This is an optimization exercise on Yosys and OpenROAD, whose aim is small area, not a production implementation.
At most, simulation tests tie the RTL to the original design; equivalence was not proved.
The series may have gaps, and a smaller design here may also do less where the tests do not look.
No functional check of the RTL was part of runs 6, 7, 11, 12 and 15.

### Signal wires on met1, run 1

Bar = 100 µm. Supply wires on this layer in gray.
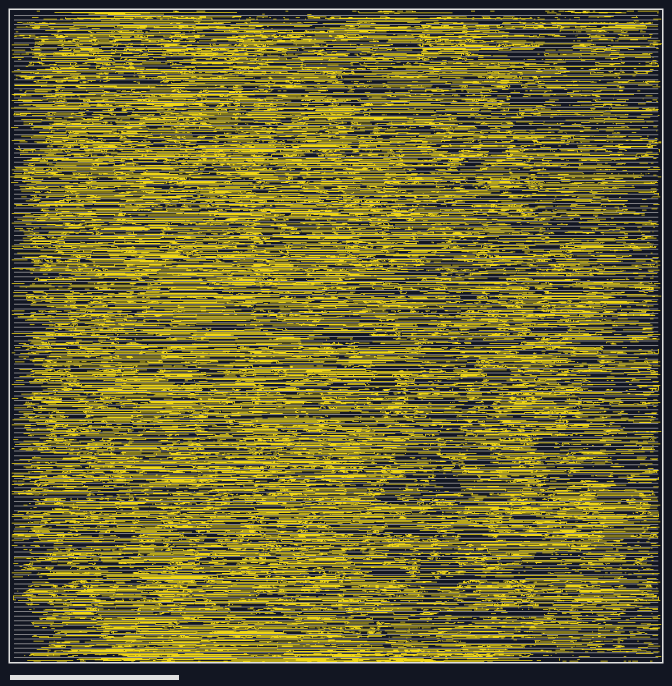
### The metal 2 layer, run 1

Bar = 100 µm.
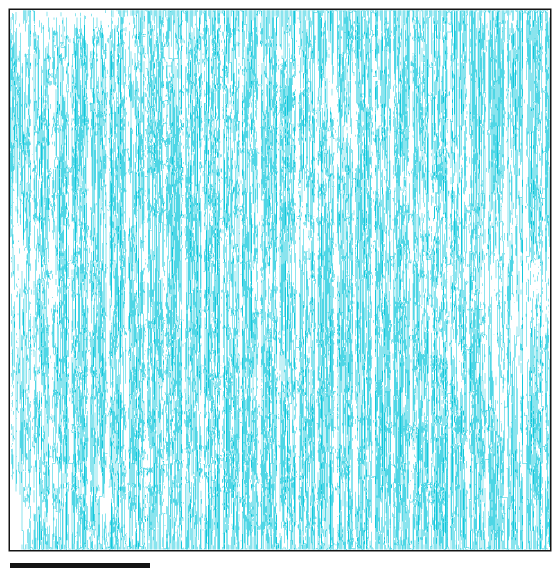
### M3 wires, run 1

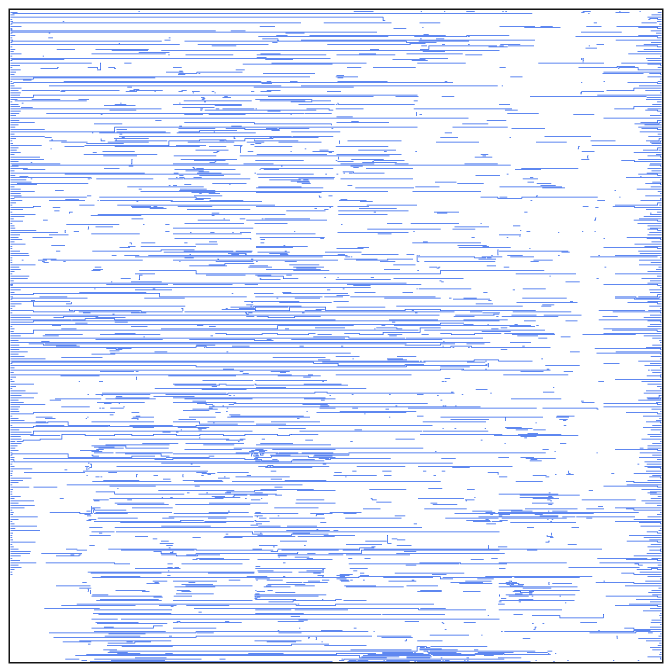
===== constraint.sdc =====
create_clock -name core_clock -period 10.0 [get_ports {clk}]
set_input_delay 2.0000 -clock core_clock [delete_from_list [all_inputs] [get_ports {clk}]]
set_output_delay 2.0000 -clock core_clock [all_outputs]
set_load 0.01 [all_outputs]

===== config.mk =====
export PLATFORM = sky130hd
export DESIGN_NAME = Ascon_Encryption_upper
export DESIGN_NICKNAME = Ascon_Encryption_upper
export VERILOG_FILES = /design/flow/design.v
export SDC_FILE = /design/flow/constraint.sdc
export NUM_CORES = 4
export LEC_CHECK = 0
export CAP_MARGIN = 20
export CORE_MARGIN = 2
export CORE_UTILIZATION = 30
export PLACE_DENSITY = 0.45
export SLEW_MARGIN = 20

===== design.v =====
module PCaddconstant(r, c);
    input [3:0] r;
    output [7:0] c;
    assign c = {~r, r};
endmodule
module PSsubstitutionlayer(sin, sout);
    input [319:0] sin;
    output [319:0] sout;
    wire [63:0] x0 = sin[319:256], x1 = sin[255:192], x2 = sin[191:128],
                x3 = sin[127:64], x4 = sin[63:0];
    wire [63:0] a0 = x0 ^ x4, a1 = x1, a2 = x2 ^ x1, a3 = x3, a4 = x4 ^ x3;
    wire [63:0] c0 = a0 ^ (~a1 & a2);
    wire [63:0] c1 = a1 ^ (~a2 & a3);
    wire [63:0] c2 = a2 ^ (~a3 & a4);
    wire [63:0] c3 = a3 ^ (~a4 & a0);
    wire [63:0] c4 = a4 ^ (~a0 & a1);
    assign sout = {c0 ^ c4, c1 ^ c0, ~c2, c3 ^ c2, c4};
endmodule
module PLlineardiffusion(sin, sout);
    input [319:0] sin;
    output [319:0] sout;
    wire [63:0] x0 = sin[319:256], x1 = sin[255:192], x2 = sin[191:128],
                x3 = sin[127:64], x4 = sin[63:0];
    wire [63:0] b0 = x0 ^ {x0[18:0], x0[63:19]} ^ {x0[27:0], x0[63:28]};
    wire [63:0] b1 = x1 ^ {x1[60:0], x1[63:61]} ^ {x1[38:0], x1[63:39]};
    wire [63:0] b2 = x2 ^ {x2[0:0],  x2[63:1]}  ^ {x2[5:0],  x2[63:6]};
    wire [63:0] b3 = x3 ^ {x3[9:0],  x3[63:10]} ^ {x3[16:0], x3[63:17]};
    wire [63:0] b4 = x4 ^ {x4[6:0],  x4[63:7]}  ^ {x4[40:0], x4[63:41]};
    assign sout = {b0, b1, b2, b3, b4};
endmodule
module Permutation(sin, sout);
    input [319:0] sin;
    output [319:0] sout;
    wire [319:0] d;
    PSsubstitutionlayer P2(sin, d);
    PLlineardiffusion P3(d, sout);
endmodule
module counter(clk, rst, count);
    input clk, rst;
    output reg [6:0] count;
    always @(posedge clk)
        if (rst)
            count <= 7'd1;
        else if (count != 7'd101)
            count <= count + 7'd1;
endmodule
module Ascon_Encryption(K,N,A,P,Encryption,C,T,clk,rst,count,Decryption,Tin,Hashing);
    input [127:0] K, N, Tin;
    input [255:0] A, P;
    input Encryption, Decryption, Hashing, clk, rst;
    input [6:0] count;
    output [255:0] C;
    output [127:0] T;
    localparam [63:0]  IV   = 64'h80400c0600000000;
    localparam [63:0]  PAD  = 64'h8000000000000000;
    localparam [319:0] HIV  = 320'hee9398aadb67f03d8bb21831c60f1002b48a92db98d5da6243189921b8f8e3e8348fa5c9d525e140;
    reg [319:0] s;
    reg [255:0] C1;
    reg [3:0] r;
    assign C = C1;
    assign T = s[127:0];
    wire aead = Encryption | Decryption;
    wire [6:0] c = count;
    wire ld   = c == 7'd1;
    wire sA0  = aead & (c == 7'd13);
    wire sA1  = aead & (c == 7'd19);
    wire sA2  = aead & (c == 7'd25);
    wire sA3  = aead & (c == 7'd31);
    wire sP0  = aead & (c == 7'd43) | Hashing & ld;
    wire sP1  = aead & (c == 7'd49) | Hashing & (c == 7'd13);
    wire sP2  = aead & (c == 7'd55) | Hashing & (c == 7'd25);
    wire sP3  = aead & (c == 7'd61) | Hashing & (c == 7'd37);
    wire sPad = aead & ((c == 7'd37) | (c == 7'd67)) | Hashing & (c == 7'd49);
    wire drep = Decryption & ((c == 7'd43) | (c == 7'd49) | (c == 7'd55) | (c == 7'd61));
    wire kK   = aead & ((c == 7'd13) | (c == 7'd79));
    wire kF   = aead & (c == 7'd67);
    wire kT   = aead & ((c == 7'd80) | (c == 7'd81));
    wire dsep = aead & (c == 7'd43);
    wire byp  = (c >= 7'd97) | aead & (c >= 7'd79);
    wire z    = |s[127:0];
    wire clr  = Decryption & (c == 7'd81) & z;
    wire [3:0] en;
    assign en[0] = aead & (c == 7'd43) | Hashing & (c == 7'd61) | clr;
    assign en[1] = aead & (c == 7'd49) | Hashing & (c == 7'd73) | clr;
    assign en[2] = aead & (c == 7'd55) | Hashing & (c == 7'd85) | clr;
    assign en[3] = aead & (c == 7'd61) | Hashing & (c == 7'd97) | clr;
    wire six  = aead & (c >= 7'd12) & (c < 7'd66);
    wire [63:0] din = {64{sA0}} & A[255:192] | {64{sA1}} & A[191:128] |
                      {64{sA2}} & A[127:64]  | {64{sA3}} & A[63:0] |
                      {64{sP0}} & P[255:192] | {64{sP1}} & P[191:128] |
                      {64{sP2}} & P[127:64]  | {64{sP3}} & P[63:0] |
                      {64{sPad}} & PAD;
    wire [63:0] s0 = s[319:256], s1 = s[255:192], s2 = s[191:128], s3 = s[127:64], s4 = s[63:0];
    wire [63:0] y  = (s0 & {64{~clr}}) ^ din;
    wire [63:0] u0 = ld ? ((Hashing ? HIV[319:256] : IV) ^ din) : (drep ? din : y);
    wire [63:0] u1 = ld ? (Hashing ? HIV[255:192] : K[127:64]) : s1 ^ ({64{kF}} & K[127:64]);
    wire [63:0] u2 = ld ? (Hashing ? HIV[191:128] : K[63:0])   : s2 ^ ({64{kF}} & K[63:0]);
    wire [63:0] u3 = ld ? (Hashing ? HIV[127:64]  : N[127:64]) :
                     s3 ^ ({64{kK}} & K[127:64] | {64{kT}} & Tin[127:64]);
    wire [63:0] u4 = ld ? (Hashing ? HIV[63:0]    : N[63:0]) :
                     s4 ^ ({64{kK}} & K[63:0] | {64{kT}} & Tin[63:0]) ^ {63'd0, dsep};
    wire [7:0] rc;
    PCaddconstant P1(r, rc);
    wire [319:0] u = {u0, u1, u2 ^ {56'd0, rc}, u3, u4};
    wire [319:0] v;
    Permutation P4(u, v);
    always @(posedge clk) begin
        s[319:128] <= v[319:128];
        s[127:0]   <= byp ? {u3, u4} : v[127:0];
        if (rst)
            r <= 4'd0;
        else if (r == 4'd11)
            r <= six ? 4'd6 : 4'd0;
        else
            r <= r + 4'd1;
        if (en[0]) C1[255:192] <= y;
        if (en[1]) C1[191:128] <= y;
        if (en[2]) C1[127:64]  <= y;
        if (en[3]) C1[63:0]    <= y;
    end
endmodule
module Ascon_Encryption_upper(clk,rst,Encryption,C,T,Decryption,Hashing,K,N,A,P,Tin);
    input clk, rst, Encryption, Decryption, Hashing;
    input [127:0] K, N, Tin;
    input [255:0] A, P;
    output [255:0] C;
    output [127:0] T;
    wire [6:0] count;
    counter c1(clk, rst, count);
    Ascon_Encryption A1(K, N, A, P, Encryption, C, T, clk, rst, count, Decryption, Tin, Hashing);
endmodule

===== run.sh =====
#!/bin/bash
# synth_recipe.tcl (not shown) runs the flow's synth.tcl, then flattens the netlist and writes it again
# the make line also repeats each setting of config.mk as NAME=value (left out here)
make -C /OpenROAD-flow-scripts/flow DESIGN_CONFIG=/design/flow/config.mk WORK_HOME=/design/flow/orfs CLKGATE_MAP_FILE= SYNTH_SCRIPT=/design/flow/synth_recipe.tcl finish

==> impl_metrics.ini, run 1 <==
[route]
post-route-drc-count = 0
highest_layer = met5
drt_iter0_drc = 6606
wl_met1_mm = 134

[grt]
grt_usage_pct = 45.8
grtUsageMet1_pct = 54.8
grt_pass1_vias = 42200
grt_overflow = 0
grt_max_degree = 120
grt_pass1_wl_mm = 449
met3_usage_pct = 16.9
use_met2_pct = 70.5

[clocking]
clkTransAtPathRegs_ns = 0.06
cts_hold_buf = 0
cts_buffers = 76

[timing]
setup_tns_ns = 0
worst_slack_ns = 2.63
slew_headroom_pct = 8.42
finalCriticalPeriod_ns = 7.37
timing.final.crit_share_pct = 73.7
hold_slack_ns = 0.528
fmax_mhz = 136

[synthesis]
synth-xor-area-share_pct = 28.7
synthSimpleGateAreaFrac_pct = 9.40
syn_area_um2 = 43900
synthAdderAreaFrac_pct = 5.12
yosysTopAreaCell = xnor2_1
synth_mux_area_share_pct = 3.11
ys_top_cells_by_count = xnor2_1 (890), xor2_1 (376), dfxtp_1 (331)
synth_most_common_cell = xnor2_1
syn_inst = 4522
yosysSeqAreaShare_pct = 32.6
yosys-top-cells-area = xnor2_1 (18%), edfxtp_1 (17%), dfxtp_1 (15%), xor2_1 (7.5%), ha_1 (3.8%)
synth.top_cell.area_share_pct = 17.7
synth_compound_area_share_pct = 15.6
syn-num-nets = 5555

[cells_and_area]
n_antenna_cell = 93
inverters = 95
ff_latch_area_um2 = 14300
reg.largest.list = A1.s x320, A1.C1 x256, c1.count x7
layout_commonest_cell = clkdlybuf4s50_1
fin_util_pct = 42.5
multi_input_area_share_pct = 44.6

[setup_path]
crit_buf_inv = 2
critPathLaunchType = input pin
startpoint = Decryption
path_class = in2reg
crit_fanout = 37
end_kind = flop
worst-path-stages = 13

[floorplan]
core_um2 = 146000
rows = 140
die_w_um = 387

[worst_hold_path]
min_from = A1.r[3]
hold_depth = 2

[placement]
dpl.hpwl_mm = 302
dp_cells = 7544

[status]
outcome = timing/DRC/antenna clean
Back to the opening pictures, 'Signal wires on met1':
nets with wire on the layer: 6,235
share of all routed wire: 38%
longest straight run: 214 µm

Back to the opening pictures, 'The metal 2 layer':
nets with wire on the layer: 5,802
longest straight run: 236 µm
main direction: vertical

Back to the opening pictures, 'M3 wires':
nets with wire on the layer: 1,393
wire length on this layer: 42.5 mm
main direction: horizontal
longest straight run: 308 µm
share of all routed wire: 12%

==> inputs of run 2 (changes only) <==
==> flow/run.sh (new file) <==
#!/bin/bash
set -euo pipefail
W=$(pwd)
export FLOW_WORK="$W"
export MY_ABC_SCRIPT="$W/flow/abc_area.script"
export BUFFER_PORTS_ARGS="-buffer_cell sky130_fd_sc_hd__buf_1"
bash standard.sh SYNTH_SCRIPT="$W/flow/synth.tcl" \
  "BUFFER_PORTS_ARGS=-buffer_cell sky130_fd_sc_hd__buf_1" finish > "$W/flow_standard.log" 2>&1
==> flow/abc_area.script (new file) <==
&get -n
&st
&dch
&nf -R 1000
&put
topo
==> flow/synth.tcl (new file) <==
proc abc {args} {
  set i [lsearch -exact $args -script]
  if {$i >= 0} { set args [lreplace $args $i [expr {$i+1}] -script $::env(MY_ABC_SCRIPT)] }
  yosys abc {*}$args
}
source $::env(FLOW_WORK)/synth_recipe.tcl
==> standard.sh (new file) <==
#!/bin/bash
# synth_recipe.tcl (not shown) runs the flow's synth.tcl, then flattens the netlist and writes it again
# the make line also repeats each setting of config.mk as NAME=value (left out here)
make -C /OpenROAD-flow-scripts/flow DESIGN_CONFIG=/design/flow/config.mk WORK_HOME=/design/flow/orfs CLKGATE_MAP_FILE= SYNTH_SCRIPT=/design/flow/synth_recipe.tcl "${@:-finish}"
--- a/config.mk
+++ b/config.mk
@@ -8,5 +8,5 @@
 export CAP_MARGIN = 20
 export CORE_MARGIN = 2
-export CORE_UTILIZATION = 30
-export PLACE_DENSITY = 0.45
+export CORE_UTILIZATION = 60
+export PLACE_DENSITY = 0.7
 export SLEW_MARGIN = 20
removed: run.sh
==> run 2 against run 1 <==
The flow now stops in I/O pin placement. Synthesized cell count down 8.2%. Area after synthesis down 9.5%.
==> impl_metrics.ini, run 2 <==
[status]
outcome = stopped before the end
flow.stopped_at = I/O pin placement
tool.error = [ERROR PPL-0024] Number of IO pins (1285) exceeds maximum number of available positions (940). Increase the die perimeter from 1045.98um to 1747.60um.

[synthesis]
syn_inst = 4149
syn-num-nets = 5182
synth_compound_area_share_pct = 15.9
synth-xor-area-share_pct = 29.4
syn_area_um2 = 39800
synthFlopType = dfxtp_1
yosys-top-cells-area = edfxtp_1 (19%), xnor2_1 (19%), dfxtp_1 (17%), xor2_1 (11%), ha_1 (4.2%)
syn_area_per_cell_um2 = 9.59
ys_ff_latch = 587
synth_most_common_cell = xnor2_1
synth_edf_count = 256
synthAdderAreaFrac_pct = 4.73
synth_top_family_by_area = XOR/XNOR gates
ys_top_cells_by_count = xnor2_1 (858), xor2_1 (479), nand2_1 (431)
synthSimpleGateAreaFrac_pct = 8.99
ys_types = 45
yosysSeqAreaShare_pct = 36.0
synthArstFlopShare_pct = 0
yosysTopAreaCell = edfxtp_1
yosysWarnings = 2
synth_mux_area_share_pct = 2.26
synth.top_cell.area_share_pct = 19.3

[floorplan]
die_w_um = 261
die_h_um = 261
rows = 94
initial_core_util_pct = 60.5
==> inputs of run 3 (changes only) <==
==> flow/run.sh (replaced) <==
#!/bin/bash
set -euo pipefail
W=$(pwd)
export FLOW_WORK="$W"
export MY_ABC_SCRIPT="$W/flow/abc_area.script"
export BUFFER_PORTS_ARGS="-buffer_cell sky130_fd_sc_hd__buf_1"
export PLACE_PINS_ARGS="-min_distance 1 -min_distance_in_tracks"
bash standard.sh SYNTH_SCRIPT="$W/flow/synth.tcl" \
  "BUFFER_PORTS_ARGS=-buffer_cell sky130_fd_sc_hd__buf_1" \
  "PLACE_PINS_ARGS=-min_distance 1 -min_distance_in_tracks" finish > "$W/flow_standard.log" 2>&1
==> run 3 against run 2 <==
The run fails in global routing. Area after synthesis stayed put. Synthesized cell count did not move.
==> impl_metrics.ini, run 3 <==
[status]
outcome = stopped before the end
flow.stopped_at = global routing
tool.error = [ERROR GRT-0116] Global routing finished with congestion. Check the congestion regions in the DRC Viewer.

[floorplan]
rows = 94
die_w_um = 261
pin_count = 1285
initial_core_util_pct = 60.5
die_h_um = 261

[synthesis]
yosys-top-cells-area = edfxtp_1 (19%), xnor2_1 (19%), dfxtp_1 (17%), xor2_1 (11%), ha_1 (4.2%)
synthSimpleGateAreaFrac_pct = 8.99
synthAdderAreaFrac_pct = 4.73
synth-xor-area-share_pct = 29.4
syn_area_um2 = 39800
synth_mux_area_share_pct = 2.26
yosysSeqAreaShare_pct = 36.0
synthArstFlopShare_pct = 0
yosysTopAreaCell = edfxtp_1
synth_most_common_cell = xnor2_1
ys_ff_latch = 587
synth_compound_area_share_pct = 15.9
syn_area_per_cell_um2 = 9.59
syn_inst = 4149
ys_types = 45
synthFlopType = dfxtp_1
yosysWarnings = 2
ys_top_cells_by_count = xnor2_1 (858), xor2_1 (479), nand2_1 (431)
synth_top_family_by_area = XOR/XNOR gates
synth_edf_count = 256
syn-num-nets = 5182
synth.top_cell.area_share_pct = 19.3

[placement]
dp_cells = 6251
placed_area_um2 = 45600
dpl.hpwl_mm = 165
place_congestion = 1.16
preCtsSetupSlack_ns = 2.12
io_buffers = 1284

[grt]
met3_usage_pct = 34.9
use_met2_pct = 84.4
grt_overflow = 32
grt_pass1_vias = 41400
grt_pass1_wl_mm = 304
grtUsageMet1_pct = 70.9
grt_usage_pct = 63.6
grt_max_degree = 129
grt.busiest_layer = met2

[clocking]
htreeDepth = 3
cts_buffers = 66
ctsResizeCount = 0
cts_root_buf = clkbuf_16
cts_hold_buf = 0
clk_path_buf_depth = 3
cts_setup_buffers = 0
cts.sinks = 587
==> inputs of run 4 (changes only) <==
--- a/config.mk
+++ b/config.mk
@@ -8,5 +8,5 @@
 export CAP_MARGIN = 20
 export CORE_MARGIN = 2
-export CORE_UTILIZATION = 60
-export PLACE_DENSITY = 0.7
+export CORE_UTILIZATION = 45
+export PLACE_DENSITY = 0.6
 export SLEW_MARGIN = 20
### The metal 4 layer, run 4

Bar = 100 µm. Supply wires on this layer in gray.
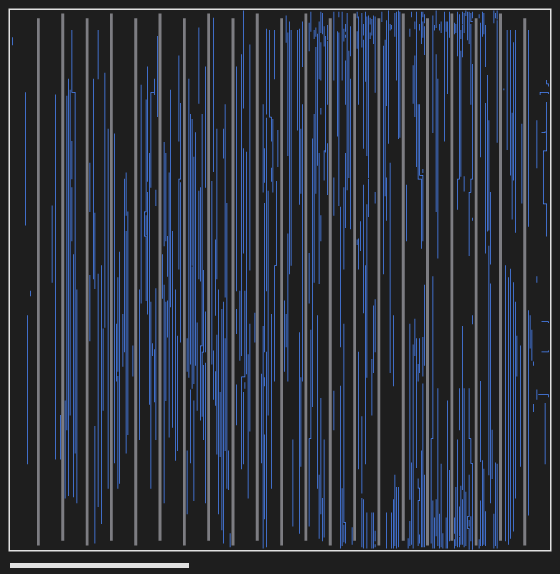
share of all routed wire: 9.6%
main direction: vertical
nets with wire on the layer: 353
longest straight run: 233 µm

==> run 4 against run 3 <==
Now clean on timing, DRC and antenna. Area after synthesis stayed put. Synthesized cell count stayed put.
==> impl_metrics.ini, run 4 <==
[status]
outcome = timing/DRC/antenna clean

[synthesis]
synthSimpleGateAreaFrac_pct = 8.99
synth_mux_area_share_pct = 2.26
synthArstFlopShare_pct = 0
synthAdderAreaFrac_pct = 4.73
syn-num-nets = 5182
ys_types = 45
yosys-top-cells-area = edfxtp_1 (19%), xnor2_1 (19%), dfxtp_1 (17%), xor2_1 (11%), ha_1 (4.2%)
ys_top_cells_by_count = xnor2_1 (858), xor2_1 (479), nand2_1 (431)
synth_top_family_by_area = XOR/XNOR gates
synth-xor-area-share_pct = 29.4
syn_area_per_cell_um2 = 9.59
yosysWarnings = 2
synth_most_common_cell = xnor2_1
syn_inst = 4149
yosysTopAreaCell = edfxtp_1
yosysSeqAreaShare_pct = 36.0
synth_compound_area_share_pct = 15.9

[clocking]
ctsResizeCount = 0
clk_path_buf_depth = 3
cts_buffers = 69
cts.sinks = 587
cts_hold_buf = 0
htreeDepth = 3
cts_root_buf = clkbuf_16
cts_setup_buffers = 0
clkTransAtPathRegs_ns = 0.06

[setup_path]
worst-path-stages = 16
crit_buf_inv = 3
startpoint = Decryption
path_class = in2reg
end_kind = flop
crit_fanout = 22

[route]
highest_layer = met5
post-route-drc-count = 0
wl_met1_mm = 83.0
drt_iter0_drc = 6500

[grt]
antenna_found_initial = 32
grt_pass1_vias = 37200
grt.busiest_layer = met2
use_met2_pct = 69.7
grt_max_degree = 175
grt_usage_pct = 47.1
met3_usage_pct = 11.0
grt_pass1_wl_mm = 297

[floorplan]
rows = 109
initial_core_util_pct = 45.2
core_um2 = 88000
die_h_um = 301
taps = 1165

[cells_and_area]
buffers = 1383
fin_util_pct = 55.3
n_antenna_cell = 28
ff_latch_area_um2 = 14300
reg.largest.list = A1.s x320, A1.C1 x256, c1.count x7
multi_input_area_share_pct = 50.7
nNetsFinal = 6508
inverters = 35

[timing]
timing.final.crit_share_pct = 75.6
slew_headroom_pct = 13.4
fmax_mhz = 132
setup_tns_ns = 0
worst_slack_ns = 2.44
hold_slack_ns = 0.559
finalCriticalPeriod_ns = 7.56

[placement]
io_buffers = 1284
dp_cells = 6569
placed_area_um2 = 46200
place_congestion = 1.14
dpl.hpwl_mm = 181
preCtsSetupSlack_ns = 2.16

[worst_hold_path]
hold_depth = 2
min_from = c1.count[1]
### Signal wires on met1, run 4

Bar = 100 µm. Supply wires on this layer in gray.
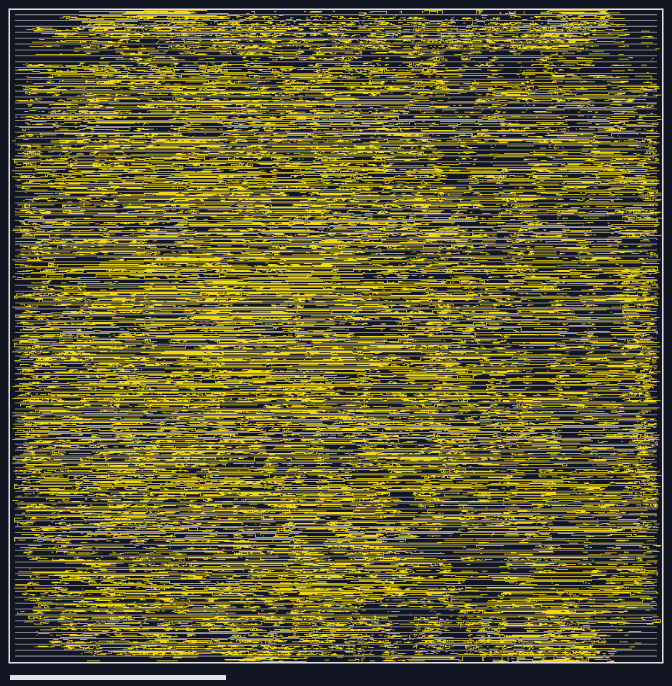
main direction: horizontal
nets with wire on the layer: 5,830
wire length on this layer: 83.0 mm
longest straight run: 139 µm
GR Layer Usage met1: 58.7%
Routed WL: 224 mm
vias: 41,600

### M3 wires, run 4

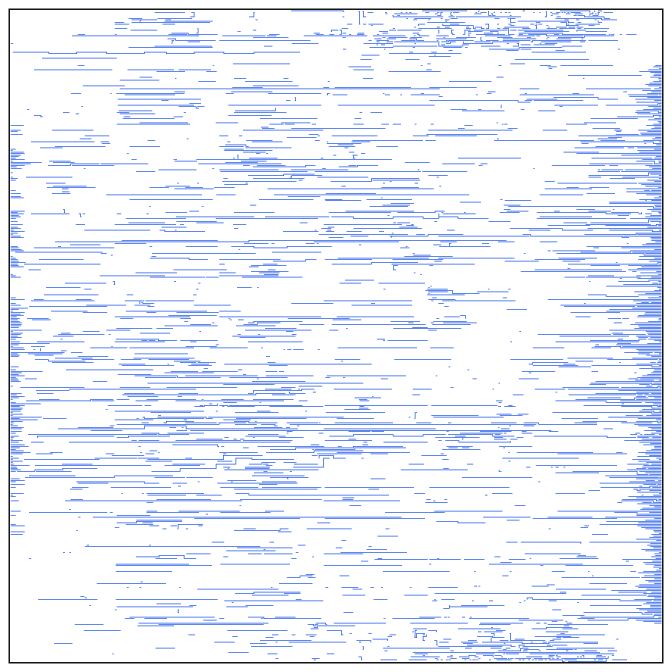

==> inputs of run 5 (changes only) <==
--- a/config.mk
+++ b/config.mk
@@ -9,4 +9,5 @@
 export CORE_MARGIN = 2
 export CORE_UTILIZATION = 45
+export CTS_BUF_LIST = sky130_fd_sc_hd__clkbuf_4 sky130_fd_sc_hd__clkbuf_8
 export PLACE_DENSITY = 0.6
 export SLEW_MARGIN = 20
### M3 wires, run 5

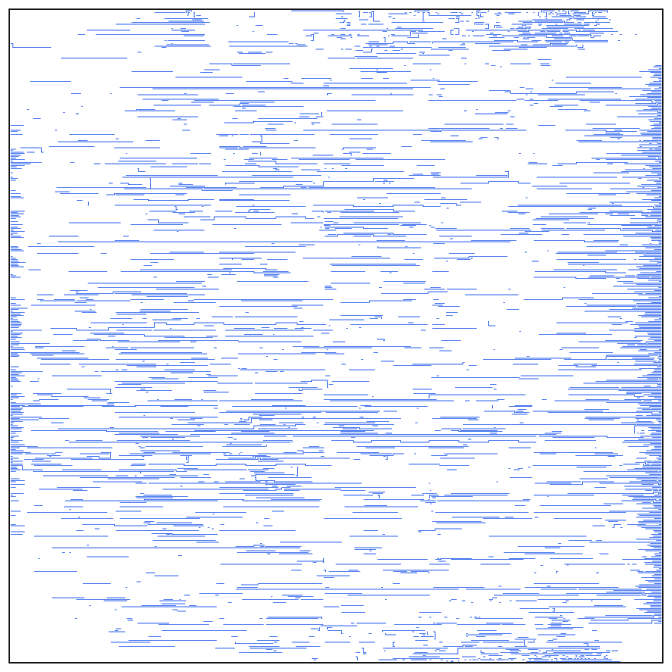
share of all routed wire: 11%
wire length on this layer: 25.8 mm
main direction: horizontal
vias: 41,800
grt met3 use: 11.5%
Routed WL: 225 mm

### The metal 2 layer, run 5

Bar = 100 µm.
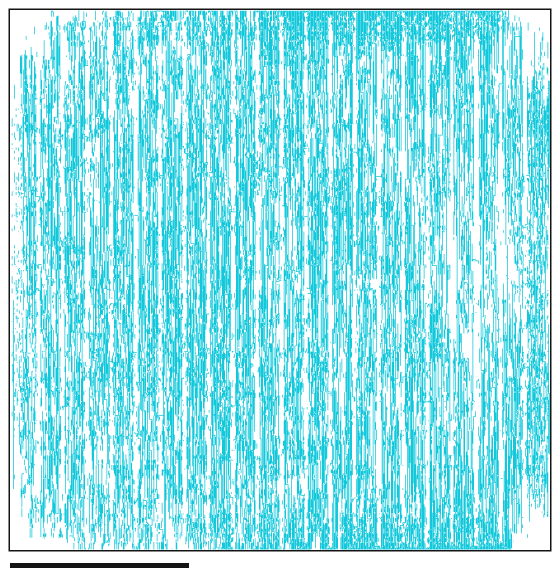
nets with wire on the layer: 5,561
main direction: vertical
longest straight run: 139 µm
GR Util met2: 70.2%

==> run 5 against run 4 <==
Still clean. Maximum frequency is 1.0% higher. Non-clock buffer count is the same. Register-to-register slack got worse by 0.11 ns. Hold slack got worse by 0.0017 ns. Final cell count rose by 0.95%. Flip-flop and latch count did not move. Critical path depth down 1. Sequential share of layout area barely moved. Clock skew is 0.0010 ns lower. Critical path type is now reg2reg.
==> impl_metrics.ini, run 5 <==
[cells_and_area]
inverters = 35
clock_area_share_pct = 4.72
reg.largest.list = A1.s x320, A1.C1 x256, c1.count x7
layout_commonest_cell = buf_1
largestClassByArea = multi-input gates
buffers = 1383
n_antenna_cell = 32
num-clock-buffers = 148
ff_latch_area_um2 = 14300
multi_input_area_share_pct = 50.7
nNetsFinal = 6541
layout.nonclk_buf_share_pct = 11.6
fin_util_pct = 55.2

[clocking]
clk_path_buf_depth = 3
cts_setup_buffers = 0
cts.sinks = 587
cts_tree = built
htreeDepth = 3
cts_hold_buf = 0
clkTransAtPathRegs_ns = 0.07
cts_buffers = 102
cts_root_buf = clkbuf_8
ctsResizeCount = 0

[synthesis]
yosysTopAreaCell = edfxtp_1
synth_compound_area_share_pct = 15.9
ys_top_cells_by_count = xnor2_1 (858), xor2_1 (479), nand2_1 (431)
synthSimpleGateAreaFrac_pct = 8.99
yosysWarnings = 2
synthFlopType = dfxtp_1
synth.top_cell.area_share_pct = 19.3
synthAdderAreaFrac_pct = 4.73
syn-num-nets = 5182
synth_top_family_by_area = XOR/XNOR gates
synth_mux_area_share_pct = 2.26
ys_ff_latch = 587
yosys-top-cells-area = edfxtp_1 (19%), xnor2_1 (19%), dfxtp_1 (17%), xor2_1 (11%), ha_1 (4.2%)
synth_edf_count = 256
syn_inst = 4149
yosysSeqAreaShare_pct = 36.0
syn_area_per_cell_um2 = 9.59
synthArstFlopShare_pct = 0
ys_types = 45
syn_area_um2 = 39800
synth_most_common_cell = xnor2_1
synth-xor-area-share_pct = 29.4

[grt]
grt_pass1_wl_mm = 297
antenna_found_initial = 36
grt.busiest_layer = met2
grt_max_degree = 175
grt_pass1_vias = 37300
grt_overflow = 0
grtUsageMet1_pct = 58.5
grt_usage_pct = 47.1

[setup_path]
crit_buf_inv = 1
crit_fanout = 26
worst-path-stages = 15
critPathLaunchType = flop
path_class = reg2reg
end_kind = flop
startpoint = A1.s[17]

[worst_hold_path]
hold_depth = 2
min_from = c1.count[1]

[route]
post-route-drc-count = 0
wl_met1_mm = 82.7
drt_iter0_drc = 6482
highest_layer = met5
postRouteAntennaNets = 0

[placement]
placed_area_um2 = 46200
io_buffers = 1284
dpl.hpwl_mm = 181
preCtsSetupSlack_ns = 2.16
place_congestion = 1.14
dp_cells = 6569

[floorplan]
initial_core_util_pct = 45.2
pin_count = 1285
rows = 109
core_um2 = 88000
taps = 1165
die_h_um = 301
die_w_um = 301

[timing]
setup_tns_ns = 0
drv_slew = 0
setup_viol = 0
fmax_mhz = 134
timing.final.crit_share_pct = 74.8
hold_slack_ns = 0.557
slew_headroom_pct = 10.6
worst_slack_ns = 2.52
finalCriticalPeriod_ns = 7.48

[status]
outcome = timing/DRC/antenna clean
### Signal wires on met1, run 5

Bar = 100 µm. Supply wires on this layer in gray.
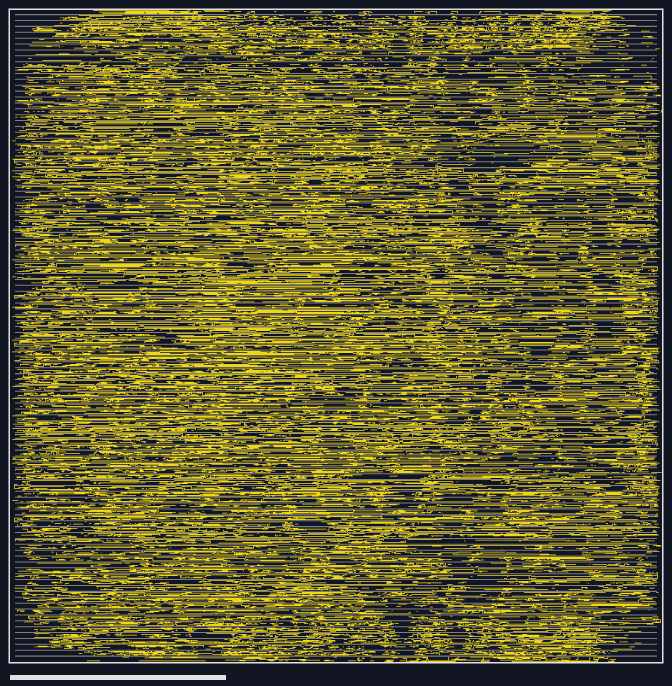

## Run 6: files that changed since run 5, shown whole
==> design.v <==
module PCaddconstant(r, c);
    input [3:0] r;
    output [7:0] c;
    assign c = {~r, r};
endmodule
module PSsubstitutionlayer(sin, sout);
    input [319:0] sin;
    output [319:0] sout;
    wire [63:0] x0 = sin[319:256], x1 = sin[255:192], x2 = sin[191:128],
                x3 = sin[127:64], x4 = sin[63:0];
    wire [63:0] a0 = x0 ^ x4, a1 = x1, a2 = x2 ^ x1, a3 = x3, a4 = x4 ^ x3;
    wire [63:0] c0 = a0 ^ (~a1 & a2);
    wire [63:0] c1 = a1 ^ (~a2 & a3);
    wire [63:0] c2 = a2 ^ (~a3 & a4);
    wire [63:0] c3 = a3 ^ (~a4 & a0);
    wire [63:0] c4 = a4 ^ (~a0 & a1);
    assign sout = {c0 ^ c4, c1 ^ c0, ~c2, c3 ^ c2, c4};
endmodule
module PLlineardiffusion(sin, sout);
    input [319:0] sin;
    output [319:0] sout;
    wire [63:0] x0 = sin[319:256], x1 = sin[255:192], x2 = sin[191:128],
                x3 = sin[127:64], x4 = sin[63:0];
    wire [63:0] b0 = x0 ^ {x0[18:0], x0[63:19]} ^ {x0[27:0], x0[63:28]};
    wire [63:0] b1 = x1 ^ {x1[60:0], x1[63:61]} ^ {x1[38:0], x1[63:39]};
    wire [63:0] b2 = x2 ^ {x2[0:0],  x2[63:1]}  ^ {x2[5:0],  x2[63:6]};
    wire [63:0] b3 = x3 ^ {x3[9:0],  x3[63:10]} ^ {x3[16:0], x3[63:17]};
    wire [63:0] b4 = x4 ^ {x4[6:0],  x4[63:7]}  ^ {x4[40:0], x4[63:41]};
    assign sout = {b0, b1, b2, b3, b4};
endmodule
module Permutation(sin, sout);
    input [319:0] sin;
    output [319:0] sout;
    wire [319:0] d;
    PSsubstitutionlayer P2(sin, d);
    PLlineardiffusion P3(d, sout);
endmodule
module counter(clk, rst, count);
    input clk, rst;
    output reg [6:0] count;
    always @(posedge clk)
        if (rst)
            count <= 7'd1;
        else if (count != 7'd101)
            count <= count + 7'd1;
endmodule
module Ascon_Encryption(count, Encryption, Decryption, Hashing, z,
                        ld, sA, sP, sPad, drep, kK, kF, kT, dsep, byp, clr, en, six);
    input [6:0] count;
    input Encryption, Decryption, Hashing, z;
    output ld, sPad, drep, kK, kF, kT, dsep, byp, clr, six;
    output [3:0] sA, sP, en;
    wire aead = Encryption | Decryption;
    wire [6:0] c = count;
    assign ld    = c == 7'd1;
    assign sA[0] = aead & (c == 7'd13);
    assign sA[1] = aead & (c == 7'd19);
    assign sA[2] = aead & (c == 7'd25);
    assign sA[3] = aead & (c == 7'd31);
    assign sP[0] = aead & (c == 7'd43) | Hashing & ld;
    assign sP[1] = aead & (c == 7'd49) | Hashing & (c == 7'd13);
    assign sP[2] = aead & (c == 7'd55) | Hashing & (c == 7'd25);
    assign sP[3] = aead & (c == 7'd61) | Hashing & (c == 7'd37);
    assign sPad  = aead & ((c == 7'd37) | (c == 7'd67)) | Hashing & (c == 7'd49);
    assign drep  = Decryption & ((c == 7'd43) | (c == 7'd49) | (c == 7'd55) | (c == 7'd61));
    assign kK    = aead & ((c == 7'd13) | (c == 7'd79));
    assign kF    = aead & (c == 7'd67);
    assign kT    = aead & ((c == 7'd80) | (c == 7'd81));
    assign dsep  = aead & (c == 7'd43);
    assign byp   = (c >= 7'd97) | aead & (c >= 7'd79);
    assign clr   = Decryption & (c == 7'd81) & z;
    assign en[0] = aead & (c == 7'd43) | Hashing & (c == 7'd61) | clr;
    assign en[1] = aead & (c == 7'd49) | Hashing & (c == 7'd73) | clr;
    assign en[2] = aead & (c == 7'd55) | Hashing & (c == 7'd85) | clr;
    assign en[3] = aead & (c == 7'd61) | Hashing & (c == 7'd97) | clr;
    assign six   = aead & (c >= 7'd12) & (c < 7'd66);
endmodule
module Ascon_Encryption_upper(clk,rst,Encryption,C,T,Decryption,Hashing,K,N,A,P,Tin);
    input clk, rst, Encryption, Decryption, Hashing;
    input [127:0] K, N, Tin;
    input [255:0] A, P;
    output reg [255:0] C;
    output reg [127:0] T;
    localparam [63:0]  IV  = 64'h80400c0600000000;
    localparam [63:0]  PAD = 64'h8000000000000000;
    localparam [319:0] HIV = 320'hee9398aadb67f03d8bb21831c60f1002b48a92db98d5da6243189921b8f8e3e8348fa5c9d525e140;
    wire [6:0] count;
    counter c1(clk, rst, count);
    reg [191:0] sh;
    reg [3:0] r;
    wire z = |T;
    wire ld, sPad, drep, kK, kF, kT, dsep, byp, clr, six;
    wire [3:0] sA, sP, en;
    Ascon_Encryption A1(count, Encryption, Decryption, Hashing, z,
                        ld, sA, sP, sPad, drep, kK, kF, kT, dsep, byp, clr, en, six);
    wire [63:0] din = {64{sA[0]}} & A[255:192] | {64{sA[1]}} & A[191:128] |
                      {64{sA[2]}} & A[127:64]  | {64{sA[3]}} & A[63:0] |
                      {64{sP[0]}} & P[255:192] | {64{sP[1]}} & P[191:128] |
                      {64{sP[2]}} & P[127:64]  | {64{sP[3]}} & P[63:0] |
                      {64{sPad}} & PAD;
    wire [63:0] s0 = sh[191:128], s1 = sh[127:64], s2 = sh[63:0];
    wire [63:0] y  = (s0 & {64{~clr}}) ^ din;
    wire [63:0] u0 = ld ? ((Hashing ? HIV[319:256] : IV) ^ din) : (drep ? din : y);
    wire [63:0] u1 = ld ? (Hashing ? HIV[255:192] : K[127:64]) : s1 ^ ({64{kF}} & K[127:64]);
    wire [63:0] u2 = ld ? (Hashing ? HIV[191:128] : K[63:0])   : s2 ^ ({64{kF}} & K[63:0]);
    wire [63:0] u3 = ld ? (Hashing ? HIV[127:64]  : N[127:64]) :
                     T[127:64] ^ ({64{kK}} & K[127:64] | {64{kT}} & Tin[127:64]);
    wire [63:0] u4 = ld ? (Hashing ? HIV[63:0]    : N[63:0]) :
                     T[63:0] ^ ({64{kK}} & K[63:0] | {64{kT}} & Tin[63:0]) ^ {63'd0, dsep};
    wire [7:0] rc;
    PCaddconstant P1(r, rc);
    wire [319:0] v;
    Permutation P4({u0, u1, u2 ^ {56'd0, rc}, u3, u4}, v);
    always @(posedge clk) begin
        sh <= v[319:128];
        T  <= byp ? {u3, u4} : v[127:0];
        if (rst)
            r <= 4'd0;
        else if (r == 4'd11)
            r <= six ? 4'd6 : 4'd0;
        else
            r <= r + 4'd1;
        if (en[0]) C[255:192] <= y;
        if (en[1]) C[191:128] <= y;
        if (en[2]) C[127:64]  <= y;
        if (en[3]) C[63:0]    <= y;
    end
endmodule
==> config.mk <==
export PLATFORM = sky130hd
export DESIGN_NAME = Ascon_Encryption_upper
export DESIGN_NICKNAME = Ascon_Encryption_upper
export VERILOG_FILES = /design/flow/design.v
export SDC_FILE = /design/flow/constraint.sdc
export NUM_CORES = 4
export LEC_CHECK = 0
export CAP_MARGIN = 20
export CORE_MARGIN = 2
export CORE_UTILIZATION = 45
export CTS_BUF_LIST = sky130_fd_sc_hd__clkbuf_8 sky130_fd_sc_hd__clkbuf_16
export CTS_CLUSTER_DIAMETER = 60
export CTS_CLUSTER_SIZE = 20
export PLACE_DENSITY = 0.6
export SLEW_MARGIN = 20
### Signal wires on met1, run 6

Bar = 100 µm. Supply wires on this layer in gray.
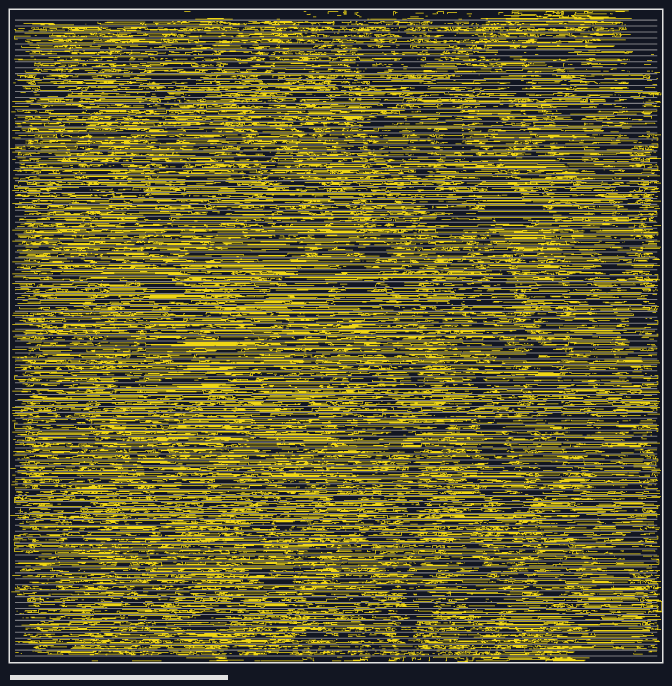
share of all routed wire: 37%
nets with wire on the layer: 5,826
wire length on this layer: 81.3 mm
GR Layer Usage met1: 58.5%
Routed WL: 222 mm
vias: 41,600

==> run 6 against run 5 <==
Clock skew shrank 0.018 ns. Critical path depth grew 2. Die area shrank 1.9%. Cell area hardly changed. Final cell count decreased by 1.4%.
==> impl_metrics.ini, run 6 <==
[synthesis]
yosysWarnings = 2
yosysSeqAreaShare_pct = 36.7
yosys-top-cells-area = edfxtp_1 (20%), xnor2_1 (20%), dfxtp_1 (17%), xor2_1 (10%), a21oi_1 (4.3%)
syn-num-nets = 5047
synthFlopType = dfxtp_1
ys_types = 46
synth_compound_area_share_pct = 17.1
synth_most_common_cell = xnor2_1
synth.top_cell.area_share_pct = 19.7
ys_top_cells_by_count = xnor2_1 (876), xor2_1 (450), nand2_1 (410)
yosysTopAreaCell = edfxtp_1
synth_mux_area_share_pct = 1.62
synth_edf_count = 256
synth-xor-area-share_pct = 29.8
synthSimpleGateAreaFrac_pct = 9.00
syn_area_per_cell_um2 = 9.72
ys_ff_latch = 587
syn_area_um2 = 39000
synthAdderAreaFrac_pct = 5.41
syn_inst = 4014
synth_top_family_by_area = XOR/XNOR gates
synthArstFlopShare_pct = 0

[setup_path]
critPathLaunchType = flop
path_class = reg2reg
worst-path-stages = 17
crit_top_cell = xnor2_1
r2r-start = T[34]
worstPathCellList = nor4_1 -> nand4_1 -> nor4_1 -> nand2_1 -> nand3_2 -> buf_4 -> nand2_1 -> xor2_1 -> nor2_1 -> a21oi_1 -> nand2_1 -> nand2b_1 -> nor2_1 -> xnor2_1 -> xnor2_1 -> xnor2_1 -> xnor2_1
critPathArrivalTime_ns = 8.48
crit_buf_inv = 1
slowest_stage = nor4_1
slowest_delay_ns = 1.05
end_kind = flop
rr_endpoint = sh[169]
crit_family = simple AND/OR/NAND/NOR gates
endpoint = sh[169]
startpoint = T[34]
crit_fanout = 51
rrSetupSlack_ns = 2.07

[timing]
setup_viol = 0
timing.final.crit_share_pct = 79.3
drv_slew = 0
worst_slack_ns = 2.07
fmax_mhz = 126
skew_ns = 0.0331
hold_viol = 0
rsz0062_at_grt = no
setup_tns_ns = 0
hold_slack_ns = 0.541
finalCriticalPeriod_ns = 7.93
tightest_slew_ns = 1.33
slew_headroom_pct = 10.7

[worst_hold_path]
hold_depth = 1
min_from = r[0]
hold_path_class = reg2reg

[cells_and_area]
nFillCells = 8044
multi_input_cells = 3391
buffers = 1378
reg.largest.list = C x256, sh x192, T x128
instances_no_fill = 6693
num-clock-buffers = 63
multi_input_area_share_pct = 51.1
multiInputGateArea_um2 = 24800
ff_latch_area_um2 = 14300
layout.nonclk_buf_share_pct = 11.5
fin_util_pct = 56.7
clock_area_share_pct = 4.31
inverters = 36
layout_commonest_cell = buf_1
largest_register_ffs = 256
n_antenna_cell = 49
stdcell_area_um2 = 48500
most-common-layout-cells = buf_1 (1,284), xnor2_1 (870), xor2_1 (449)
final_layout_size_suffix_gt1_share_pct = 4.11
top_register = C
nNetsFinal = 6485
largestClassByArea = multi-input gates

[floorplan]
pin_count = 1285
die_h_um = 298
initial_core_util_pct = 45.6
taps = 1144
dieArea_um2 = 89000
rows = 107
die_w_um = 298
core_um2 = 85500

[clocking]
cts.sinks = 587
clkTransAtPathRegs_ns = 0.08
cts_root_buf = clkbuf_16
cts_tree = built
htreeDepth = 2
cts_buffers = 58
ctsResizeCount = 0
clk_latency_ns = 0.68
cts_setup_buffers = 0
clk_path_buf_depth = 3
cts_hold_buf = 0

[status]
outcome = timing/DRC/antenna clean

[grt]
grt_overflow = 0
grt_pass1_vias = 37700
grt.busiest_layer = met2
met3_usage_pct = 9.63
grt_max_degree = 99
grt_pass1_wl_mm = 296
antenna_found_initial = 42
grt_usage_pct = 47.2
use_met2_pct = 71.6

[placement]
preCtsSetupSlack_ns = 1.99
dpl.hpwl_mm = 179
dp_cells = 6535
place_congestion = 1.11
io_buffers = 1284
placed_area_um2 = 46300

[route]
wl_per_cell_um = 33.1
met3WireLength_mm = 24.4
route.met2.wl_mm = 95.2
postRouteAntennaNets = 0
highest_layer = met5
vias_per_cell = 6.21
drt_iter0_drc = 6461
wl_met1_mm = 81.3
post-route-drc-count = 0
drtPass1Iterations = 12

[job]
drv_cap = 0
### The metal 2 layer, run 6

Bar = 100 µm.
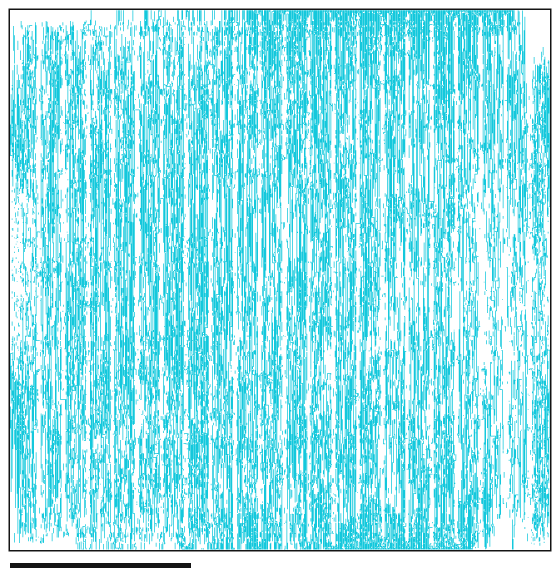
main direction: vertical
share of all routed wire: 43%
longest straight run: 131 µm
wire length on this layer: 95.2 mm
nets with wire on the layer: 5,463

### M3 wires, run 6

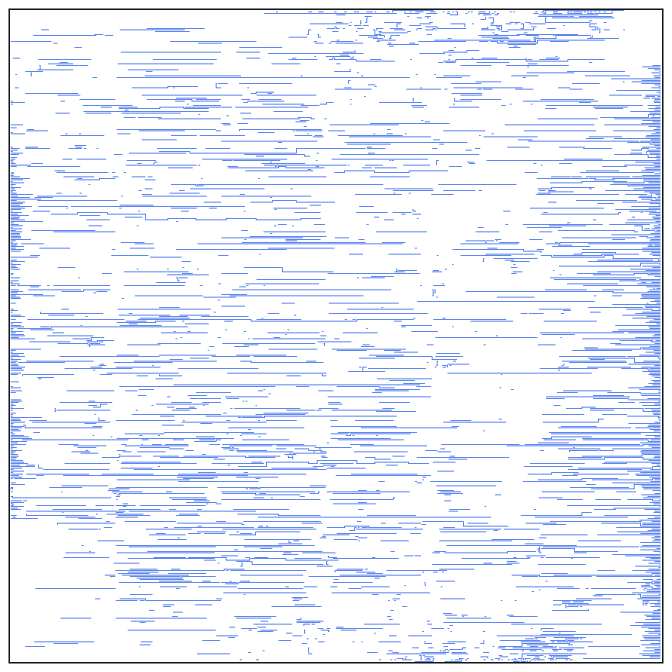

==> inputs of run 7 (changes only) <==
--- a/config.mk
+++ b/config.mk
@@ -10,6 +10,6 @@
 export CORE_UTILIZATION = 45
 export CTS_BUF_LIST = sky130_fd_sc_hd__clkbuf_8 sky130_fd_sc_hd__clkbuf_16
-export CTS_CLUSTER_DIAMETER = 60
-export CTS_CLUSTER_SIZE = 20
+export CTS_CLUSTER_DIAMETER = 45
+export CTS_CLUSTER_SIZE = 28
 export PLACE_DENSITY = 0.6
 export SLEW_MARGIN = 20
### M3 wires, run 7

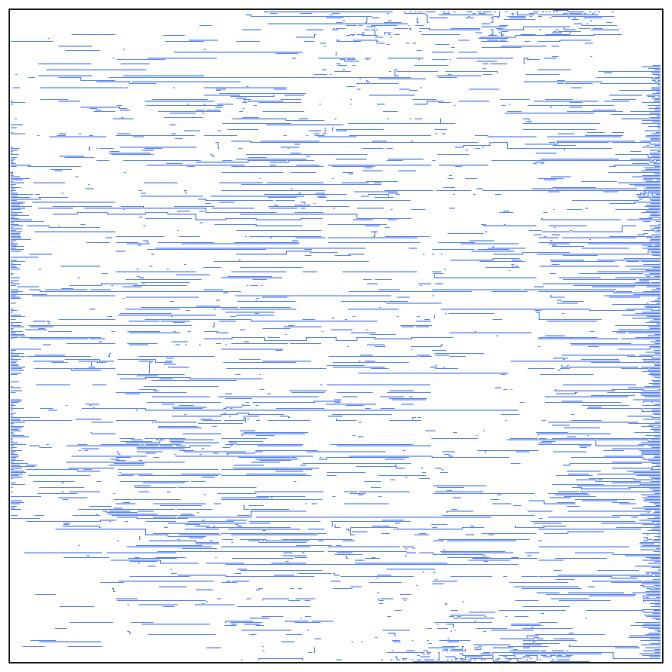
wire length on this layer: 24.4 mm
longest straight run: 170 µm
main direction: horizontal
share of all routed wire: 11%
nets with wire on the layer: 1,524

### The metal 4 layer, run 7

Bar = 100 µm. Supply wires on this layer in gray.
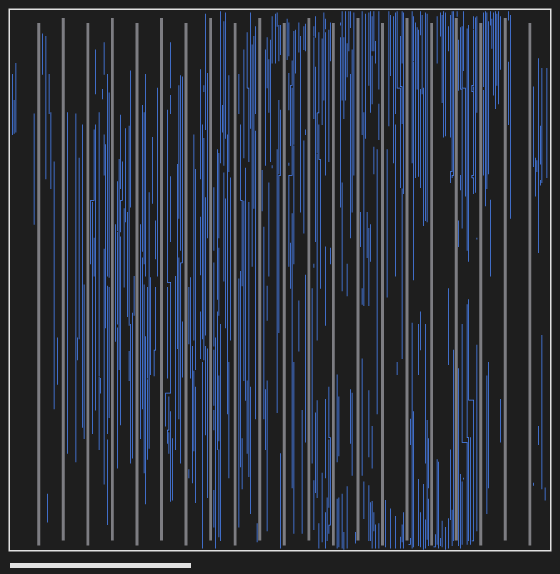
wire length on this layer: 21.4 mm
longest straight run: 192 µm
main direction: vertical
nets with wire on the layer: 336
share of all routed wire: 9.6%

==> run 7 against run 6 <==
Die area stayed put. Final cell count is 0.79% higher. Clock skew is 0.0019 ns lower. Utilization is 1.4 points higher. Global-route usage is 0.28 points higher. Count of clock-buffer cells in the layout is 32 higher. First-iteration DRC count is 0.80% lower. Via count is 0.39% higher. Area after synthesis stayed put. Worst setup slack worse by 0.015 ns. Critical path type unchanged.
==> impl_metrics.ini, run 7 <==
[grt]
antenna_found_initial = 37
grt_overflow = 0
grt_pass1_wl_mm = 298
grt_usage_pct = 47.4
grt_pass1_vias = 38300
grtUsageMet1_pct = 58.1
use_met2_pct = 71.9
met3_usage_pct = 10.4
grt.busiest_layer = met2

[synthesis]
syn_inst = 4014
synthFlopType = dfxtp_1
yosysTopAreaCell = edfxtp_1
ys_ff_latch = 587
synth_compound_area_share_pct = 17.1
synth.top_cell.area_share_pct = 19.7
synth-xor-area-share_pct = 29.8
synth_top_family_by_area = XOR/XNOR gates
syn-num-nets = 5047
synthAdderAreaFrac_pct = 5.41
synthArstFlopShare_pct = 0
syn_area_per_cell_um2 = 9.72
synthSimpleGateAreaFrac_pct = 9.00
yosysSeqAreaShare_pct = 36.7
ys_types = 46
yosys-top-cells-area = edfxtp_1 (20%), xnor2_1 (20%), dfxtp_1 (17%), xor2_1 (10%), a21oi_1 (4.3%)
syn_area_um2 = 39000
synth_most_common_cell = xnor2_1
ys_top_cells_by_count = xnor2_1 (876), xor2_1 (450), nand2_1 (410)
synth_mux_area_share_pct = 1.62

[cells_and_area]
stdcell_area_um2 = 49700
nFillCells = 7935
largest_register_ffs = 256
multiInputGateArea_um2 = 24800
layout.nonclk_buf_share_pct = 11.3
instances_no_fill = 6746
clock_area_share_pct = 6.60
n_antenna_cell = 41
multi_input_area_share_pct = 49.9
num-clock-buffers = 95
top_register = C
most-common-layout-cells = buf_1 (1,284), xnor2_1 (870), xor2_1 (448)
inverters = 36
reg.largest.list = C x256, sh x192, T x128
multi_input_cells = 3391
layout_commonest_cell = buf_1
nNetsFinal = 6517
ff_latch_area_um2 = 14300

[route]
post-route-drc-count = 0
met3WireLength_mm = 24.4
wl_met1_mm = 81.1
drt_iter0_drc = 6409
wl_per_cell_um = 32.9
finalWirelength_mm = 222
highest_layer = met5
vias_per_cell = 6.18
vias = 41700

[timing]
finalCriticalPeriod_ns = 7.95
timing.final.crit_share_pct = 79.5
setup_viol = 0
fmax_mhz = 126
hold_viol = 0
tightest_slew_ns = 1.27
setup_tns_ns = 0
slew_headroom_pct = 14.4
rsz0062_at_grt = no
skew_ns = 0.0312
worst_slack_ns = 2.05
hold_slack_ns = 0.535
drv_slew = 0

[status]
outcome = timing/DRC/antenna clean

[clocking]
cts.sinks = 587
cts_buffers = 91
clkTransAtPathRegs_ns = 0.06
cts_hold_buf = 0
cts_root_buf = clkbuf_16
cts_tree = built
clk_latency_ns = 0.66
clk_path_buf_depth = 3
htreeDepth = 3
cts_setup_buffers = 0

[placement]
preCtsSetupSlack_ns = 1.99
dp_cells = 6535
placed_area_um2 = 46300
place_congestion = 1.11

[setup_path]
crit_buf_inv = 1
startpoint = T[34]
end_kind = flop
rrSetupSlack_ns = 2.05
rr_endpoint = sh[169]
critPathLaunchType = flop
worst-path-stages = 17
r2r-start = T[34]
crit_fanout = 51
slowest_delay_ns = 1.16
crit_top_cell = xnor2_1
slowest_stage = nor4_1
critPathArrivalTime_ns = 8.49
path_class = reg2reg
endpoint = sh[169]

[floorplan]
die_h_um = 298
pin_count = 1285
core_um2 = 85500
taps = 1144
die_w_um = 298
rows = 107
dieArea_um2 = 89000

[job]
drv_cap = 0

[worst_hold_path]
hold_path_class = reg2reg
min_from = r[0]
### Routing view, run 7

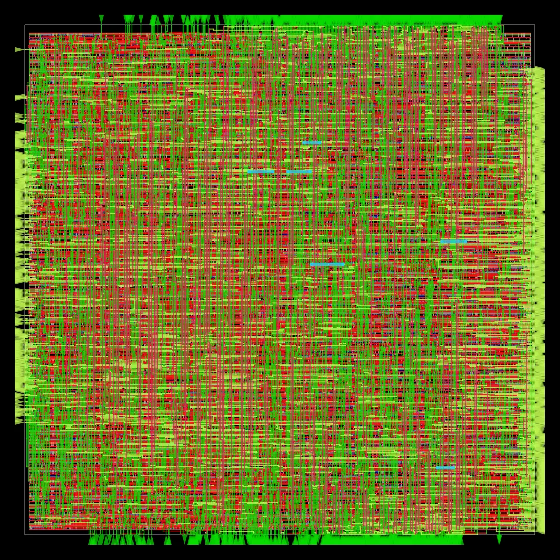

==> inputs of run 8 (changes only) <==
--- a/design.v
+++ b/design.v
@@ -101,11 +101,11 @@
     wire [63:0] s0 = sh[191:128], s1 = sh[127:64], s2 = sh[63:0];
     wire [63:0] y  = (s0 & {64{~clr}}) ^ din;
-    wire [63:0] u0 = ld ? ((Hashing ? HIV[319:256] : IV) ^ din) : (drep ? din : y);
-    wire [63:0] u1 = ld ? (Hashing ? HIV[255:192] : K[127:64]) : s1 ^ ({64{kF}} & K[127:64]);
-    wire [63:0] u2 = ld ? (Hashing ? HIV[191:128] : K[63:0])   : s2 ^ ({64{kF}} & K[63:0]);
-    wire [63:0] u3 = ld ? (Hashing ? HIV[127:64]  : N[127:64]) :
-                     T[127:64] ^ ({64{kK}} & K[127:64] | {64{kT}} & Tin[127:64]);
-    wire [63:0] u4 = ld ? (Hashing ? HIV[63:0]    : N[63:0]) :
-                     T[63:0] ^ ({64{kK}} & K[63:0] | {64{kT}} & Tin[63:0]) ^ {63'd0, dsep};
+    wire ldA = ld & ~Hashing, ldH = ld & Hashing;
+    wire kx = kF | ldA;
+    wire [63:0] u0 = (s0 & {64{~(ld | drep | clr)}}) ^ din ^ ({64{ldA}} & IV) ^ ({64{ldH}} & HIV[319:256]);
+    wire [63:0] u1 = (s1 & {64{~ld}}) ^ ({64{kx}} & K[127:64]) ^ ({64{ldH}} & HIV[255:192]);
+    wire [63:0] u2 = (s2 & {64{~ld}}) ^ ({64{kx}} & K[63:0])   ^ ({64{ldH}} & HIV[191:128]);
+    wire [63:0] u3 = (T[127:64] & {64{~ld}}) ^ ({64{kK}} & K[127:64] | {64{kT}} & Tin[127:64] | {64{ldA}} & N[127:64] | {64{ldH}} & HIV[127:64]);
+    wire [63:0] u4 = (T[63:0] & {64{~ld}}) ^ ({64{kK}} & K[63:0] | {64{kT}} & Tin[63:0] | {64{ldA}} & N[63:0] | {64{ldH}} & HIV[63:0]) ^ {63'd0, dsep};
     wire [7:0] rc;
     PCaddconstant P1(r, rc);
--- a/config.mk
+++ b/config.mk
@@ -9,7 +9,7 @@
 export CORE_MARGIN = 2
 export CORE_UTILIZATION = 45
-export CTS_BUF_LIST = sky130_fd_sc_hd__clkbuf_8 sky130_fd_sc_hd__clkbuf_16
-export CTS_CLUSTER_DIAMETER = 45
-export CTS_CLUSTER_SIZE = 28
+export CTS_BUF_LIST = sky130_fd_sc_hd__clkbuf_16
+export CTS_CLUSTER_DIAMETER = 80
+export CTS_CLUSTER_SIZE = 30
 export PLACE_DENSITY = 0.6
 export SLEW_MARGIN = 20
### Routing view, run 8

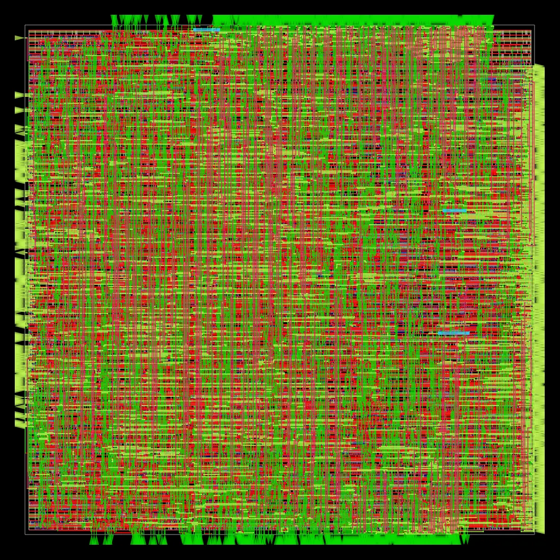
Max Used Layer: met5
gr usage total: 45.6%
DR WL/cell: 31.9 µm

### Signal wires on met1, run 8

Bar = 100 µm. Supply wires on this layer in gray.
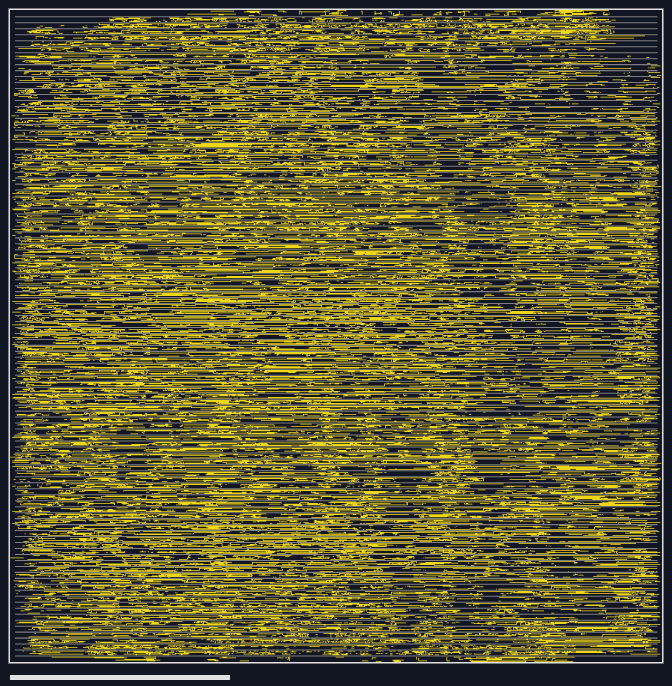
longest straight run: 116 µm
share of all routed wire: 37%
wire length on this layer: 78.9 mm
main direction: horizontal
nets with wire on the layer: 5,794

==> run 8 against run 7 <==
Maximum frequency increased by 1.8%. Worst setup slack better by 0.14 ns. Routed wire length down 5.3%. Critical path depth decreased by 2. Cell area is 4.7% lower. First-iteration DRC count rose by 10%.
==> impl_metrics.ini, run 8 <==
[setup_path]
startpoint = Decryption
rr_endpoint = sh[138]
crit_buf_inv = 2
r2r-start = T[102]
slowest_stage = xor2_1
crit_family = XOR/XNOR gates
worstPathCellList = buf_1 -> or2_0 -> nand2_1 -> nand2_2 -> buf_4 -> a222oi_1 -> nand3_1 -> xnor2_1 -> mux2i_1 -> a21oi_1 -> xnor2_1 -> xor2_1 -> xor2_1 -> xnor2_1 -> xor2_1
endpoint = sh[66]
critPathLaunchType = input pin
worst-path-stages = 15
path_class = in2reg
rrSetupSlack_ns = 2.42
slowest_delay_ns = 1.02
critPathArrivalTime_ns = 8.26
crit_fanout = 30

[cells_and_area]
layout.nonclk_buf_share_pct = 11.7
layout_commonest_cell = buf_1
multi_input_area_share_pct = 51.3
num-clock-buffers = 41
fin_util_pct = 55.6
inverters = 70
largestClassByArea = multi-input gates
final_layout_size_suffix_gt1_share_pct = 3.49
ff_latch_area_um2 = 14300
nFillCells = 8205
instances_no_fill = 6602
top_register = C
clock_area_share_pct = 3.02
multiInputGateArea_um2 = 24300
largest_register_ffs = 256
multi_input_cells = 3316
nNetsFinal = 6416
most-common-layout-cells = buf_1 (1,284), xnor2_1 (969), nand2_1 (751)
reg.largest.list = C x256, sh x192, T x128

[synthesis]
synth.top_cell.area_share_pct = 22.3
syn_area_um2 = 38600
syn_area_per_cell_um2 = 9.72
ys_top_cells_by_count = xnor2_1 (981), nand2_1 (757), xor2_1 (454)
ys_ff_latch = 587
yosys-top-cells-area = xnor2_1 (22%), edfxtp_1 (20%), dfxtp_1 (17%), xor2_1 (10%), nand2_1 (7.4%)
synthAdderAreaFrac_pct = 4.82
synth_edf_count = 256
yosysWarnings = 2
synth_most_common_cell = xnor2_1
synthArstFlopShare_pct = 0
syn-num-nets = 5006
synthSimpleGateAreaFrac_pct = 10.1
syn_inst = 3973

[clocking]
cts.sinks = 587
cts_setup_buffers = 0
cts_hold_buf = 0
htreeDepth = 2
clk_latency_ns = 0.63
ctsResizeCount = 0
cts_buffers = 39
clk_path_buf_depth = 3
cts_root_buf = clkbuf_16
clkTransAtPathRegs_ns = 0.11

[worst_hold_path]
min_from = c1.count[1]
hold_path_class = reg2reg
hold_depth = 2

[placement]
preCtsSetupSlack_ns = 1.81
place_congestion = 1.10
dp_cells = 6485
placed_area_um2 = 45800

[route]
drtPass1Iterations = 17
vias = 39500
met3WireLength_mm = 21.7
finalWirelength_mm = 211
post-route-drc-count = 0
drt_iter0_drc = 7078

[floorplan]
pin_count = 1285
initial_core_util_pct = 45.3
dieArea_um2 = 88100
core_um2 = 85100

[timing]
setup_tns_ns = 0
slew_headroom_pct = 14.4
tightest_slew_ns = 1.27
finalCriticalPeriod_ns = 7.81
skew_ns = 0.0311
rsz0062_at_grt = no
worst_slack_ns = 2.19
hold_slack_ns = 0.539
hold_viol = 0
fmax_mhz = 128
timing.final.crit_share_pct = 78.1
setup_viol = 0
drv_slew = 0

[grt]
grt.busiest_layer = met2
grt_max_degree = 175
grt_overflow = 0
grtUsageMet1_pct = 57.2
met3_usage_pct = 8.84
antenna_found_initial = 42
grt_pass1_vias = 36400

[status]
outcome = timing/DRC/antenna clean
### M3 wires, run 8

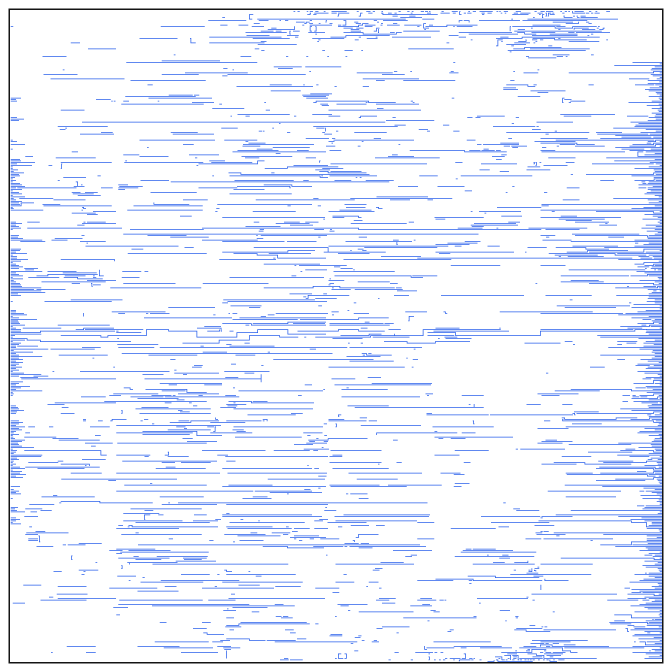

==> inputs of run 9 (changes only) <==
--- a/config.mk
+++ b/config.mk
@@ -6,10 +6,10 @@
 export NUM_CORES = 4
 export LEC_CHECK = 0
-export CAP_MARGIN = 20
+export CAP_MARGIN = 0
 export CORE_MARGIN = 2
 export CORE_UTILIZATION = 45
 export CTS_BUF_LIST = sky130_fd_sc_hd__clkbuf_16
-export CTS_CLUSTER_DIAMETER = 80
-export CTS_CLUSTER_SIZE = 30
+export CTS_CLUSTER_DIAMETER = 100
+export CTS_CLUSTER_SIZE = 24
 export PLACE_DENSITY = 0.6
-export SLEW_MARGIN = 20
+export SLEW_MARGIN = 0
### M3 wires, run 9

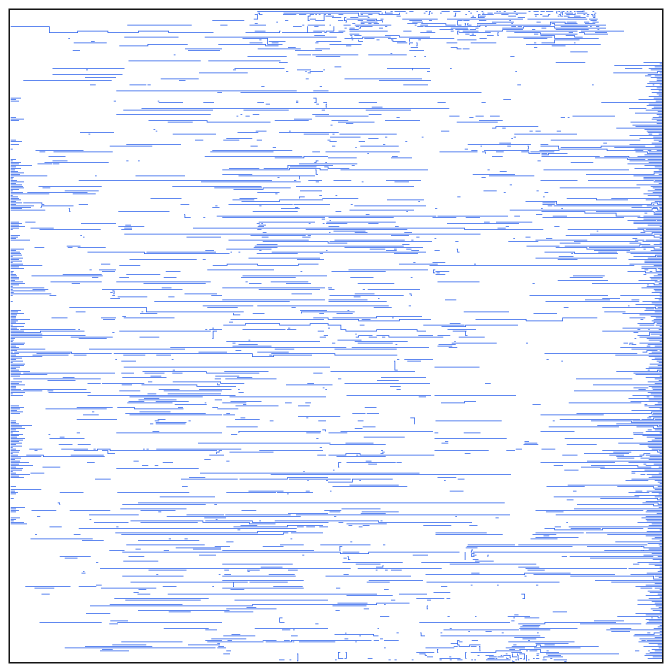
wire length on this layer: 22.8 mm
share of all routed wire: 11%

### The metal 2 layer, run 9

Bar = 100 µm.
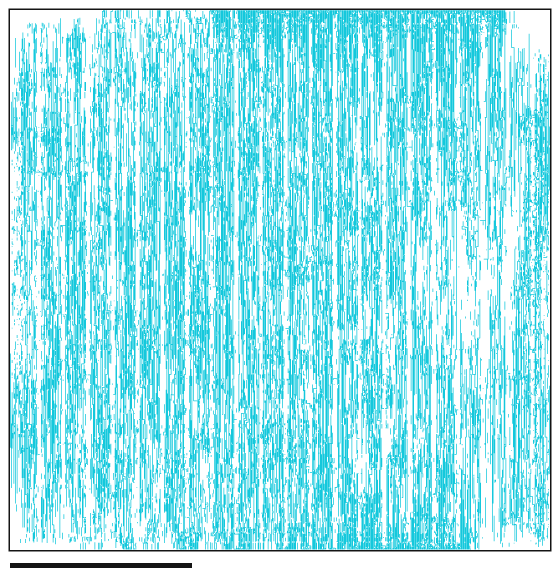
wire length on this layer: 91.2 mm
longest straight run: 107 µm

==> run 9 against run 8 <==
Now fails the layout checks on capacitance limit, slew limit. Clock skew up 0.0021 ns. Area after synthesis is the same. Register-to-register slack got worse by 0.15 ns. Worst setup slack worse by 0.037 ns. Flip-flop and latch count stayed put.
==> impl_metrics.ini, run 9 <==
[status]
outcome = failed layout checks
so.violations = capacitance limit, slew limit

[grt]
grt_max_degree = 175
grt_overflow = 0
grt_usage_pct = 45.3
use_met2_pct = 69.5
grtUsageMet1_pct = 55.7
met3_usage_pct = 10.3
antenna_found_initial = 45

[synthesis]
ys_top_cells_by_count = xnor2_1 (981), nand2_1 (757), xor2_1 (454)
yosysWarnings = 2
synthFlopType = dfxtp_1
synth_compound_area_share_pct = 12.6
yosysTopAreaCell = xnor2_1
syn_inst = 3973
syn_area_per_cell_um2 = 9.72
synth.top_cell.area_share_pct = 22.3
synth_edf_count = 256
ys_types = 39
synthAdderAreaFrac_pct = 4.82
synth_top_family_by_area = XOR/XNOR gates
yosysSeqAreaShare_pct = 37.1
synth_mux_area_share_pct = 2.11
synthArstFlopShare_pct = 0
synth-xor-area-share_pct = 32.6
syn-num-nets = 5006
synthSimpleGateAreaFrac_pct = 10.1
syn_area_um2 = 38600

[clocking]
cts_root_buf = clkbuf_16
clk_latency_ns = 0.69
clk_path_buf_depth = 3
cts.sinks = 587
cts_tree = built
htreeDepth = 1
clkTransAtPathRegs_ns = 0.10
ctsResizeCount = 0
cts_setup_buffers = 0
cts_hold_buf = 0
cts_buffers = 31

[setup_path]
crit_family = XOR/XNOR gates
end_kind = flop
worstPathCellList = buf_1 -> or2_0 -> nand2_1 -> nand2_2 -> buf_4 -> a222oi_1 -> nand3_1 -> xnor2_1 -> mux2i_1 -> a21oi_1 -> xnor2_1 -> xor2_1 -> xor2_1 -> xnor2_1 -> xor2_1
r2r-start = T[102]
slowest_stage = xor2_1
rrSetupSlack_ns = 2.27
path_class = in2reg
worst-path-stages = 15
startpoint = Decryption
rr_endpoint = sh[138]
slowest_delay_ns = 1.04
critPathArrivalTime_ns = 8.36
endpoint = sh[66]

[timing]
drv_slew = 4
timing.final.crit_share_pct = 78.5
worst_slack_ns = 2.15
setup_viol = 0
hold_slack_ns = 0.533
hold_viol = 0
setup_tns_ns = 0
finalCriticalPeriod_ns = 7.85
slew_headroom_pct = -6.41
rsz0062_at_grt = no

[cells_and_area]
layout_commonest_cell = buf_1
largestClassByArea = multi-input gates
instances_no_fill = 6586
fin_util_pct = 55.0
most-common-layout-cells = buf_1 (1,284), xnor2_1 (977), nand2_1 (751)
final_layout_size_suffix_gt1_share_pct = 2.82
num-clock-buffers = 31
stdcell_area_um2 = 46800
reg.largest.list = C x256, sh x192, T x128
ff_latch_area_um2 = 14300
multi_input_area_share_pct = 51.7
multiInputGateArea_um2 = 24200
largest_register_ffs = 256
multi_input_cells = 3316
nNetsFinal = 6407

[route]
vias = 39400
wl_per_cell_um = 32.0
post-route-drc-count = 0
vias_per_cell = 5.98
drtPass1Iterations = 22
met3WireLength_mm = 22.8
highest_layer = met5

[floorplan]
dieArea_um2 = 88100
rows = 107
die_w_um = 297
pin_count = 1285
core_um2 = 85100
taps = 1144

[placement]
preCtsSetupSlack_ns = 1.75
dp_cells = 6485
io_buffers = 1284

[worst_hold_path]
min_from = r[0]
hold_depth = 1

[job]
drv_cap = 1
### Signal wires on met1, run 9

Bar = 100 µm. Supply wires on this layer in gray.
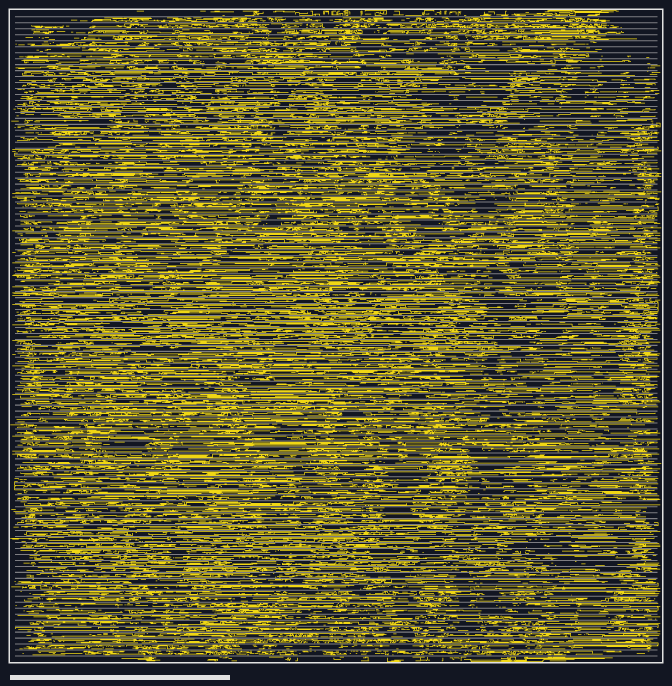

==> inputs of run 10 (changes only) <==
--- a/config.mk
+++ b/config.mk
@@ -6,10 +6,10 @@
 export NUM_CORES = 4
 export LEC_CHECK = 0
-export CAP_MARGIN = 0
+export CAP_MARGIN = 20
 export CORE_MARGIN = 2
-export CORE_UTILIZATION = 45
+export CORE_UTILIZATION = 52
 export CTS_BUF_LIST = sky130_fd_sc_hd__clkbuf_16
 export CTS_CLUSTER_DIAMETER = 100
 export CTS_CLUSTER_SIZE = 24
-export PLACE_DENSITY = 0.6
-export SLEW_MARGIN = 0
+export PLACE_DENSITY = 0.68
+export SLEW_MARGIN = 20
### Signal wires on met1, run 10

Bar = 100 µm. Supply wires on this layer in gray.
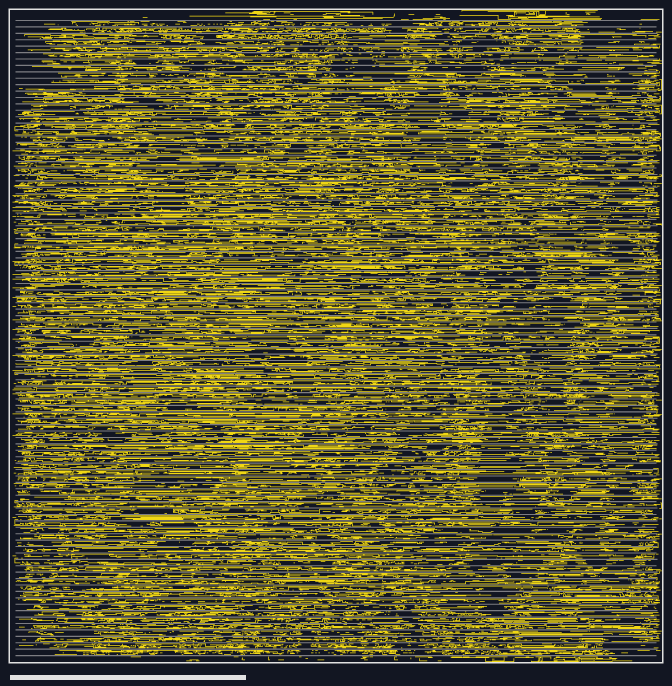
longest straight run: 104 µm
wire length on this layer: 71.1 mm
main direction: horizontal

### The metal 4 layer, run 10

Bar = 100 µm. Supply wires on this layer in gray.
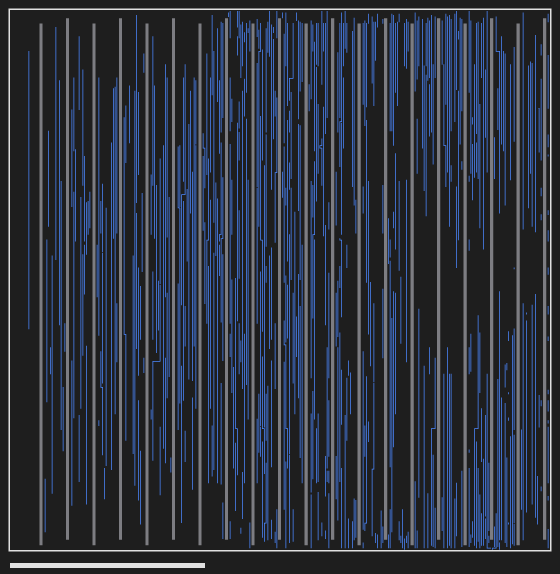
wire length on this layer: 22.1 mm
main direction: vertical
share of all routed wire: 11%

==> run 10 against run 9 <==
The run now finishes clean. Maximum frequency rose by 2.8%. Highest routed layer unchanged. Clock skew rose by 0.011 ns. Critical path depth did not move.
==> impl_metrics.ini, run 10 <==
[synthesis]
syn-num-nets = 5006
yosysWarnings = 2
synth_compound_area_share_pct = 12.6
yosysTopAreaCell = xnor2_1
synth_mux_area_share_pct = 2.11
ys_ff_latch = 587
ys_top_cells_by_count = xnor2_1 (981), nand2_1 (757), xor2_1 (454)
ys_types = 39
synthFlopType = dfxtp_1
synthArstFlopShare_pct = 0
synth-xor-area-share_pct = 32.6
synth_most_common_cell = xnor2_1
synth.top_cell.area_share_pct = 22.3

[clocking]
htreeDepth = 2
cts.sinks = 587
cts_root_buf = clkbuf_16
clk_latency_ns = 0.63
ctsResizeCount = 0

[route]
route.met2.wl_mm = 84.8
vias_per_cell = 6.36
postRouteAntennaNets = 0
post-route-drc-count = 0

[cells_and_area]
stdcell_area_um2 = 46700
most-common-layout-cells = buf_1 (1,284), xnor2_1 (977), nand2_1 (751)
largestClassByArea = multi-input gates
largest_register_ffs = 256
buffers = 1357
layout_commonest_cell = buf_1
num-clock-buffers = 37
n_antenna_cell = 53
fin_util_pct = 63.8
reg.largest.list = C x256, sh x192, T x128
nNetsFinal = 6400
nFillCells = 6482
ff_latch_area_um2 = 14300
inverters = 70
final_layout_size_suffix_gt1_share_pct = 2.84

[setup_path]
end_kind = flop
r2r-start = T[96]
rr_endpoint = sh[138]
worstPathCellList = nor4_1 -> nand4_1 -> nor4_1 -> nand2_1 -> nand3_4 -> buf_4 -> nand2_1 -> xnor2_1 -> mux2i_1 -> xnor2_1 -> nand2_1 -> xor2_1 -> xnor2_1 -> xor2_1 -> xnor2_1
startpoint = T[96]
worst-path-stages = 15
slowest_delay_ns = 1.17
crit_top_cell = xnor2_1
endpoint = sh[138]
path_class = reg2reg

[timing]
finalCriticalPeriod_ns = 7.63
tightest_slew_ns = 1.31
skew_ns = 0.0444
slew_headroom_pct = 12.0
setup_viol = 0
worst_slack_ns = 2.37
hold_viol = 0

[floorplan]
taps = 959
die_h_um = 276
rows = 99
die_w_um = 276
dieArea_um2 = 76400
pin_count = 1285

[status]
outcome = timing/DRC/antenna clean

[grt]
met3_usage_pct = 16.2
grt_max_degree = 248
grt.busiest_layer = met2
use_met2_pct = 74.1
grt_usage_pct = 51.7
antenna_found_initial = 51

[job]
drv_cap = 0
### Routing view, run 10

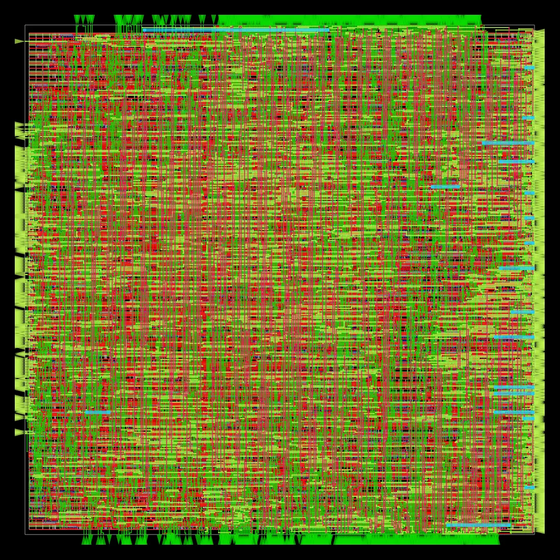

==> inputs of run 11 (changes only) <==
--- a/design.v
+++ b/design.v
@@ -42,5 +42,5 @@
         if (rst)
             count <= 7'd1;
-        else if (count != 7'd101)
+        else if (count != 7'd127)
             count <= count + 7'd1;
 endmodule
--- a/config.mk
+++ b/config.mk
@@ -8,8 +8,8 @@
 export CAP_MARGIN = 20
 export CORE_MARGIN = 2
-export CORE_UTILIZATION = 52
+export CORE_UTILIZATION = 45
 export CTS_BUF_LIST = sky130_fd_sc_hd__clkbuf_16
 export CTS_CLUSTER_DIAMETER = 100
 export CTS_CLUSTER_SIZE = 24
-export PLACE_DENSITY = 0.68
+export PLACE_DENSITY = 0.6
 export SLEW_MARGIN = 20
### Routing view, run 11

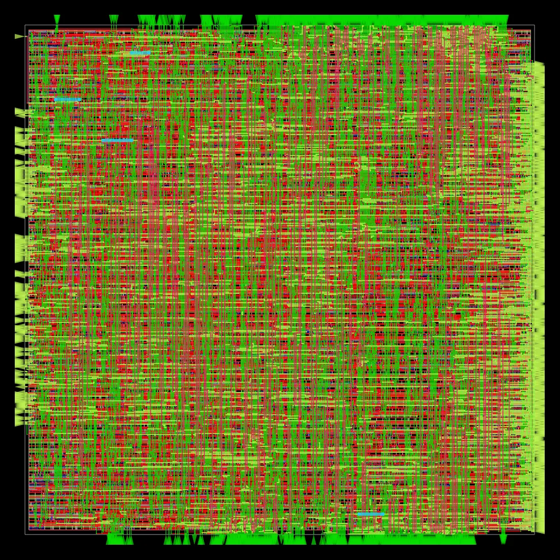
wire length on met1: 76.6 mm
Routed WL: 211 mm
gr usage total: 45.5%

### M3 wires, run 11

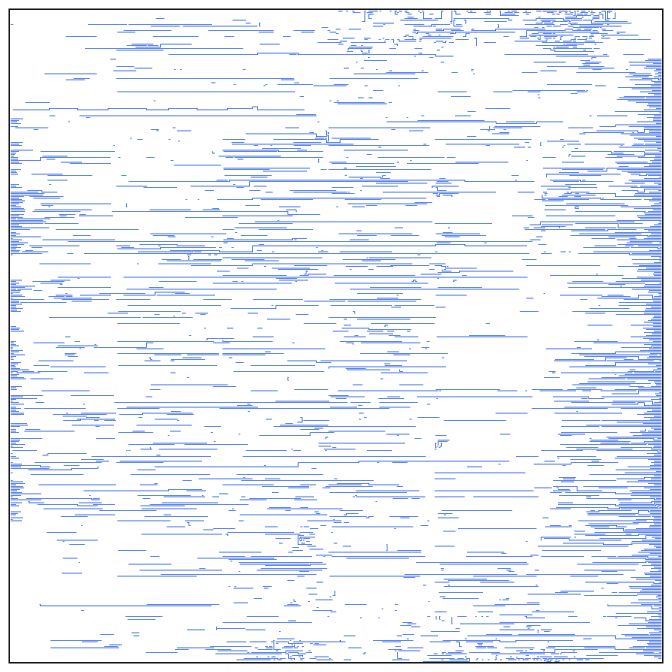
wire length on this layer: 23.7 mm
longest straight run: 211 µm
nets with wire on the layer: 1,485
main direction: horizontal
share of all routed wire: 11%

==> run 11 against run 10 <==
Flip-flop and latch count unchanged. Utilization decreased by 5.1 points. Sequential share of layout area decreased by 2.0 points. Largest cell class unchanged. Non-clock buffer count decreased by 13. Critical endpoint is now T[22].
==> impl_metrics.ini, run 11 <==
[status]
outcome = timing/DRC/antenna clean

[cells_and_area]
reg.largest.list = C x256, sh x192, T x128
buffers = 1344
stdcell_area_um2 = 49900
largestClassByArea = multi-input gates
top_register = C
inverters = 60
layout_commonest_cell = buf_1
fin_util_pct = 58.7
nFillCells = 7764
n_antenna_cell = 38
num-clock-buffers = 31
layout.nonclk_buf_share_pct = 10.7
instances_no_fill = 6516
area.growth.synth_to_final_pct = 29.4
most-common-layout-cells = buf_1 (1,284), xnor2_1 (737), nand2_1 (692)
multiInputGateArea_um2 = 27500
final_layout_size_suffix_gt1_share_pct = 8.55
multi_input_area_share_pct = 55.1
ff_latch_area_um2 = 14300
clock_area_share_pct = 1.94
largest_register_ffs = 256
multi_input_cells = 3286
nNetsFinal = 6343

[setup_path]
slowest_stage = and2_2
critPathArrivalTime_ns = 8.09
critPathLaunchType = input pin
end_kind = flop
rr_endpoint = sh[170]
endpoint = T[22]
worstPathCellList = buf_1 -> or2_0 -> and2_2 -> o21bai_4 -> buf_4 -> buf_4 -> a222oi_1 -> xor2_1 -> xor2_1 -> xnor2_1 -> nand2_1 -> xor2_2 -> xor2_1 -> xnor2_1 -> o21ai_0
reg2reg_depth = 15
crit_family = XOR/XNOR gates
crit_buf_inv = 3
worst-path-stages = 15
path_class = in2reg
r2r-start = T[96]
crit_fanout = 44
slowest_delay_ns = 0.80
crit_top_cell = xor2_1
rrSetupSlack_ns = 2.75
startpoint = Encryption

[job]
drv_cap = 0

[floorplan]
die_h_um = 297
core_um2 = 85000
initial_core_util_pct = 45.3
taps = 1144
pin_count = 1285
dieArea_um2 = 88000
die_w_um = 297
rows = 107

[synthesis]
synth-xor-area-share_pct = 32.2
syn_area_per_cell_um2 = 9.80
yosysWarnings = 2
synth_edf_count = 256
synth_compound_area_share_pct = 12.8
ys_ff_latch = 587
yosysSeqAreaShare_pct = 37.1
synth_mux_area_share_pct = 2.21
ys_top_cells_by_count = xnor2_1 (875), nand2_1 (696), xor2_1 (544)
syn_inst = 3933
synthFlopType = dfxtp_1
syn-num-nets = 4966
synthAdderAreaFrac_pct = 5.14
yosysTopAreaCell = edfxtp_1
synthSimpleGateAreaFrac_pct = 9.92
synth_top_family_by_area = XOR/XNOR gates
synth.top_cell.area_share_pct = 19.9
synth_most_common_cell = xnor2_1
syn_area_um2 = 38600

[placement]
io_buffers = 1284
dp_cells = 6421
placed_area_um2 = 48800
preCtsSetupSlack_ns = 1.93
place_congestion = 1.11
dpl.hpwl_mm = 173

[grt]
grt_overflow = 0
grtUsageMet1_pct = 56.4
grt_pass1_vias = 36300
grt_pass1_wl_mm = 278
grt.busiest_layer = met2
grt_max_degree = 168
antenna_found_initial = 39
met3_usage_pct = 9.65
use_met2_pct = 69.3

[worst_hold_path]
min_from = r[0]
hold_depth = 1

[timing]
finalCriticalPeriod_ns = 7.56
fmax_mhz = 132
timing.final.crit_share_pct = 75.6
setup_viol = 0
hold_slack_ns = 0.520
tightest_slew_ns = 1.25
rsz0062_at_grt = no
setup_tns_ns = 0
slew_headroom_pct = 16.1
worst_slack_ns = 2.44
drv_slew = 0
hold_viol = 0

[route]
wl_per_cell_um = 32.3
met3WireLength_mm = 23.7
drt_iter0_drc = 6032
postRouteAntennaNets = 0
highest_layer = met5
route.met2.wl_mm = 91.5
post-route-drc-count = 0
vias = 39500
drtPass1Iterations = 22
vias_per_cell = 6.05

[clocking]
cts_root_buf = clkbuf_16
htreeDepth = 1
cts_setup_buffers = 0
clk_path_buf_depth = 3
cts_tree = built
ctsResizeCount = 0
cts_hold_buf = 0
cts.sinks = 587
clk_latency_ns = 0.69
cts_buffers = 31
### Signal wires on met1, run 11

Bar = 100 µm. Supply wires on this layer in gray.
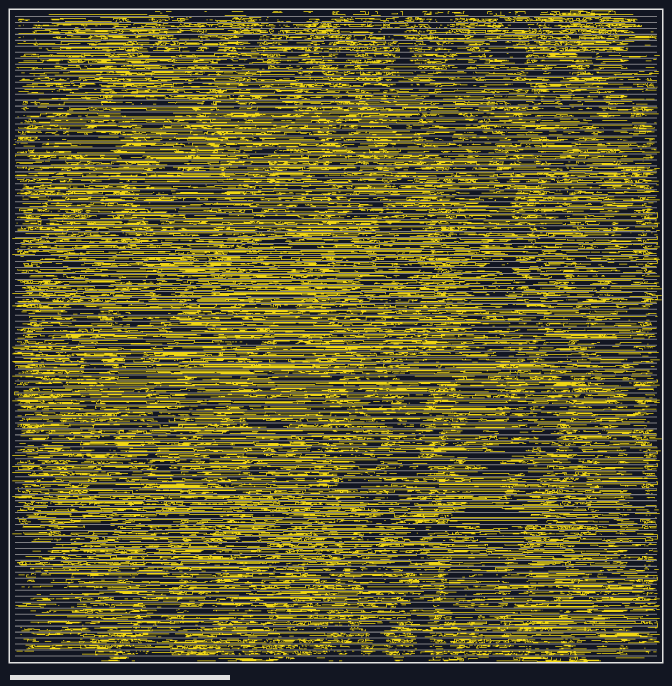

==> inputs of run 12 (changes only) <==
--- a/config.mk
+++ b/config.mk
@@ -12,4 +12,5 @@
 export CTS_CLUSTER_DIAMETER = 100
 export CTS_CLUSTER_SIZE = 24
+export GPL_TIMING_DRIVEN = 0
 export PLACE_DENSITY = 0.6
 export SLEW_MARGIN = 20
### Signal wires on met1, run 12

Bar = 100 µm. Supply wires on this layer in gray.
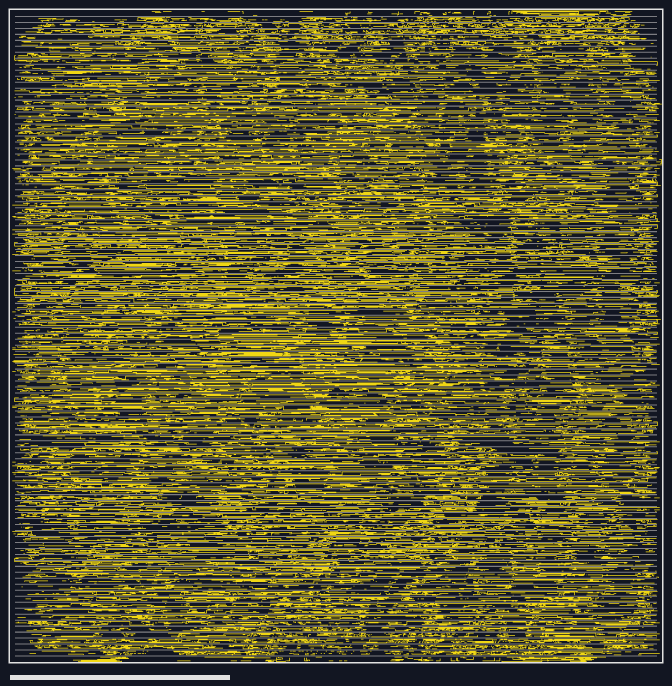
main direction: horizontal
nets with wire on the layer: 5,580
wire length on this layer: 74.6 mm
share of all routed wire: 37%
longest straight run: 113 µm

### The metal 4 layer, run 12

Bar = 100 µm. Supply wires on this layer in gray.
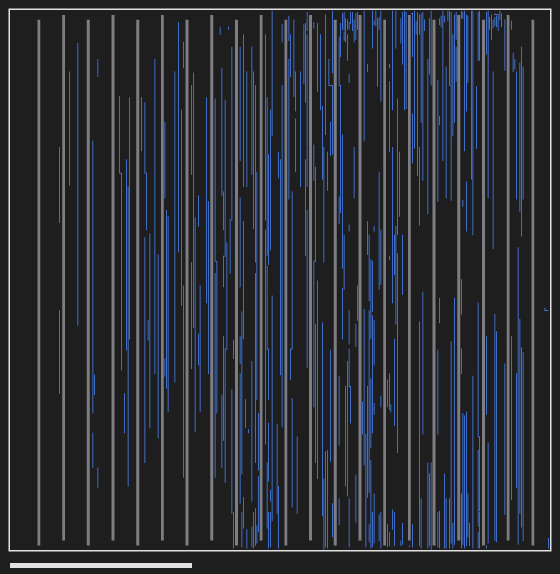
wire length on this layer: 15,800 µm
nets with wire on the layer: 287

==> run 12 against run 11 <==
Largest cell class unchanged. Routed wire length down 4.9%. Via count shrank 1.9%. Sequential share of layout area down 0.49 points. Register-to-register slack got worse by 0.15 ns. Clock skew fell by 0.0025 ns. Count of clock-buffer cells in the layout rose by 5. First-iteration DRC count shrank 11%. Global-route usage decreased by 2.0 points.
==> impl_metrics.ini, run 12 <==
[status]
outcome = timing/DRC/antenna clean

[cells_and_area]
n_antenna_cell = 50
reg.largest.list = C x256, sh x192, T x128
layout_commonest_cell = buf_1
instances_no_fill = 6531
clock_area_share_pct = 2.22
most-common-layout-cells = buf_1 (1,284), xnor2_1 (735), nand2_1 (691)
largestClassByArea = multi-input gates
buffers = 1340
layout.nonclk_buf_share_pct = 11.7
stdcell_area_um2 = 50700
largest_register_ffs = 256
final_layout_size_suffix_gt1_share_pct = 8.71
nNetsFinal = 6343
ff_latch_area_um2 = 14300
multiInputGateArea_um2 = 27600
area.growth.synth_to_final_pct = 31.6
multi_input_area_share_pct = 54.3
fin_util_pct = 59.7
inverters = 60
top_register = C
multi_input_cells = 3286
num-clock-buffers = 36
nFillCells = 7787

[synthesis]
synth_most_common_cell = xnor2_1
ys_top_cells_by_count = xnor2_1 (875), nand2_1 (696), xor2_1 (544)
yosysTopAreaCell = edfxtp_1
ys_ff_latch = 587
synth.top_cell.area_share_pct = 19.9
syn_area_um2 = 38600
syn_area_per_cell_um2 = 9.80
synth_edf_count = 256
synthAdderAreaFrac_pct = 5.14
syn_inst = 3933
synth_mux_area_share_pct = 2.21
yosysWarnings = 2
ys_types = 40
synthFlopType = dfxtp_1
synthSimpleGateAreaFrac_pct = 9.92
yosysSeqAreaShare_pct = 37.1
synth_top_family_by_area = XOR/XNOR gates
synth-xor-area-share_pct = 32.2
synthArstFlopShare_pct = 0
yosys-top-cells-area = edfxtp_1 (20%), xnor2_1 (20%), dfxtp_1 (17%), xor2_1 (12%), nand2_1 (6.8%)
synth_compound_area_share_pct = 12.8
syn-num-nets = 4966

[placement]
dp_cells = 6417
dpl.hpwl_mm = 167
io_buffers = 1284
place_congestion = 1.04
placed_area_um2 = 49500
preCtsSetupSlack_ns = 2.18

[setup_path]
slowest_stage = a221oi_1
r2r-start = T[96]
end_kind = flop
critPathArrivalTime_ns = 7.92
critPathLaunchType = input pin
startpoint = Decryption
crit_top_cell = xnor2_1
crit_family = XOR/XNOR gates
crit_fanout = 34
crit_buf_inv = 3
worstPathCellList = buf_1 -> nor2_1 -> nor2_4 -> buf_12 -> buf_12 -> a222oi_1 -> nand3_1 -> a221oi_1 -> xnor2_1 -> nand2_1 -> o21ai_1 -> xor2_1 -> nand2_1 -> xor2_2 -> xor2_2 -> xnor2_1 -> xnor2_1
slowest_delay_ns = 0.75
rrSetupSlack_ns = 2.60
path_class = in2reg
worst-path-stages = 17
endpoint = sh[128]
reg2reg_depth = 16
rr_endpoint = sh[128]

[grt]
grt_overflow = 0
grtUsageMet1_pct = 54.1
grt_max_degree = 81
met3_usage_pct = 9.19
grt_pass1_vias = 35600
grt_pass1_wl_mm = 267
antenna_found_initial = 46
use_met2_pct = 67.8
grt.busiest_layer = met2
grt_usage_pct = 43.5

[timing]
rsz0062_at_grt = no
setup_viol = 0
slew_headroom_pct = 17.3
worst_slack_ns = 2.56
skew_ns = 0.0323
finalCriticalPeriod_ns = 7.44
hold_slack_ns = 0.516
hold_viol = 0
fmax_mhz = 134
setup_tns_ns = 0
tightest_slew_ns = 1.24
drv_slew = 0
timing.final.crit_share_pct = 74.4

[clocking]
cts_tree = built
cts_setup_buffers = 0
htreeDepth = 2
ctsResizeCount = 0
cts_root_buf = clkbuf_16
cts_buffers = 35
cts_hold_buf = 0
clkTransAtPathRegs_ns = 0.10
cts.sinks = 587
clk_path_buf_depth = 3
clk_latency_ns = 0.62

[route]
postRouteAntennaNets = 0
vias = 38700
drtPass1Iterations = 22
met3WireLength_mm = 21.0
vias_per_cell = 5.92
post-route-drc-count = 0
wl_per_cell_um = 30.7
drt_iter0_drc = 5367
highest_layer = met5
wl_met1_mm = 74.6
route.met2.wl_mm = 89.1
finalWirelength_mm = 201

[floorplan]
taps = 1144
pin_count = 1285
die_h_um = 297
rows = 107
die_w_um = 297
core_um2 = 85000
dieArea_um2 = 88000
initial_core_util_pct = 45.3

[worst_hold_path]
min_to = r[0]
hold_path_class = reg2reg
hold_depth = 1
min_from = r[0]

[job]
drv_cap = 0
### Routing view, run 12

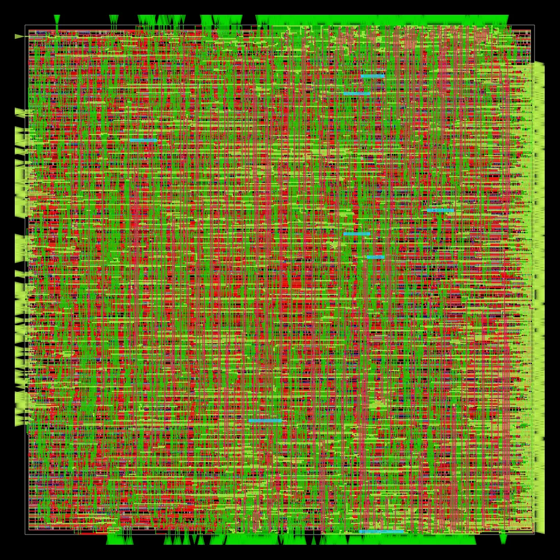

==> inputs of run 13 (changes only) <==
--- a/design.v
+++ b/design.v
@@ -42,5 +42,5 @@
         if (rst)
             count <= 7'd1;
-        else if (count != 7'd127)
+        else if (count != 7'd101)
             count <= count + 7'd1;
 endmodule
--- a/config.mk
+++ b/config.mk
@@ -12,5 +12,4 @@
 export CTS_CLUSTER_DIAMETER = 100
 export CTS_CLUSTER_SIZE = 24
-export GPL_TIMING_DRIVEN = 0
 export PLACE_DENSITY = 0.6
 export SLEW_MARGIN = 20
### Routing view, run 13

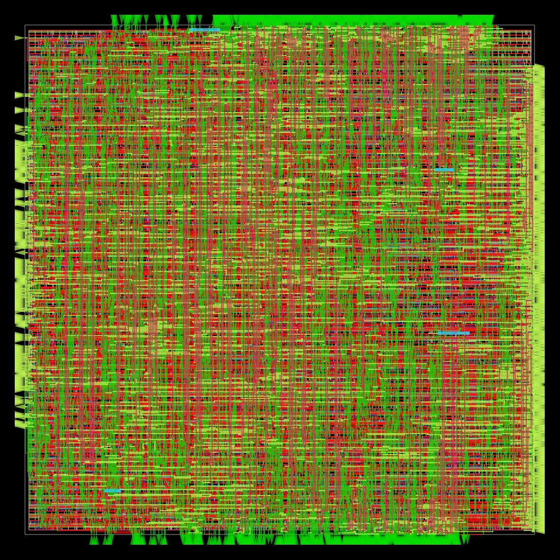
routed wl met3: 22.4 mm
DR WL/cell: 32.0 µm

==> run 13 against run 12 <==
First-iteration DRC count is 29% higher. Clock skew is 0.0029 ns lower. Count of clock-buffer cells in the layout is 5 lower. Hold slack better by 0.021 ns. Critical path type unchanged. Worst setup slack worse by 0.34 ns. Routed wire length is 5.0% higher. Area after synthesis is 0.12% higher. Cell area is 7.5% lower. Largest cell class unchanged.
==> impl_metrics.ini, run 13 <==
[status]
outcome = timing/DRC/antenna clean

[route]
highest_layer = met5
vias_per_cell = 5.98
route.met2.wl_mm = 90.2
finalWirelength_mm = 211
postRouteAntennaNets = 0
wl_met1_mm = 78.3
drtPass1Iterations = 14
drt_iter0_drc = 6907

[synthesis]
yosysWarnings = 2
synthSimpleGateAreaFrac_pct = 10.1
syn_inst = 3973
synthAdderAreaFrac_pct = 4.82
synth-xor-area-share_pct = 32.6
ys_top_cells_by_count = xnor2_1 (981), nand2_1 (757), xor2_1 (454)
synth_mux_area_share_pct = 2.11
syn_area_um2 = 38600
ys_ff_latch = 587
synth_compound_area_share_pct = 12.6
yosys-top-cells-area = xnor2_1 (22%), edfxtp_1 (20%), dfxtp_1 (17%), xor2_1 (10%), nand2_1 (7.4%)
synthArstFlopShare_pct = 0
yosysSeqAreaShare_pct = 37.1
syn-num-nets = 5006
synthFlopType = dfxtp_1
synth_edf_count = 256
synth_top_family_by_area = XOR/XNOR gates

[floorplan]
die_w_um = 297
core_um2 = 85100
pin_count = 1285
rows = 107
dieArea_um2 = 88100
die_h_um = 297
taps = 1144

[cells_and_area]
multiInputGateArea_um2 = 24300
layout_commonest_cell = buf_1
nFillCells = 8246
num-clock-buffers = 31
stdcell_area_um2 = 46900
multi_input_cells = 3316
fin_util_pct = 55.1
reg.largest.list = C x256, sh x192, T x128
ff_latch_area_um2 = 14300
instances_no_fill = 6590
clock_area_share_pct = 2.12
final_layout_size_suffix_gt1_share_pct = 3.09
area.growth.synth_to_final_pct = 21.6
largest_register_ffs = 256
n_antenna_cell = 46
nNetsFinal = 6408
inverters = 70
multi_input_area_share_pct = 51.8

[clocking]
clk_path_buf_depth = 3
cts_tree = built
cts.sinks = 587
htreeDepth = 1
cts_root_buf = clkbuf_16
clkTransAtPathRegs_ns = 0.11
cts_hold_buf = 0

[grt]
grt_max_degree = 175
grt_pass1_vias = 36400
grt_pass1_wl_mm = 284
grt.busiest_layer = met2
grt_usage_pct = 45.4
grtUsageMet1_pct = 56.8

[timing]
worst_slack_ns = 2.22
hold_slack_ns = 0.537
skew_ns = 0.0294
rsz0062_at_grt = no
drv_slew = 0
finalCriticalPeriod_ns = 7.78
setup_tns_ns = 0
setup_viol = 0
slew_headroom_pct = 12.8
hold_viol = 0
fmax_mhz = 129

[setup_path]
startpoint = Decryption
worst-path-stages = 15
crit_buf_inv = 2
worstPathCellList = buf_1 -> or2_0 -> nand2_1 -> nand2_2 -> buf_4 -> a222oi_1 -> nand3_1 -> xnor2_1 -> mux2i_1 -> a21oi_1 -> xnor2_1 -> xor2_1 -> xor2_1 -> xnor2_1 -> xor2_1
endpoint = sh[66]
end_kind = flop
reg2reg_depth = 16
slowest_delay_ns = 1.06
r2r-start = T[102]
crit_fanout = 30
crit_family = XOR/XNOR gates

[placement]
placed_area_um2 = 45800
dp_cells = 6485
place_congestion = 1.10
preCtsSetupSlack_ns = 1.81

[worst_hold_path]
min_from = r[0]
### The metal 4 layer, run 13

Bar = 100 µm. Supply wires on this layer in gray.
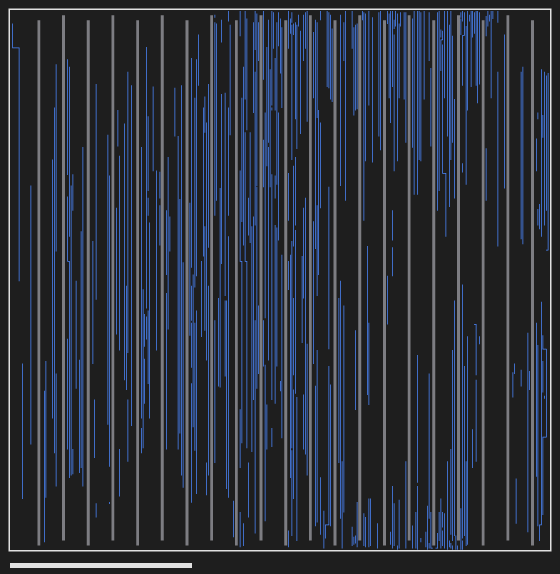
wire length on this layer: 19,700 µm
share of all routed wire: 9.4%
longest straight run: 214 µm
nets with wire on the layer: 313

### The metal 2 layer, run 13

Bar = 100 µm.
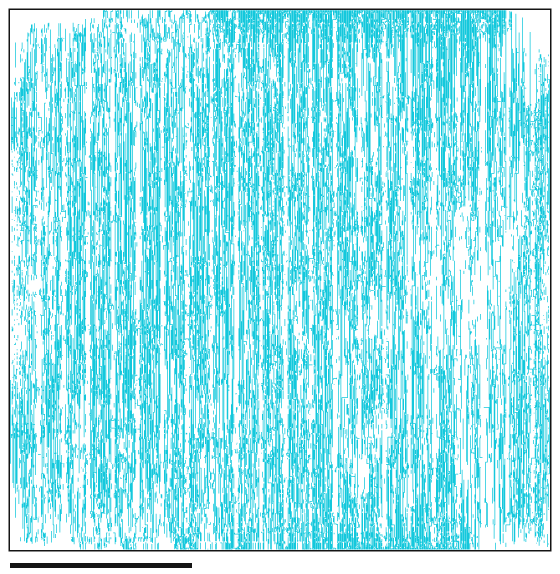

==> inputs of run 14 (changes only) <==
==> flow/run.sh (replaced) <==
#!/bin/bash
# Own layout flow: the standard ORFS flow (standard.sh) with these changes:
#  * IO pins may sit one routing track apart (place_pins -min_distance 1 track), so the
#    1285 ports do not set the die size;
#  * the port buffers that placement inserts on every input and output are buf_1 cells;
#  * floorplan does not size up gates for timing before placement (REMOVE_ABC_BUFFERS=1:
#    there, unplaced high-fanout nets look slow and make it upsize hundreds of gates).
# Each tool's full output is in orfs/logs/ (ORFS) and flow_*.log here.
set -euo pipefail
W=$(pwd)
export FLOW_WORK="$W"
export MY_ABC_SCRIPT="$W/flow/abc_area.script"
export BUFFER_PORTS_ARGS="-buffer_cell sky130_fd_sc_hd__buf_1"
export PLACE_PINS_ARGS="-min_distance 1 -min_distance_in_tracks"
export REMOVE_ABC_BUFFERS=1
bash standard.sh SYNTH_SCRIPT="$W/flow/synth.tcl" \
  "BUFFER_PORTS_ARGS=-buffer_cell sky130_fd_sc_hd__buf_1" \
  "PLACE_PINS_ARGS=-min_distance 1 -min_distance_in_tracks" REMOVE_ABC_BUFFERS=1 finish > "$W/flow_standard.log" 2>&1
### The metal 2 layer, run 14

Bar = 100 µm.
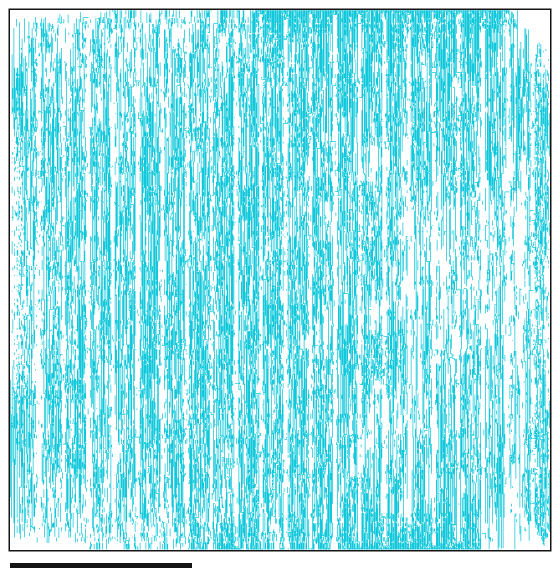
longest straight run: 116 µm
nets with wire on the layer: 5,435
share of all routed wire: 43%

### Signal wires on met1, run 14

Bar = 100 µm. Supply wires on this layer in gray.
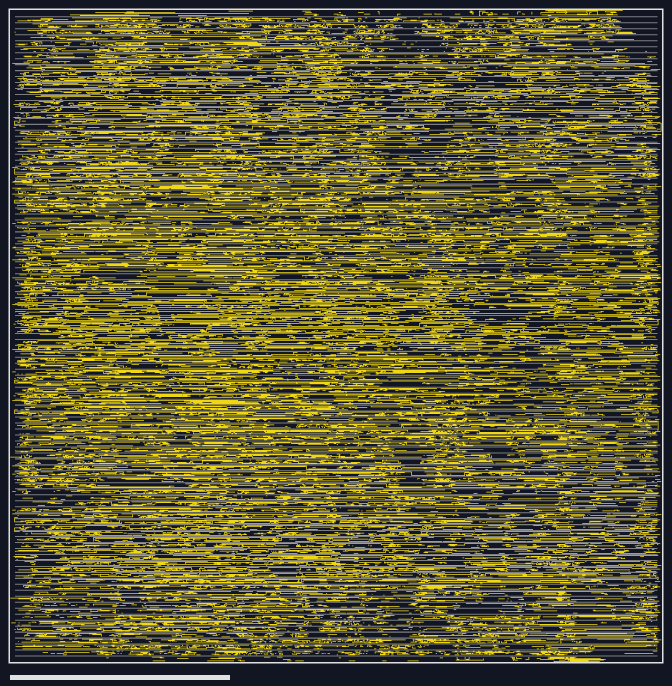
share of all routed wire: 37%
nets with wire on the layer: 5,736
vias: 39,400
Routed WL: 213 mm
GR Layer Usage met1: 55.9%

==> run 14 against run 13 <==
Critical path depth decreased by 1. Utilization grew 0.10 points. Sequential share of layout area down 0.055 points. Critical path type is now reg2reg. Largest cell class unchanged.
==> impl_metrics.ini, run 14 <==
[status]
outcome = timing/DRC/antenna clean

[cells_and_area]
multi_input_cells = 3316
multi_input_area_share_pct = 51.5
instances_no_fill = 6598
final_layout_size_suffix_gt1_share_pct = 3.13
clock_area_share_pct = 2.52
reg.largest.list = C x256, sh x192, T x128
multiInputGateArea_um2 = 24200
inverters = 70
nNetsFinal = 6410
ff_latch_area_um2 = 14300
top_register = C

[timing]
hold_slack_ns = 0.535
skew_ns = 0.0352
tightest_slew_ns = 1.28
slew_headroom_pct = 14.4
drv_slew = 0
timing.final.crit_share_pct = 75.7
setup_tns_ns = 0
hold_viol = 0
fmax_mhz = 132
rsz0062_at_grt = no

[setup_path]
worstPathCellList = nor4_1 -> nand4_1 -> nor4_1 -> nand2_1 -> nand3_4 -> nor2b_4 -> buf_4 -> nand2_1 -> xnor2_1 -> xnor2_1 -> xnor2_1 -> xor2_1 -> xnor2_1 -> xnor2_1
crit_buf_inv = 1
rr_endpoint = sh[117]
reg2reg_depth = 14
crit_fanout = 34
slowest_delay_ns = 1.08
r2r-start = T[98]
critPathArrivalTime_ns = 8.00
critPathLaunchType = flop
crit_family = simple AND/OR/NAND/NOR gates
endpoint = sh[117]
crit_top_cell = xnor2_1

[route]
wl_per_cell_um = 32.2
drtPass1Iterations = 14
route.met2.wl_mm = 91.0
vias_per_cell = 5.97
postRouteAntennaNets = 0
met3WireLength_mm = 22.5
wl_met1_mm = 78.4
post-route-drc-count = 0
highest_layer = met5

[placement]
dpl.hpwl_mm = 174
place_congestion = 1.11
io_buffers = 1284
dp_cells = 6482
placed_area_um2 = 45700

[grt]
grt_pass1_wl_mm = 285
grt_overflow = 0
met3_usage_pct = 10.8
grt_usage_pct = 45.8
grt_max_degree = 138

[worst_hold_path]
hold_depth = 1
min_to = r[0]
min_from = r[0]
hold_path_class = reg2reg

[synthesis]
syn_area_um2 = 38600
synthAdderAreaFrac_pct = 4.82
ys_types = 39
synthSimpleGateAreaFrac_pct = 10.1
synth_compound_area_share_pct = 12.6
synth_most_common_cell = xnor2_1
synth.top_cell.area_share_pct = 22.3
ys_top_cells_by_count = xnor2_1 (981), nand2_1 (757), xor2_1 (454)
yosysSeqAreaShare_pct = 37.1
synth_edf_count = 256
syn_inst = 3973
yosysTopAreaCell = xnor2_1

[clocking]
clkTransAtPathRegs_ns = 0.09
cts_setup_buffers = 0
htreeDepth = 2
clk_latency_ns = 0.64
ctsResizeCount = 0
cts_tree = built

[floorplan]
dieArea_um2 = 88100
core_um2 = 85100
rows = 107
pin_count = 1285
die_w_um = 297
die_h_um = 297
initial_core_util_pct = 45.3

[job]
drv_cap = 0
### Routing view, run 14

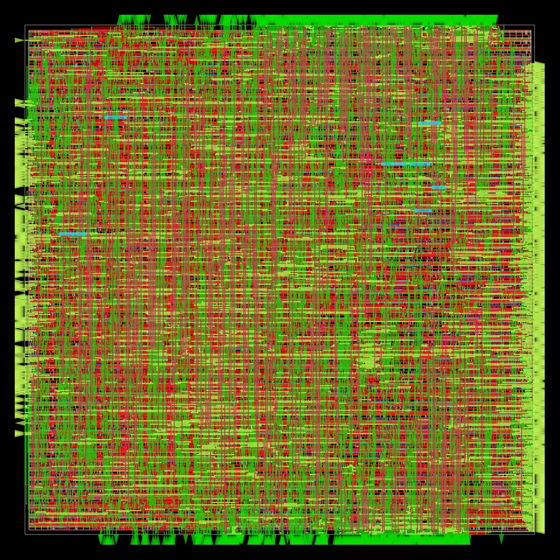

==> inputs of run 15 (changes only) <==
--- a/design.v
+++ b/design.v
@@ -42,5 +42,5 @@
         if (rst)
             count <= 7'd1;
-        else if (count != 7'd101)
+        else if (count != 7'd127)
             count <= count + 7'd1;
 endmodule
### Routing view, run 15

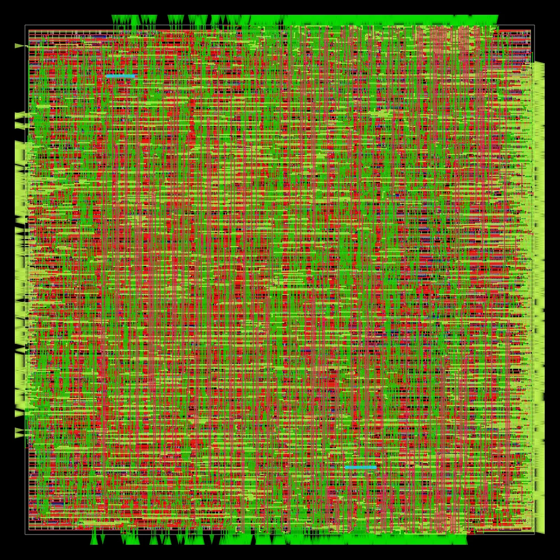
gr usage total: 45.3%
routed wl met3: 22.2 mm
wire length on met1: 79.0 mm
met2 wire length: 91.9 mm
Routed WL: 211 mm

==> run 15 against run 14 <==
Synthesized cell count shrank 1.0%. Highest routed layer unchanged. Cell area is 0.13% higher. Critical path type is now in2reg. First-iteration DRC count decreased by 9.1%. Area after synthesis fell by 0.12%. Global-route usage is 0.56 points lower. Non-clock buffer count rose by 12. Worst setup slack got worse by 0.012 ns. Register-to-register slack improved by 0.32 ns. Largest cell class unchanged.
==> impl_metrics.ini, run 15 <==
[grt]
grt_pass1_vias = 35500
antenna_found_initial = 27
use_met2_pct = 70.1
grt_pass1_wl_mm = 276
grtUsageMet1_pct = 56.2
grt.busiest_layer = met2
met3_usage_pct = 9.26
grt_overflow = 0
grt_max_degree = 189

[setup_path]
rr_endpoint = T[125]
slowest_delay_ns = 0.91
crit_buf_inv = 3
critPathLaunchType = input pin
path_class = in2reg
slowest_stage = xor2_1
crit_fanout = 69
rrSetupSlack_ns = 2.75
crit_family = XOR/XNOR gates
endpoint = sh[169]
r2r-start = T[38]
worst-path-stages = 15
end_kind = flop
crit_top_cell = xor2_1
critPathArrivalTime_ns = 8.07
reg2reg_depth = 16
worstPathCellList = buf_1 -> or2_0 -> and2_2 -> o21bai_4 -> buf_4 -> buf_4 -> a222oi_1 -> xor2_1 -> xnor2_1 -> xnor2_1 -> nand2_1 -> xor2_1 -> xor2_1 -> xor2_1 -> xnor2_1

[synthesis]
synthAdderAreaFrac_pct = 5.14
synth.top_cell.area_share_pct = 19.9
yosysSeqAreaShare_pct = 37.1
synth_top_family_by_area = XOR/XNOR gates
yosysTopAreaCell = edfxtp_1
synth_mux_area_share_pct = 2.21
ys_types = 40
synthArstFlopShare_pct = 0
synth_compound_area_share_pct = 12.8
yosysWarnings = 2
syn_inst = 3933
synth-xor-area-share_pct = 32.2
synthSimpleGateAreaFrac_pct = 9.92
ys_ff_latch = 587
ys_top_cells_by_count = xnor2_1 (875), nand2_1 (696), xor2_1 (544)
synth_most_common_cell = xnor2_1
synthFlopType = dfxtp_1
syn_area_um2 = 38600
syn_area_per_cell_um2 = 9.80
synth_edf_count = 256

[floorplan]
initial_core_util_pct = 45.3
taps = 1144
rows = 107
die_w_um = 297
die_h_um = 297
core_um2 = 85000
dieArea_um2 = 88000

[worst_hold_path]
hold_depth = 1
hold_path_class = reg2reg
min_to = r[0]

[cells_and_area]
largestClassByArea = multi-input gates
multiInputGateArea_um2 = 24300
ff_latch_area_um2 = 14300
layout.nonclk_buf_share_pct = 11.8
stdcell_area_um2 = 47100
layout_commonest_cell = buf_1
clock_area_share_pct = 2.45
most-common-layout-cells = buf_1 (1,284), xnor2_1 (865), nand2_1 (692)
buffers = 1377
top_register = C
nNetsFinal = 6380
final_layout_size_suffix_gt1_share_pct = 3.41
nFillCells = 8150
num-clock-buffers = 37
instances_no_fill = 6548
fin_util_pct = 55.4
multi_input_cells = 3286
largest_register_ffs = 256
n_antenna_cell = 30
area.growth.synth_to_final_pct = 22.2
inverters = 60
reg.largest.list = C x256, sh x192, T x128
multi_input_area_share_pct = 51.6

[placement]
dpl.hpwl_mm = 174
io_buffers = 1284
preCtsSetupSlack_ns = 2.12
placed_area_um2 = 45800
dp_cells = 6451
place_congestion = 1.10

[route]
highest_layer = met5
wl_per_cell_um = 32.2
vias_per_cell = 5.95
drtPass1Iterations = 22
postRouteAntennaNets = 0
drt_iter0_drc = 5891
post-route-drc-count = 0
vias = 38900

[job]
drv_cap = 0

[timing]
timing.final.crit_share_pct = 75.8
fmax_mhz = 132
hold_viol = 0
setup_tns_ns = 0
slew_headroom_pct = 11.7
tightest_slew_ns = 1.31
drv_slew = 0
finalCriticalPeriod_ns = 7.58
skew_ns = 0.0320
worst_slack_ns = 2.42
setup_viol = 0
hold_slack_ns = 0.521

[clocking]
clkTransAtPathRegs_ns = 0.10
ctsResizeCount = 0
htreeDepth = 2
cts_buffers = 35
clk_path_buf_depth = 3
cts_hold_buf = 0
cts_root_buf = clkbuf_16
cts.sinks = 587
clk_latency_ns = 0.62
cts_tree = built

[status]
outcome = timing/DRC/antenna clean
### M3 wires, run 15

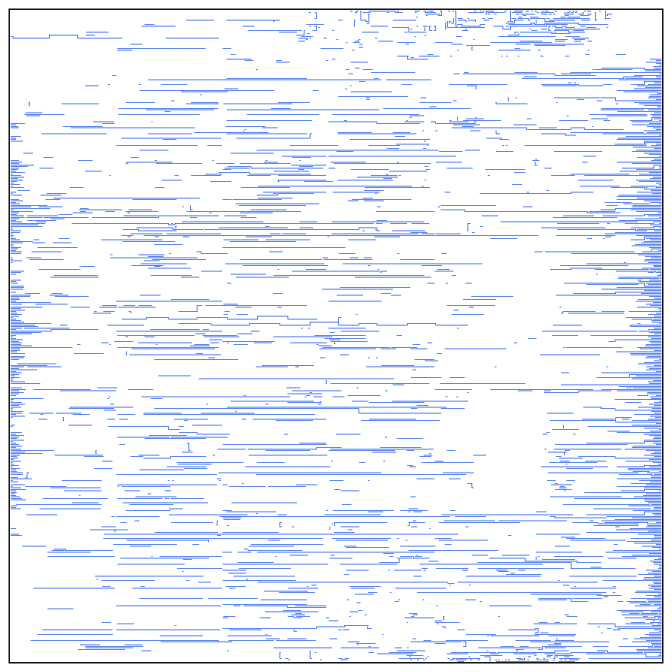
longest straight run: 179 µm
main direction: horizontal
share of all routed wire: 11%
wire length on this layer: 22.2 mm

[separate check: timing with driven ports]
How much do the figures lean on ideal ports? The routed layouts below were timed once more, with nothing changed but the port constraints.
Step 1 sets driving cells, clkbuf_16 on the clock port and buf_2 on the other inputs (assumed; they add their load-dependent delay and slew).
Step 2, shift: input delay + t, output delay - t, t = (earliest + latest rising clock arrival at the registers) / 2. This alone moves slack from input paths to output paths.
Slacks: no drivers / after step 1 / after step 2; pairs: no drivers / after step 1.
run | shift t [ns] | slack for setup (ns) | clock arrival spread, ns
run 1 | 0.774 | 2.632 / 2.625 / 1.851 | 0.027 / 0.027
run 4 | 0.716 | 2.440 / 2.483 / 1.767 | 0.052 / 0.052
run 5 | 0.835 | 2.517 / 2.517 / 1.812 | 0.051 / 0.050
run 6 | 0.736 | 2.065 / 2.065 / 1.733 | 0.037 / 0.037
run 7 | 0.724 | 2.050 / 2.050 / 1.750 | 0.032 / 0.031
run 8 | 0.700 | 2.190 / 2.236 / 1.536 | 0.031 / 0.031
run 9 | 0.752 | 2.153 / 2.196 / 1.445 | 0.033 / 0.033
run 10 | 0.683 | 2.365 / 2.365 / 1.732 | 0.045 / 0.046
run 11 | 0.746 | 2.437 / 2.446 / 1.700 | 0.034 / 0.035
run 12 | 0.682 | 2.563 / 2.575 / 1.893 | 0.032 / 0.032
run 13 | 0.757 | 2.218 / 2.261 / 1.504 | 0.029 / 0.030
run 14 | 0.694 | 2.428 / 2.428 / 2.116 | 0.037 / 0.037
run 15 | 0.681 | 2.416 / 2.415 / 1.734 | 0.034 / 0.034
The setup slack of run 1, which loses most, moves by -0.007 ns with the drivers and by -0.781 ns with both steps.
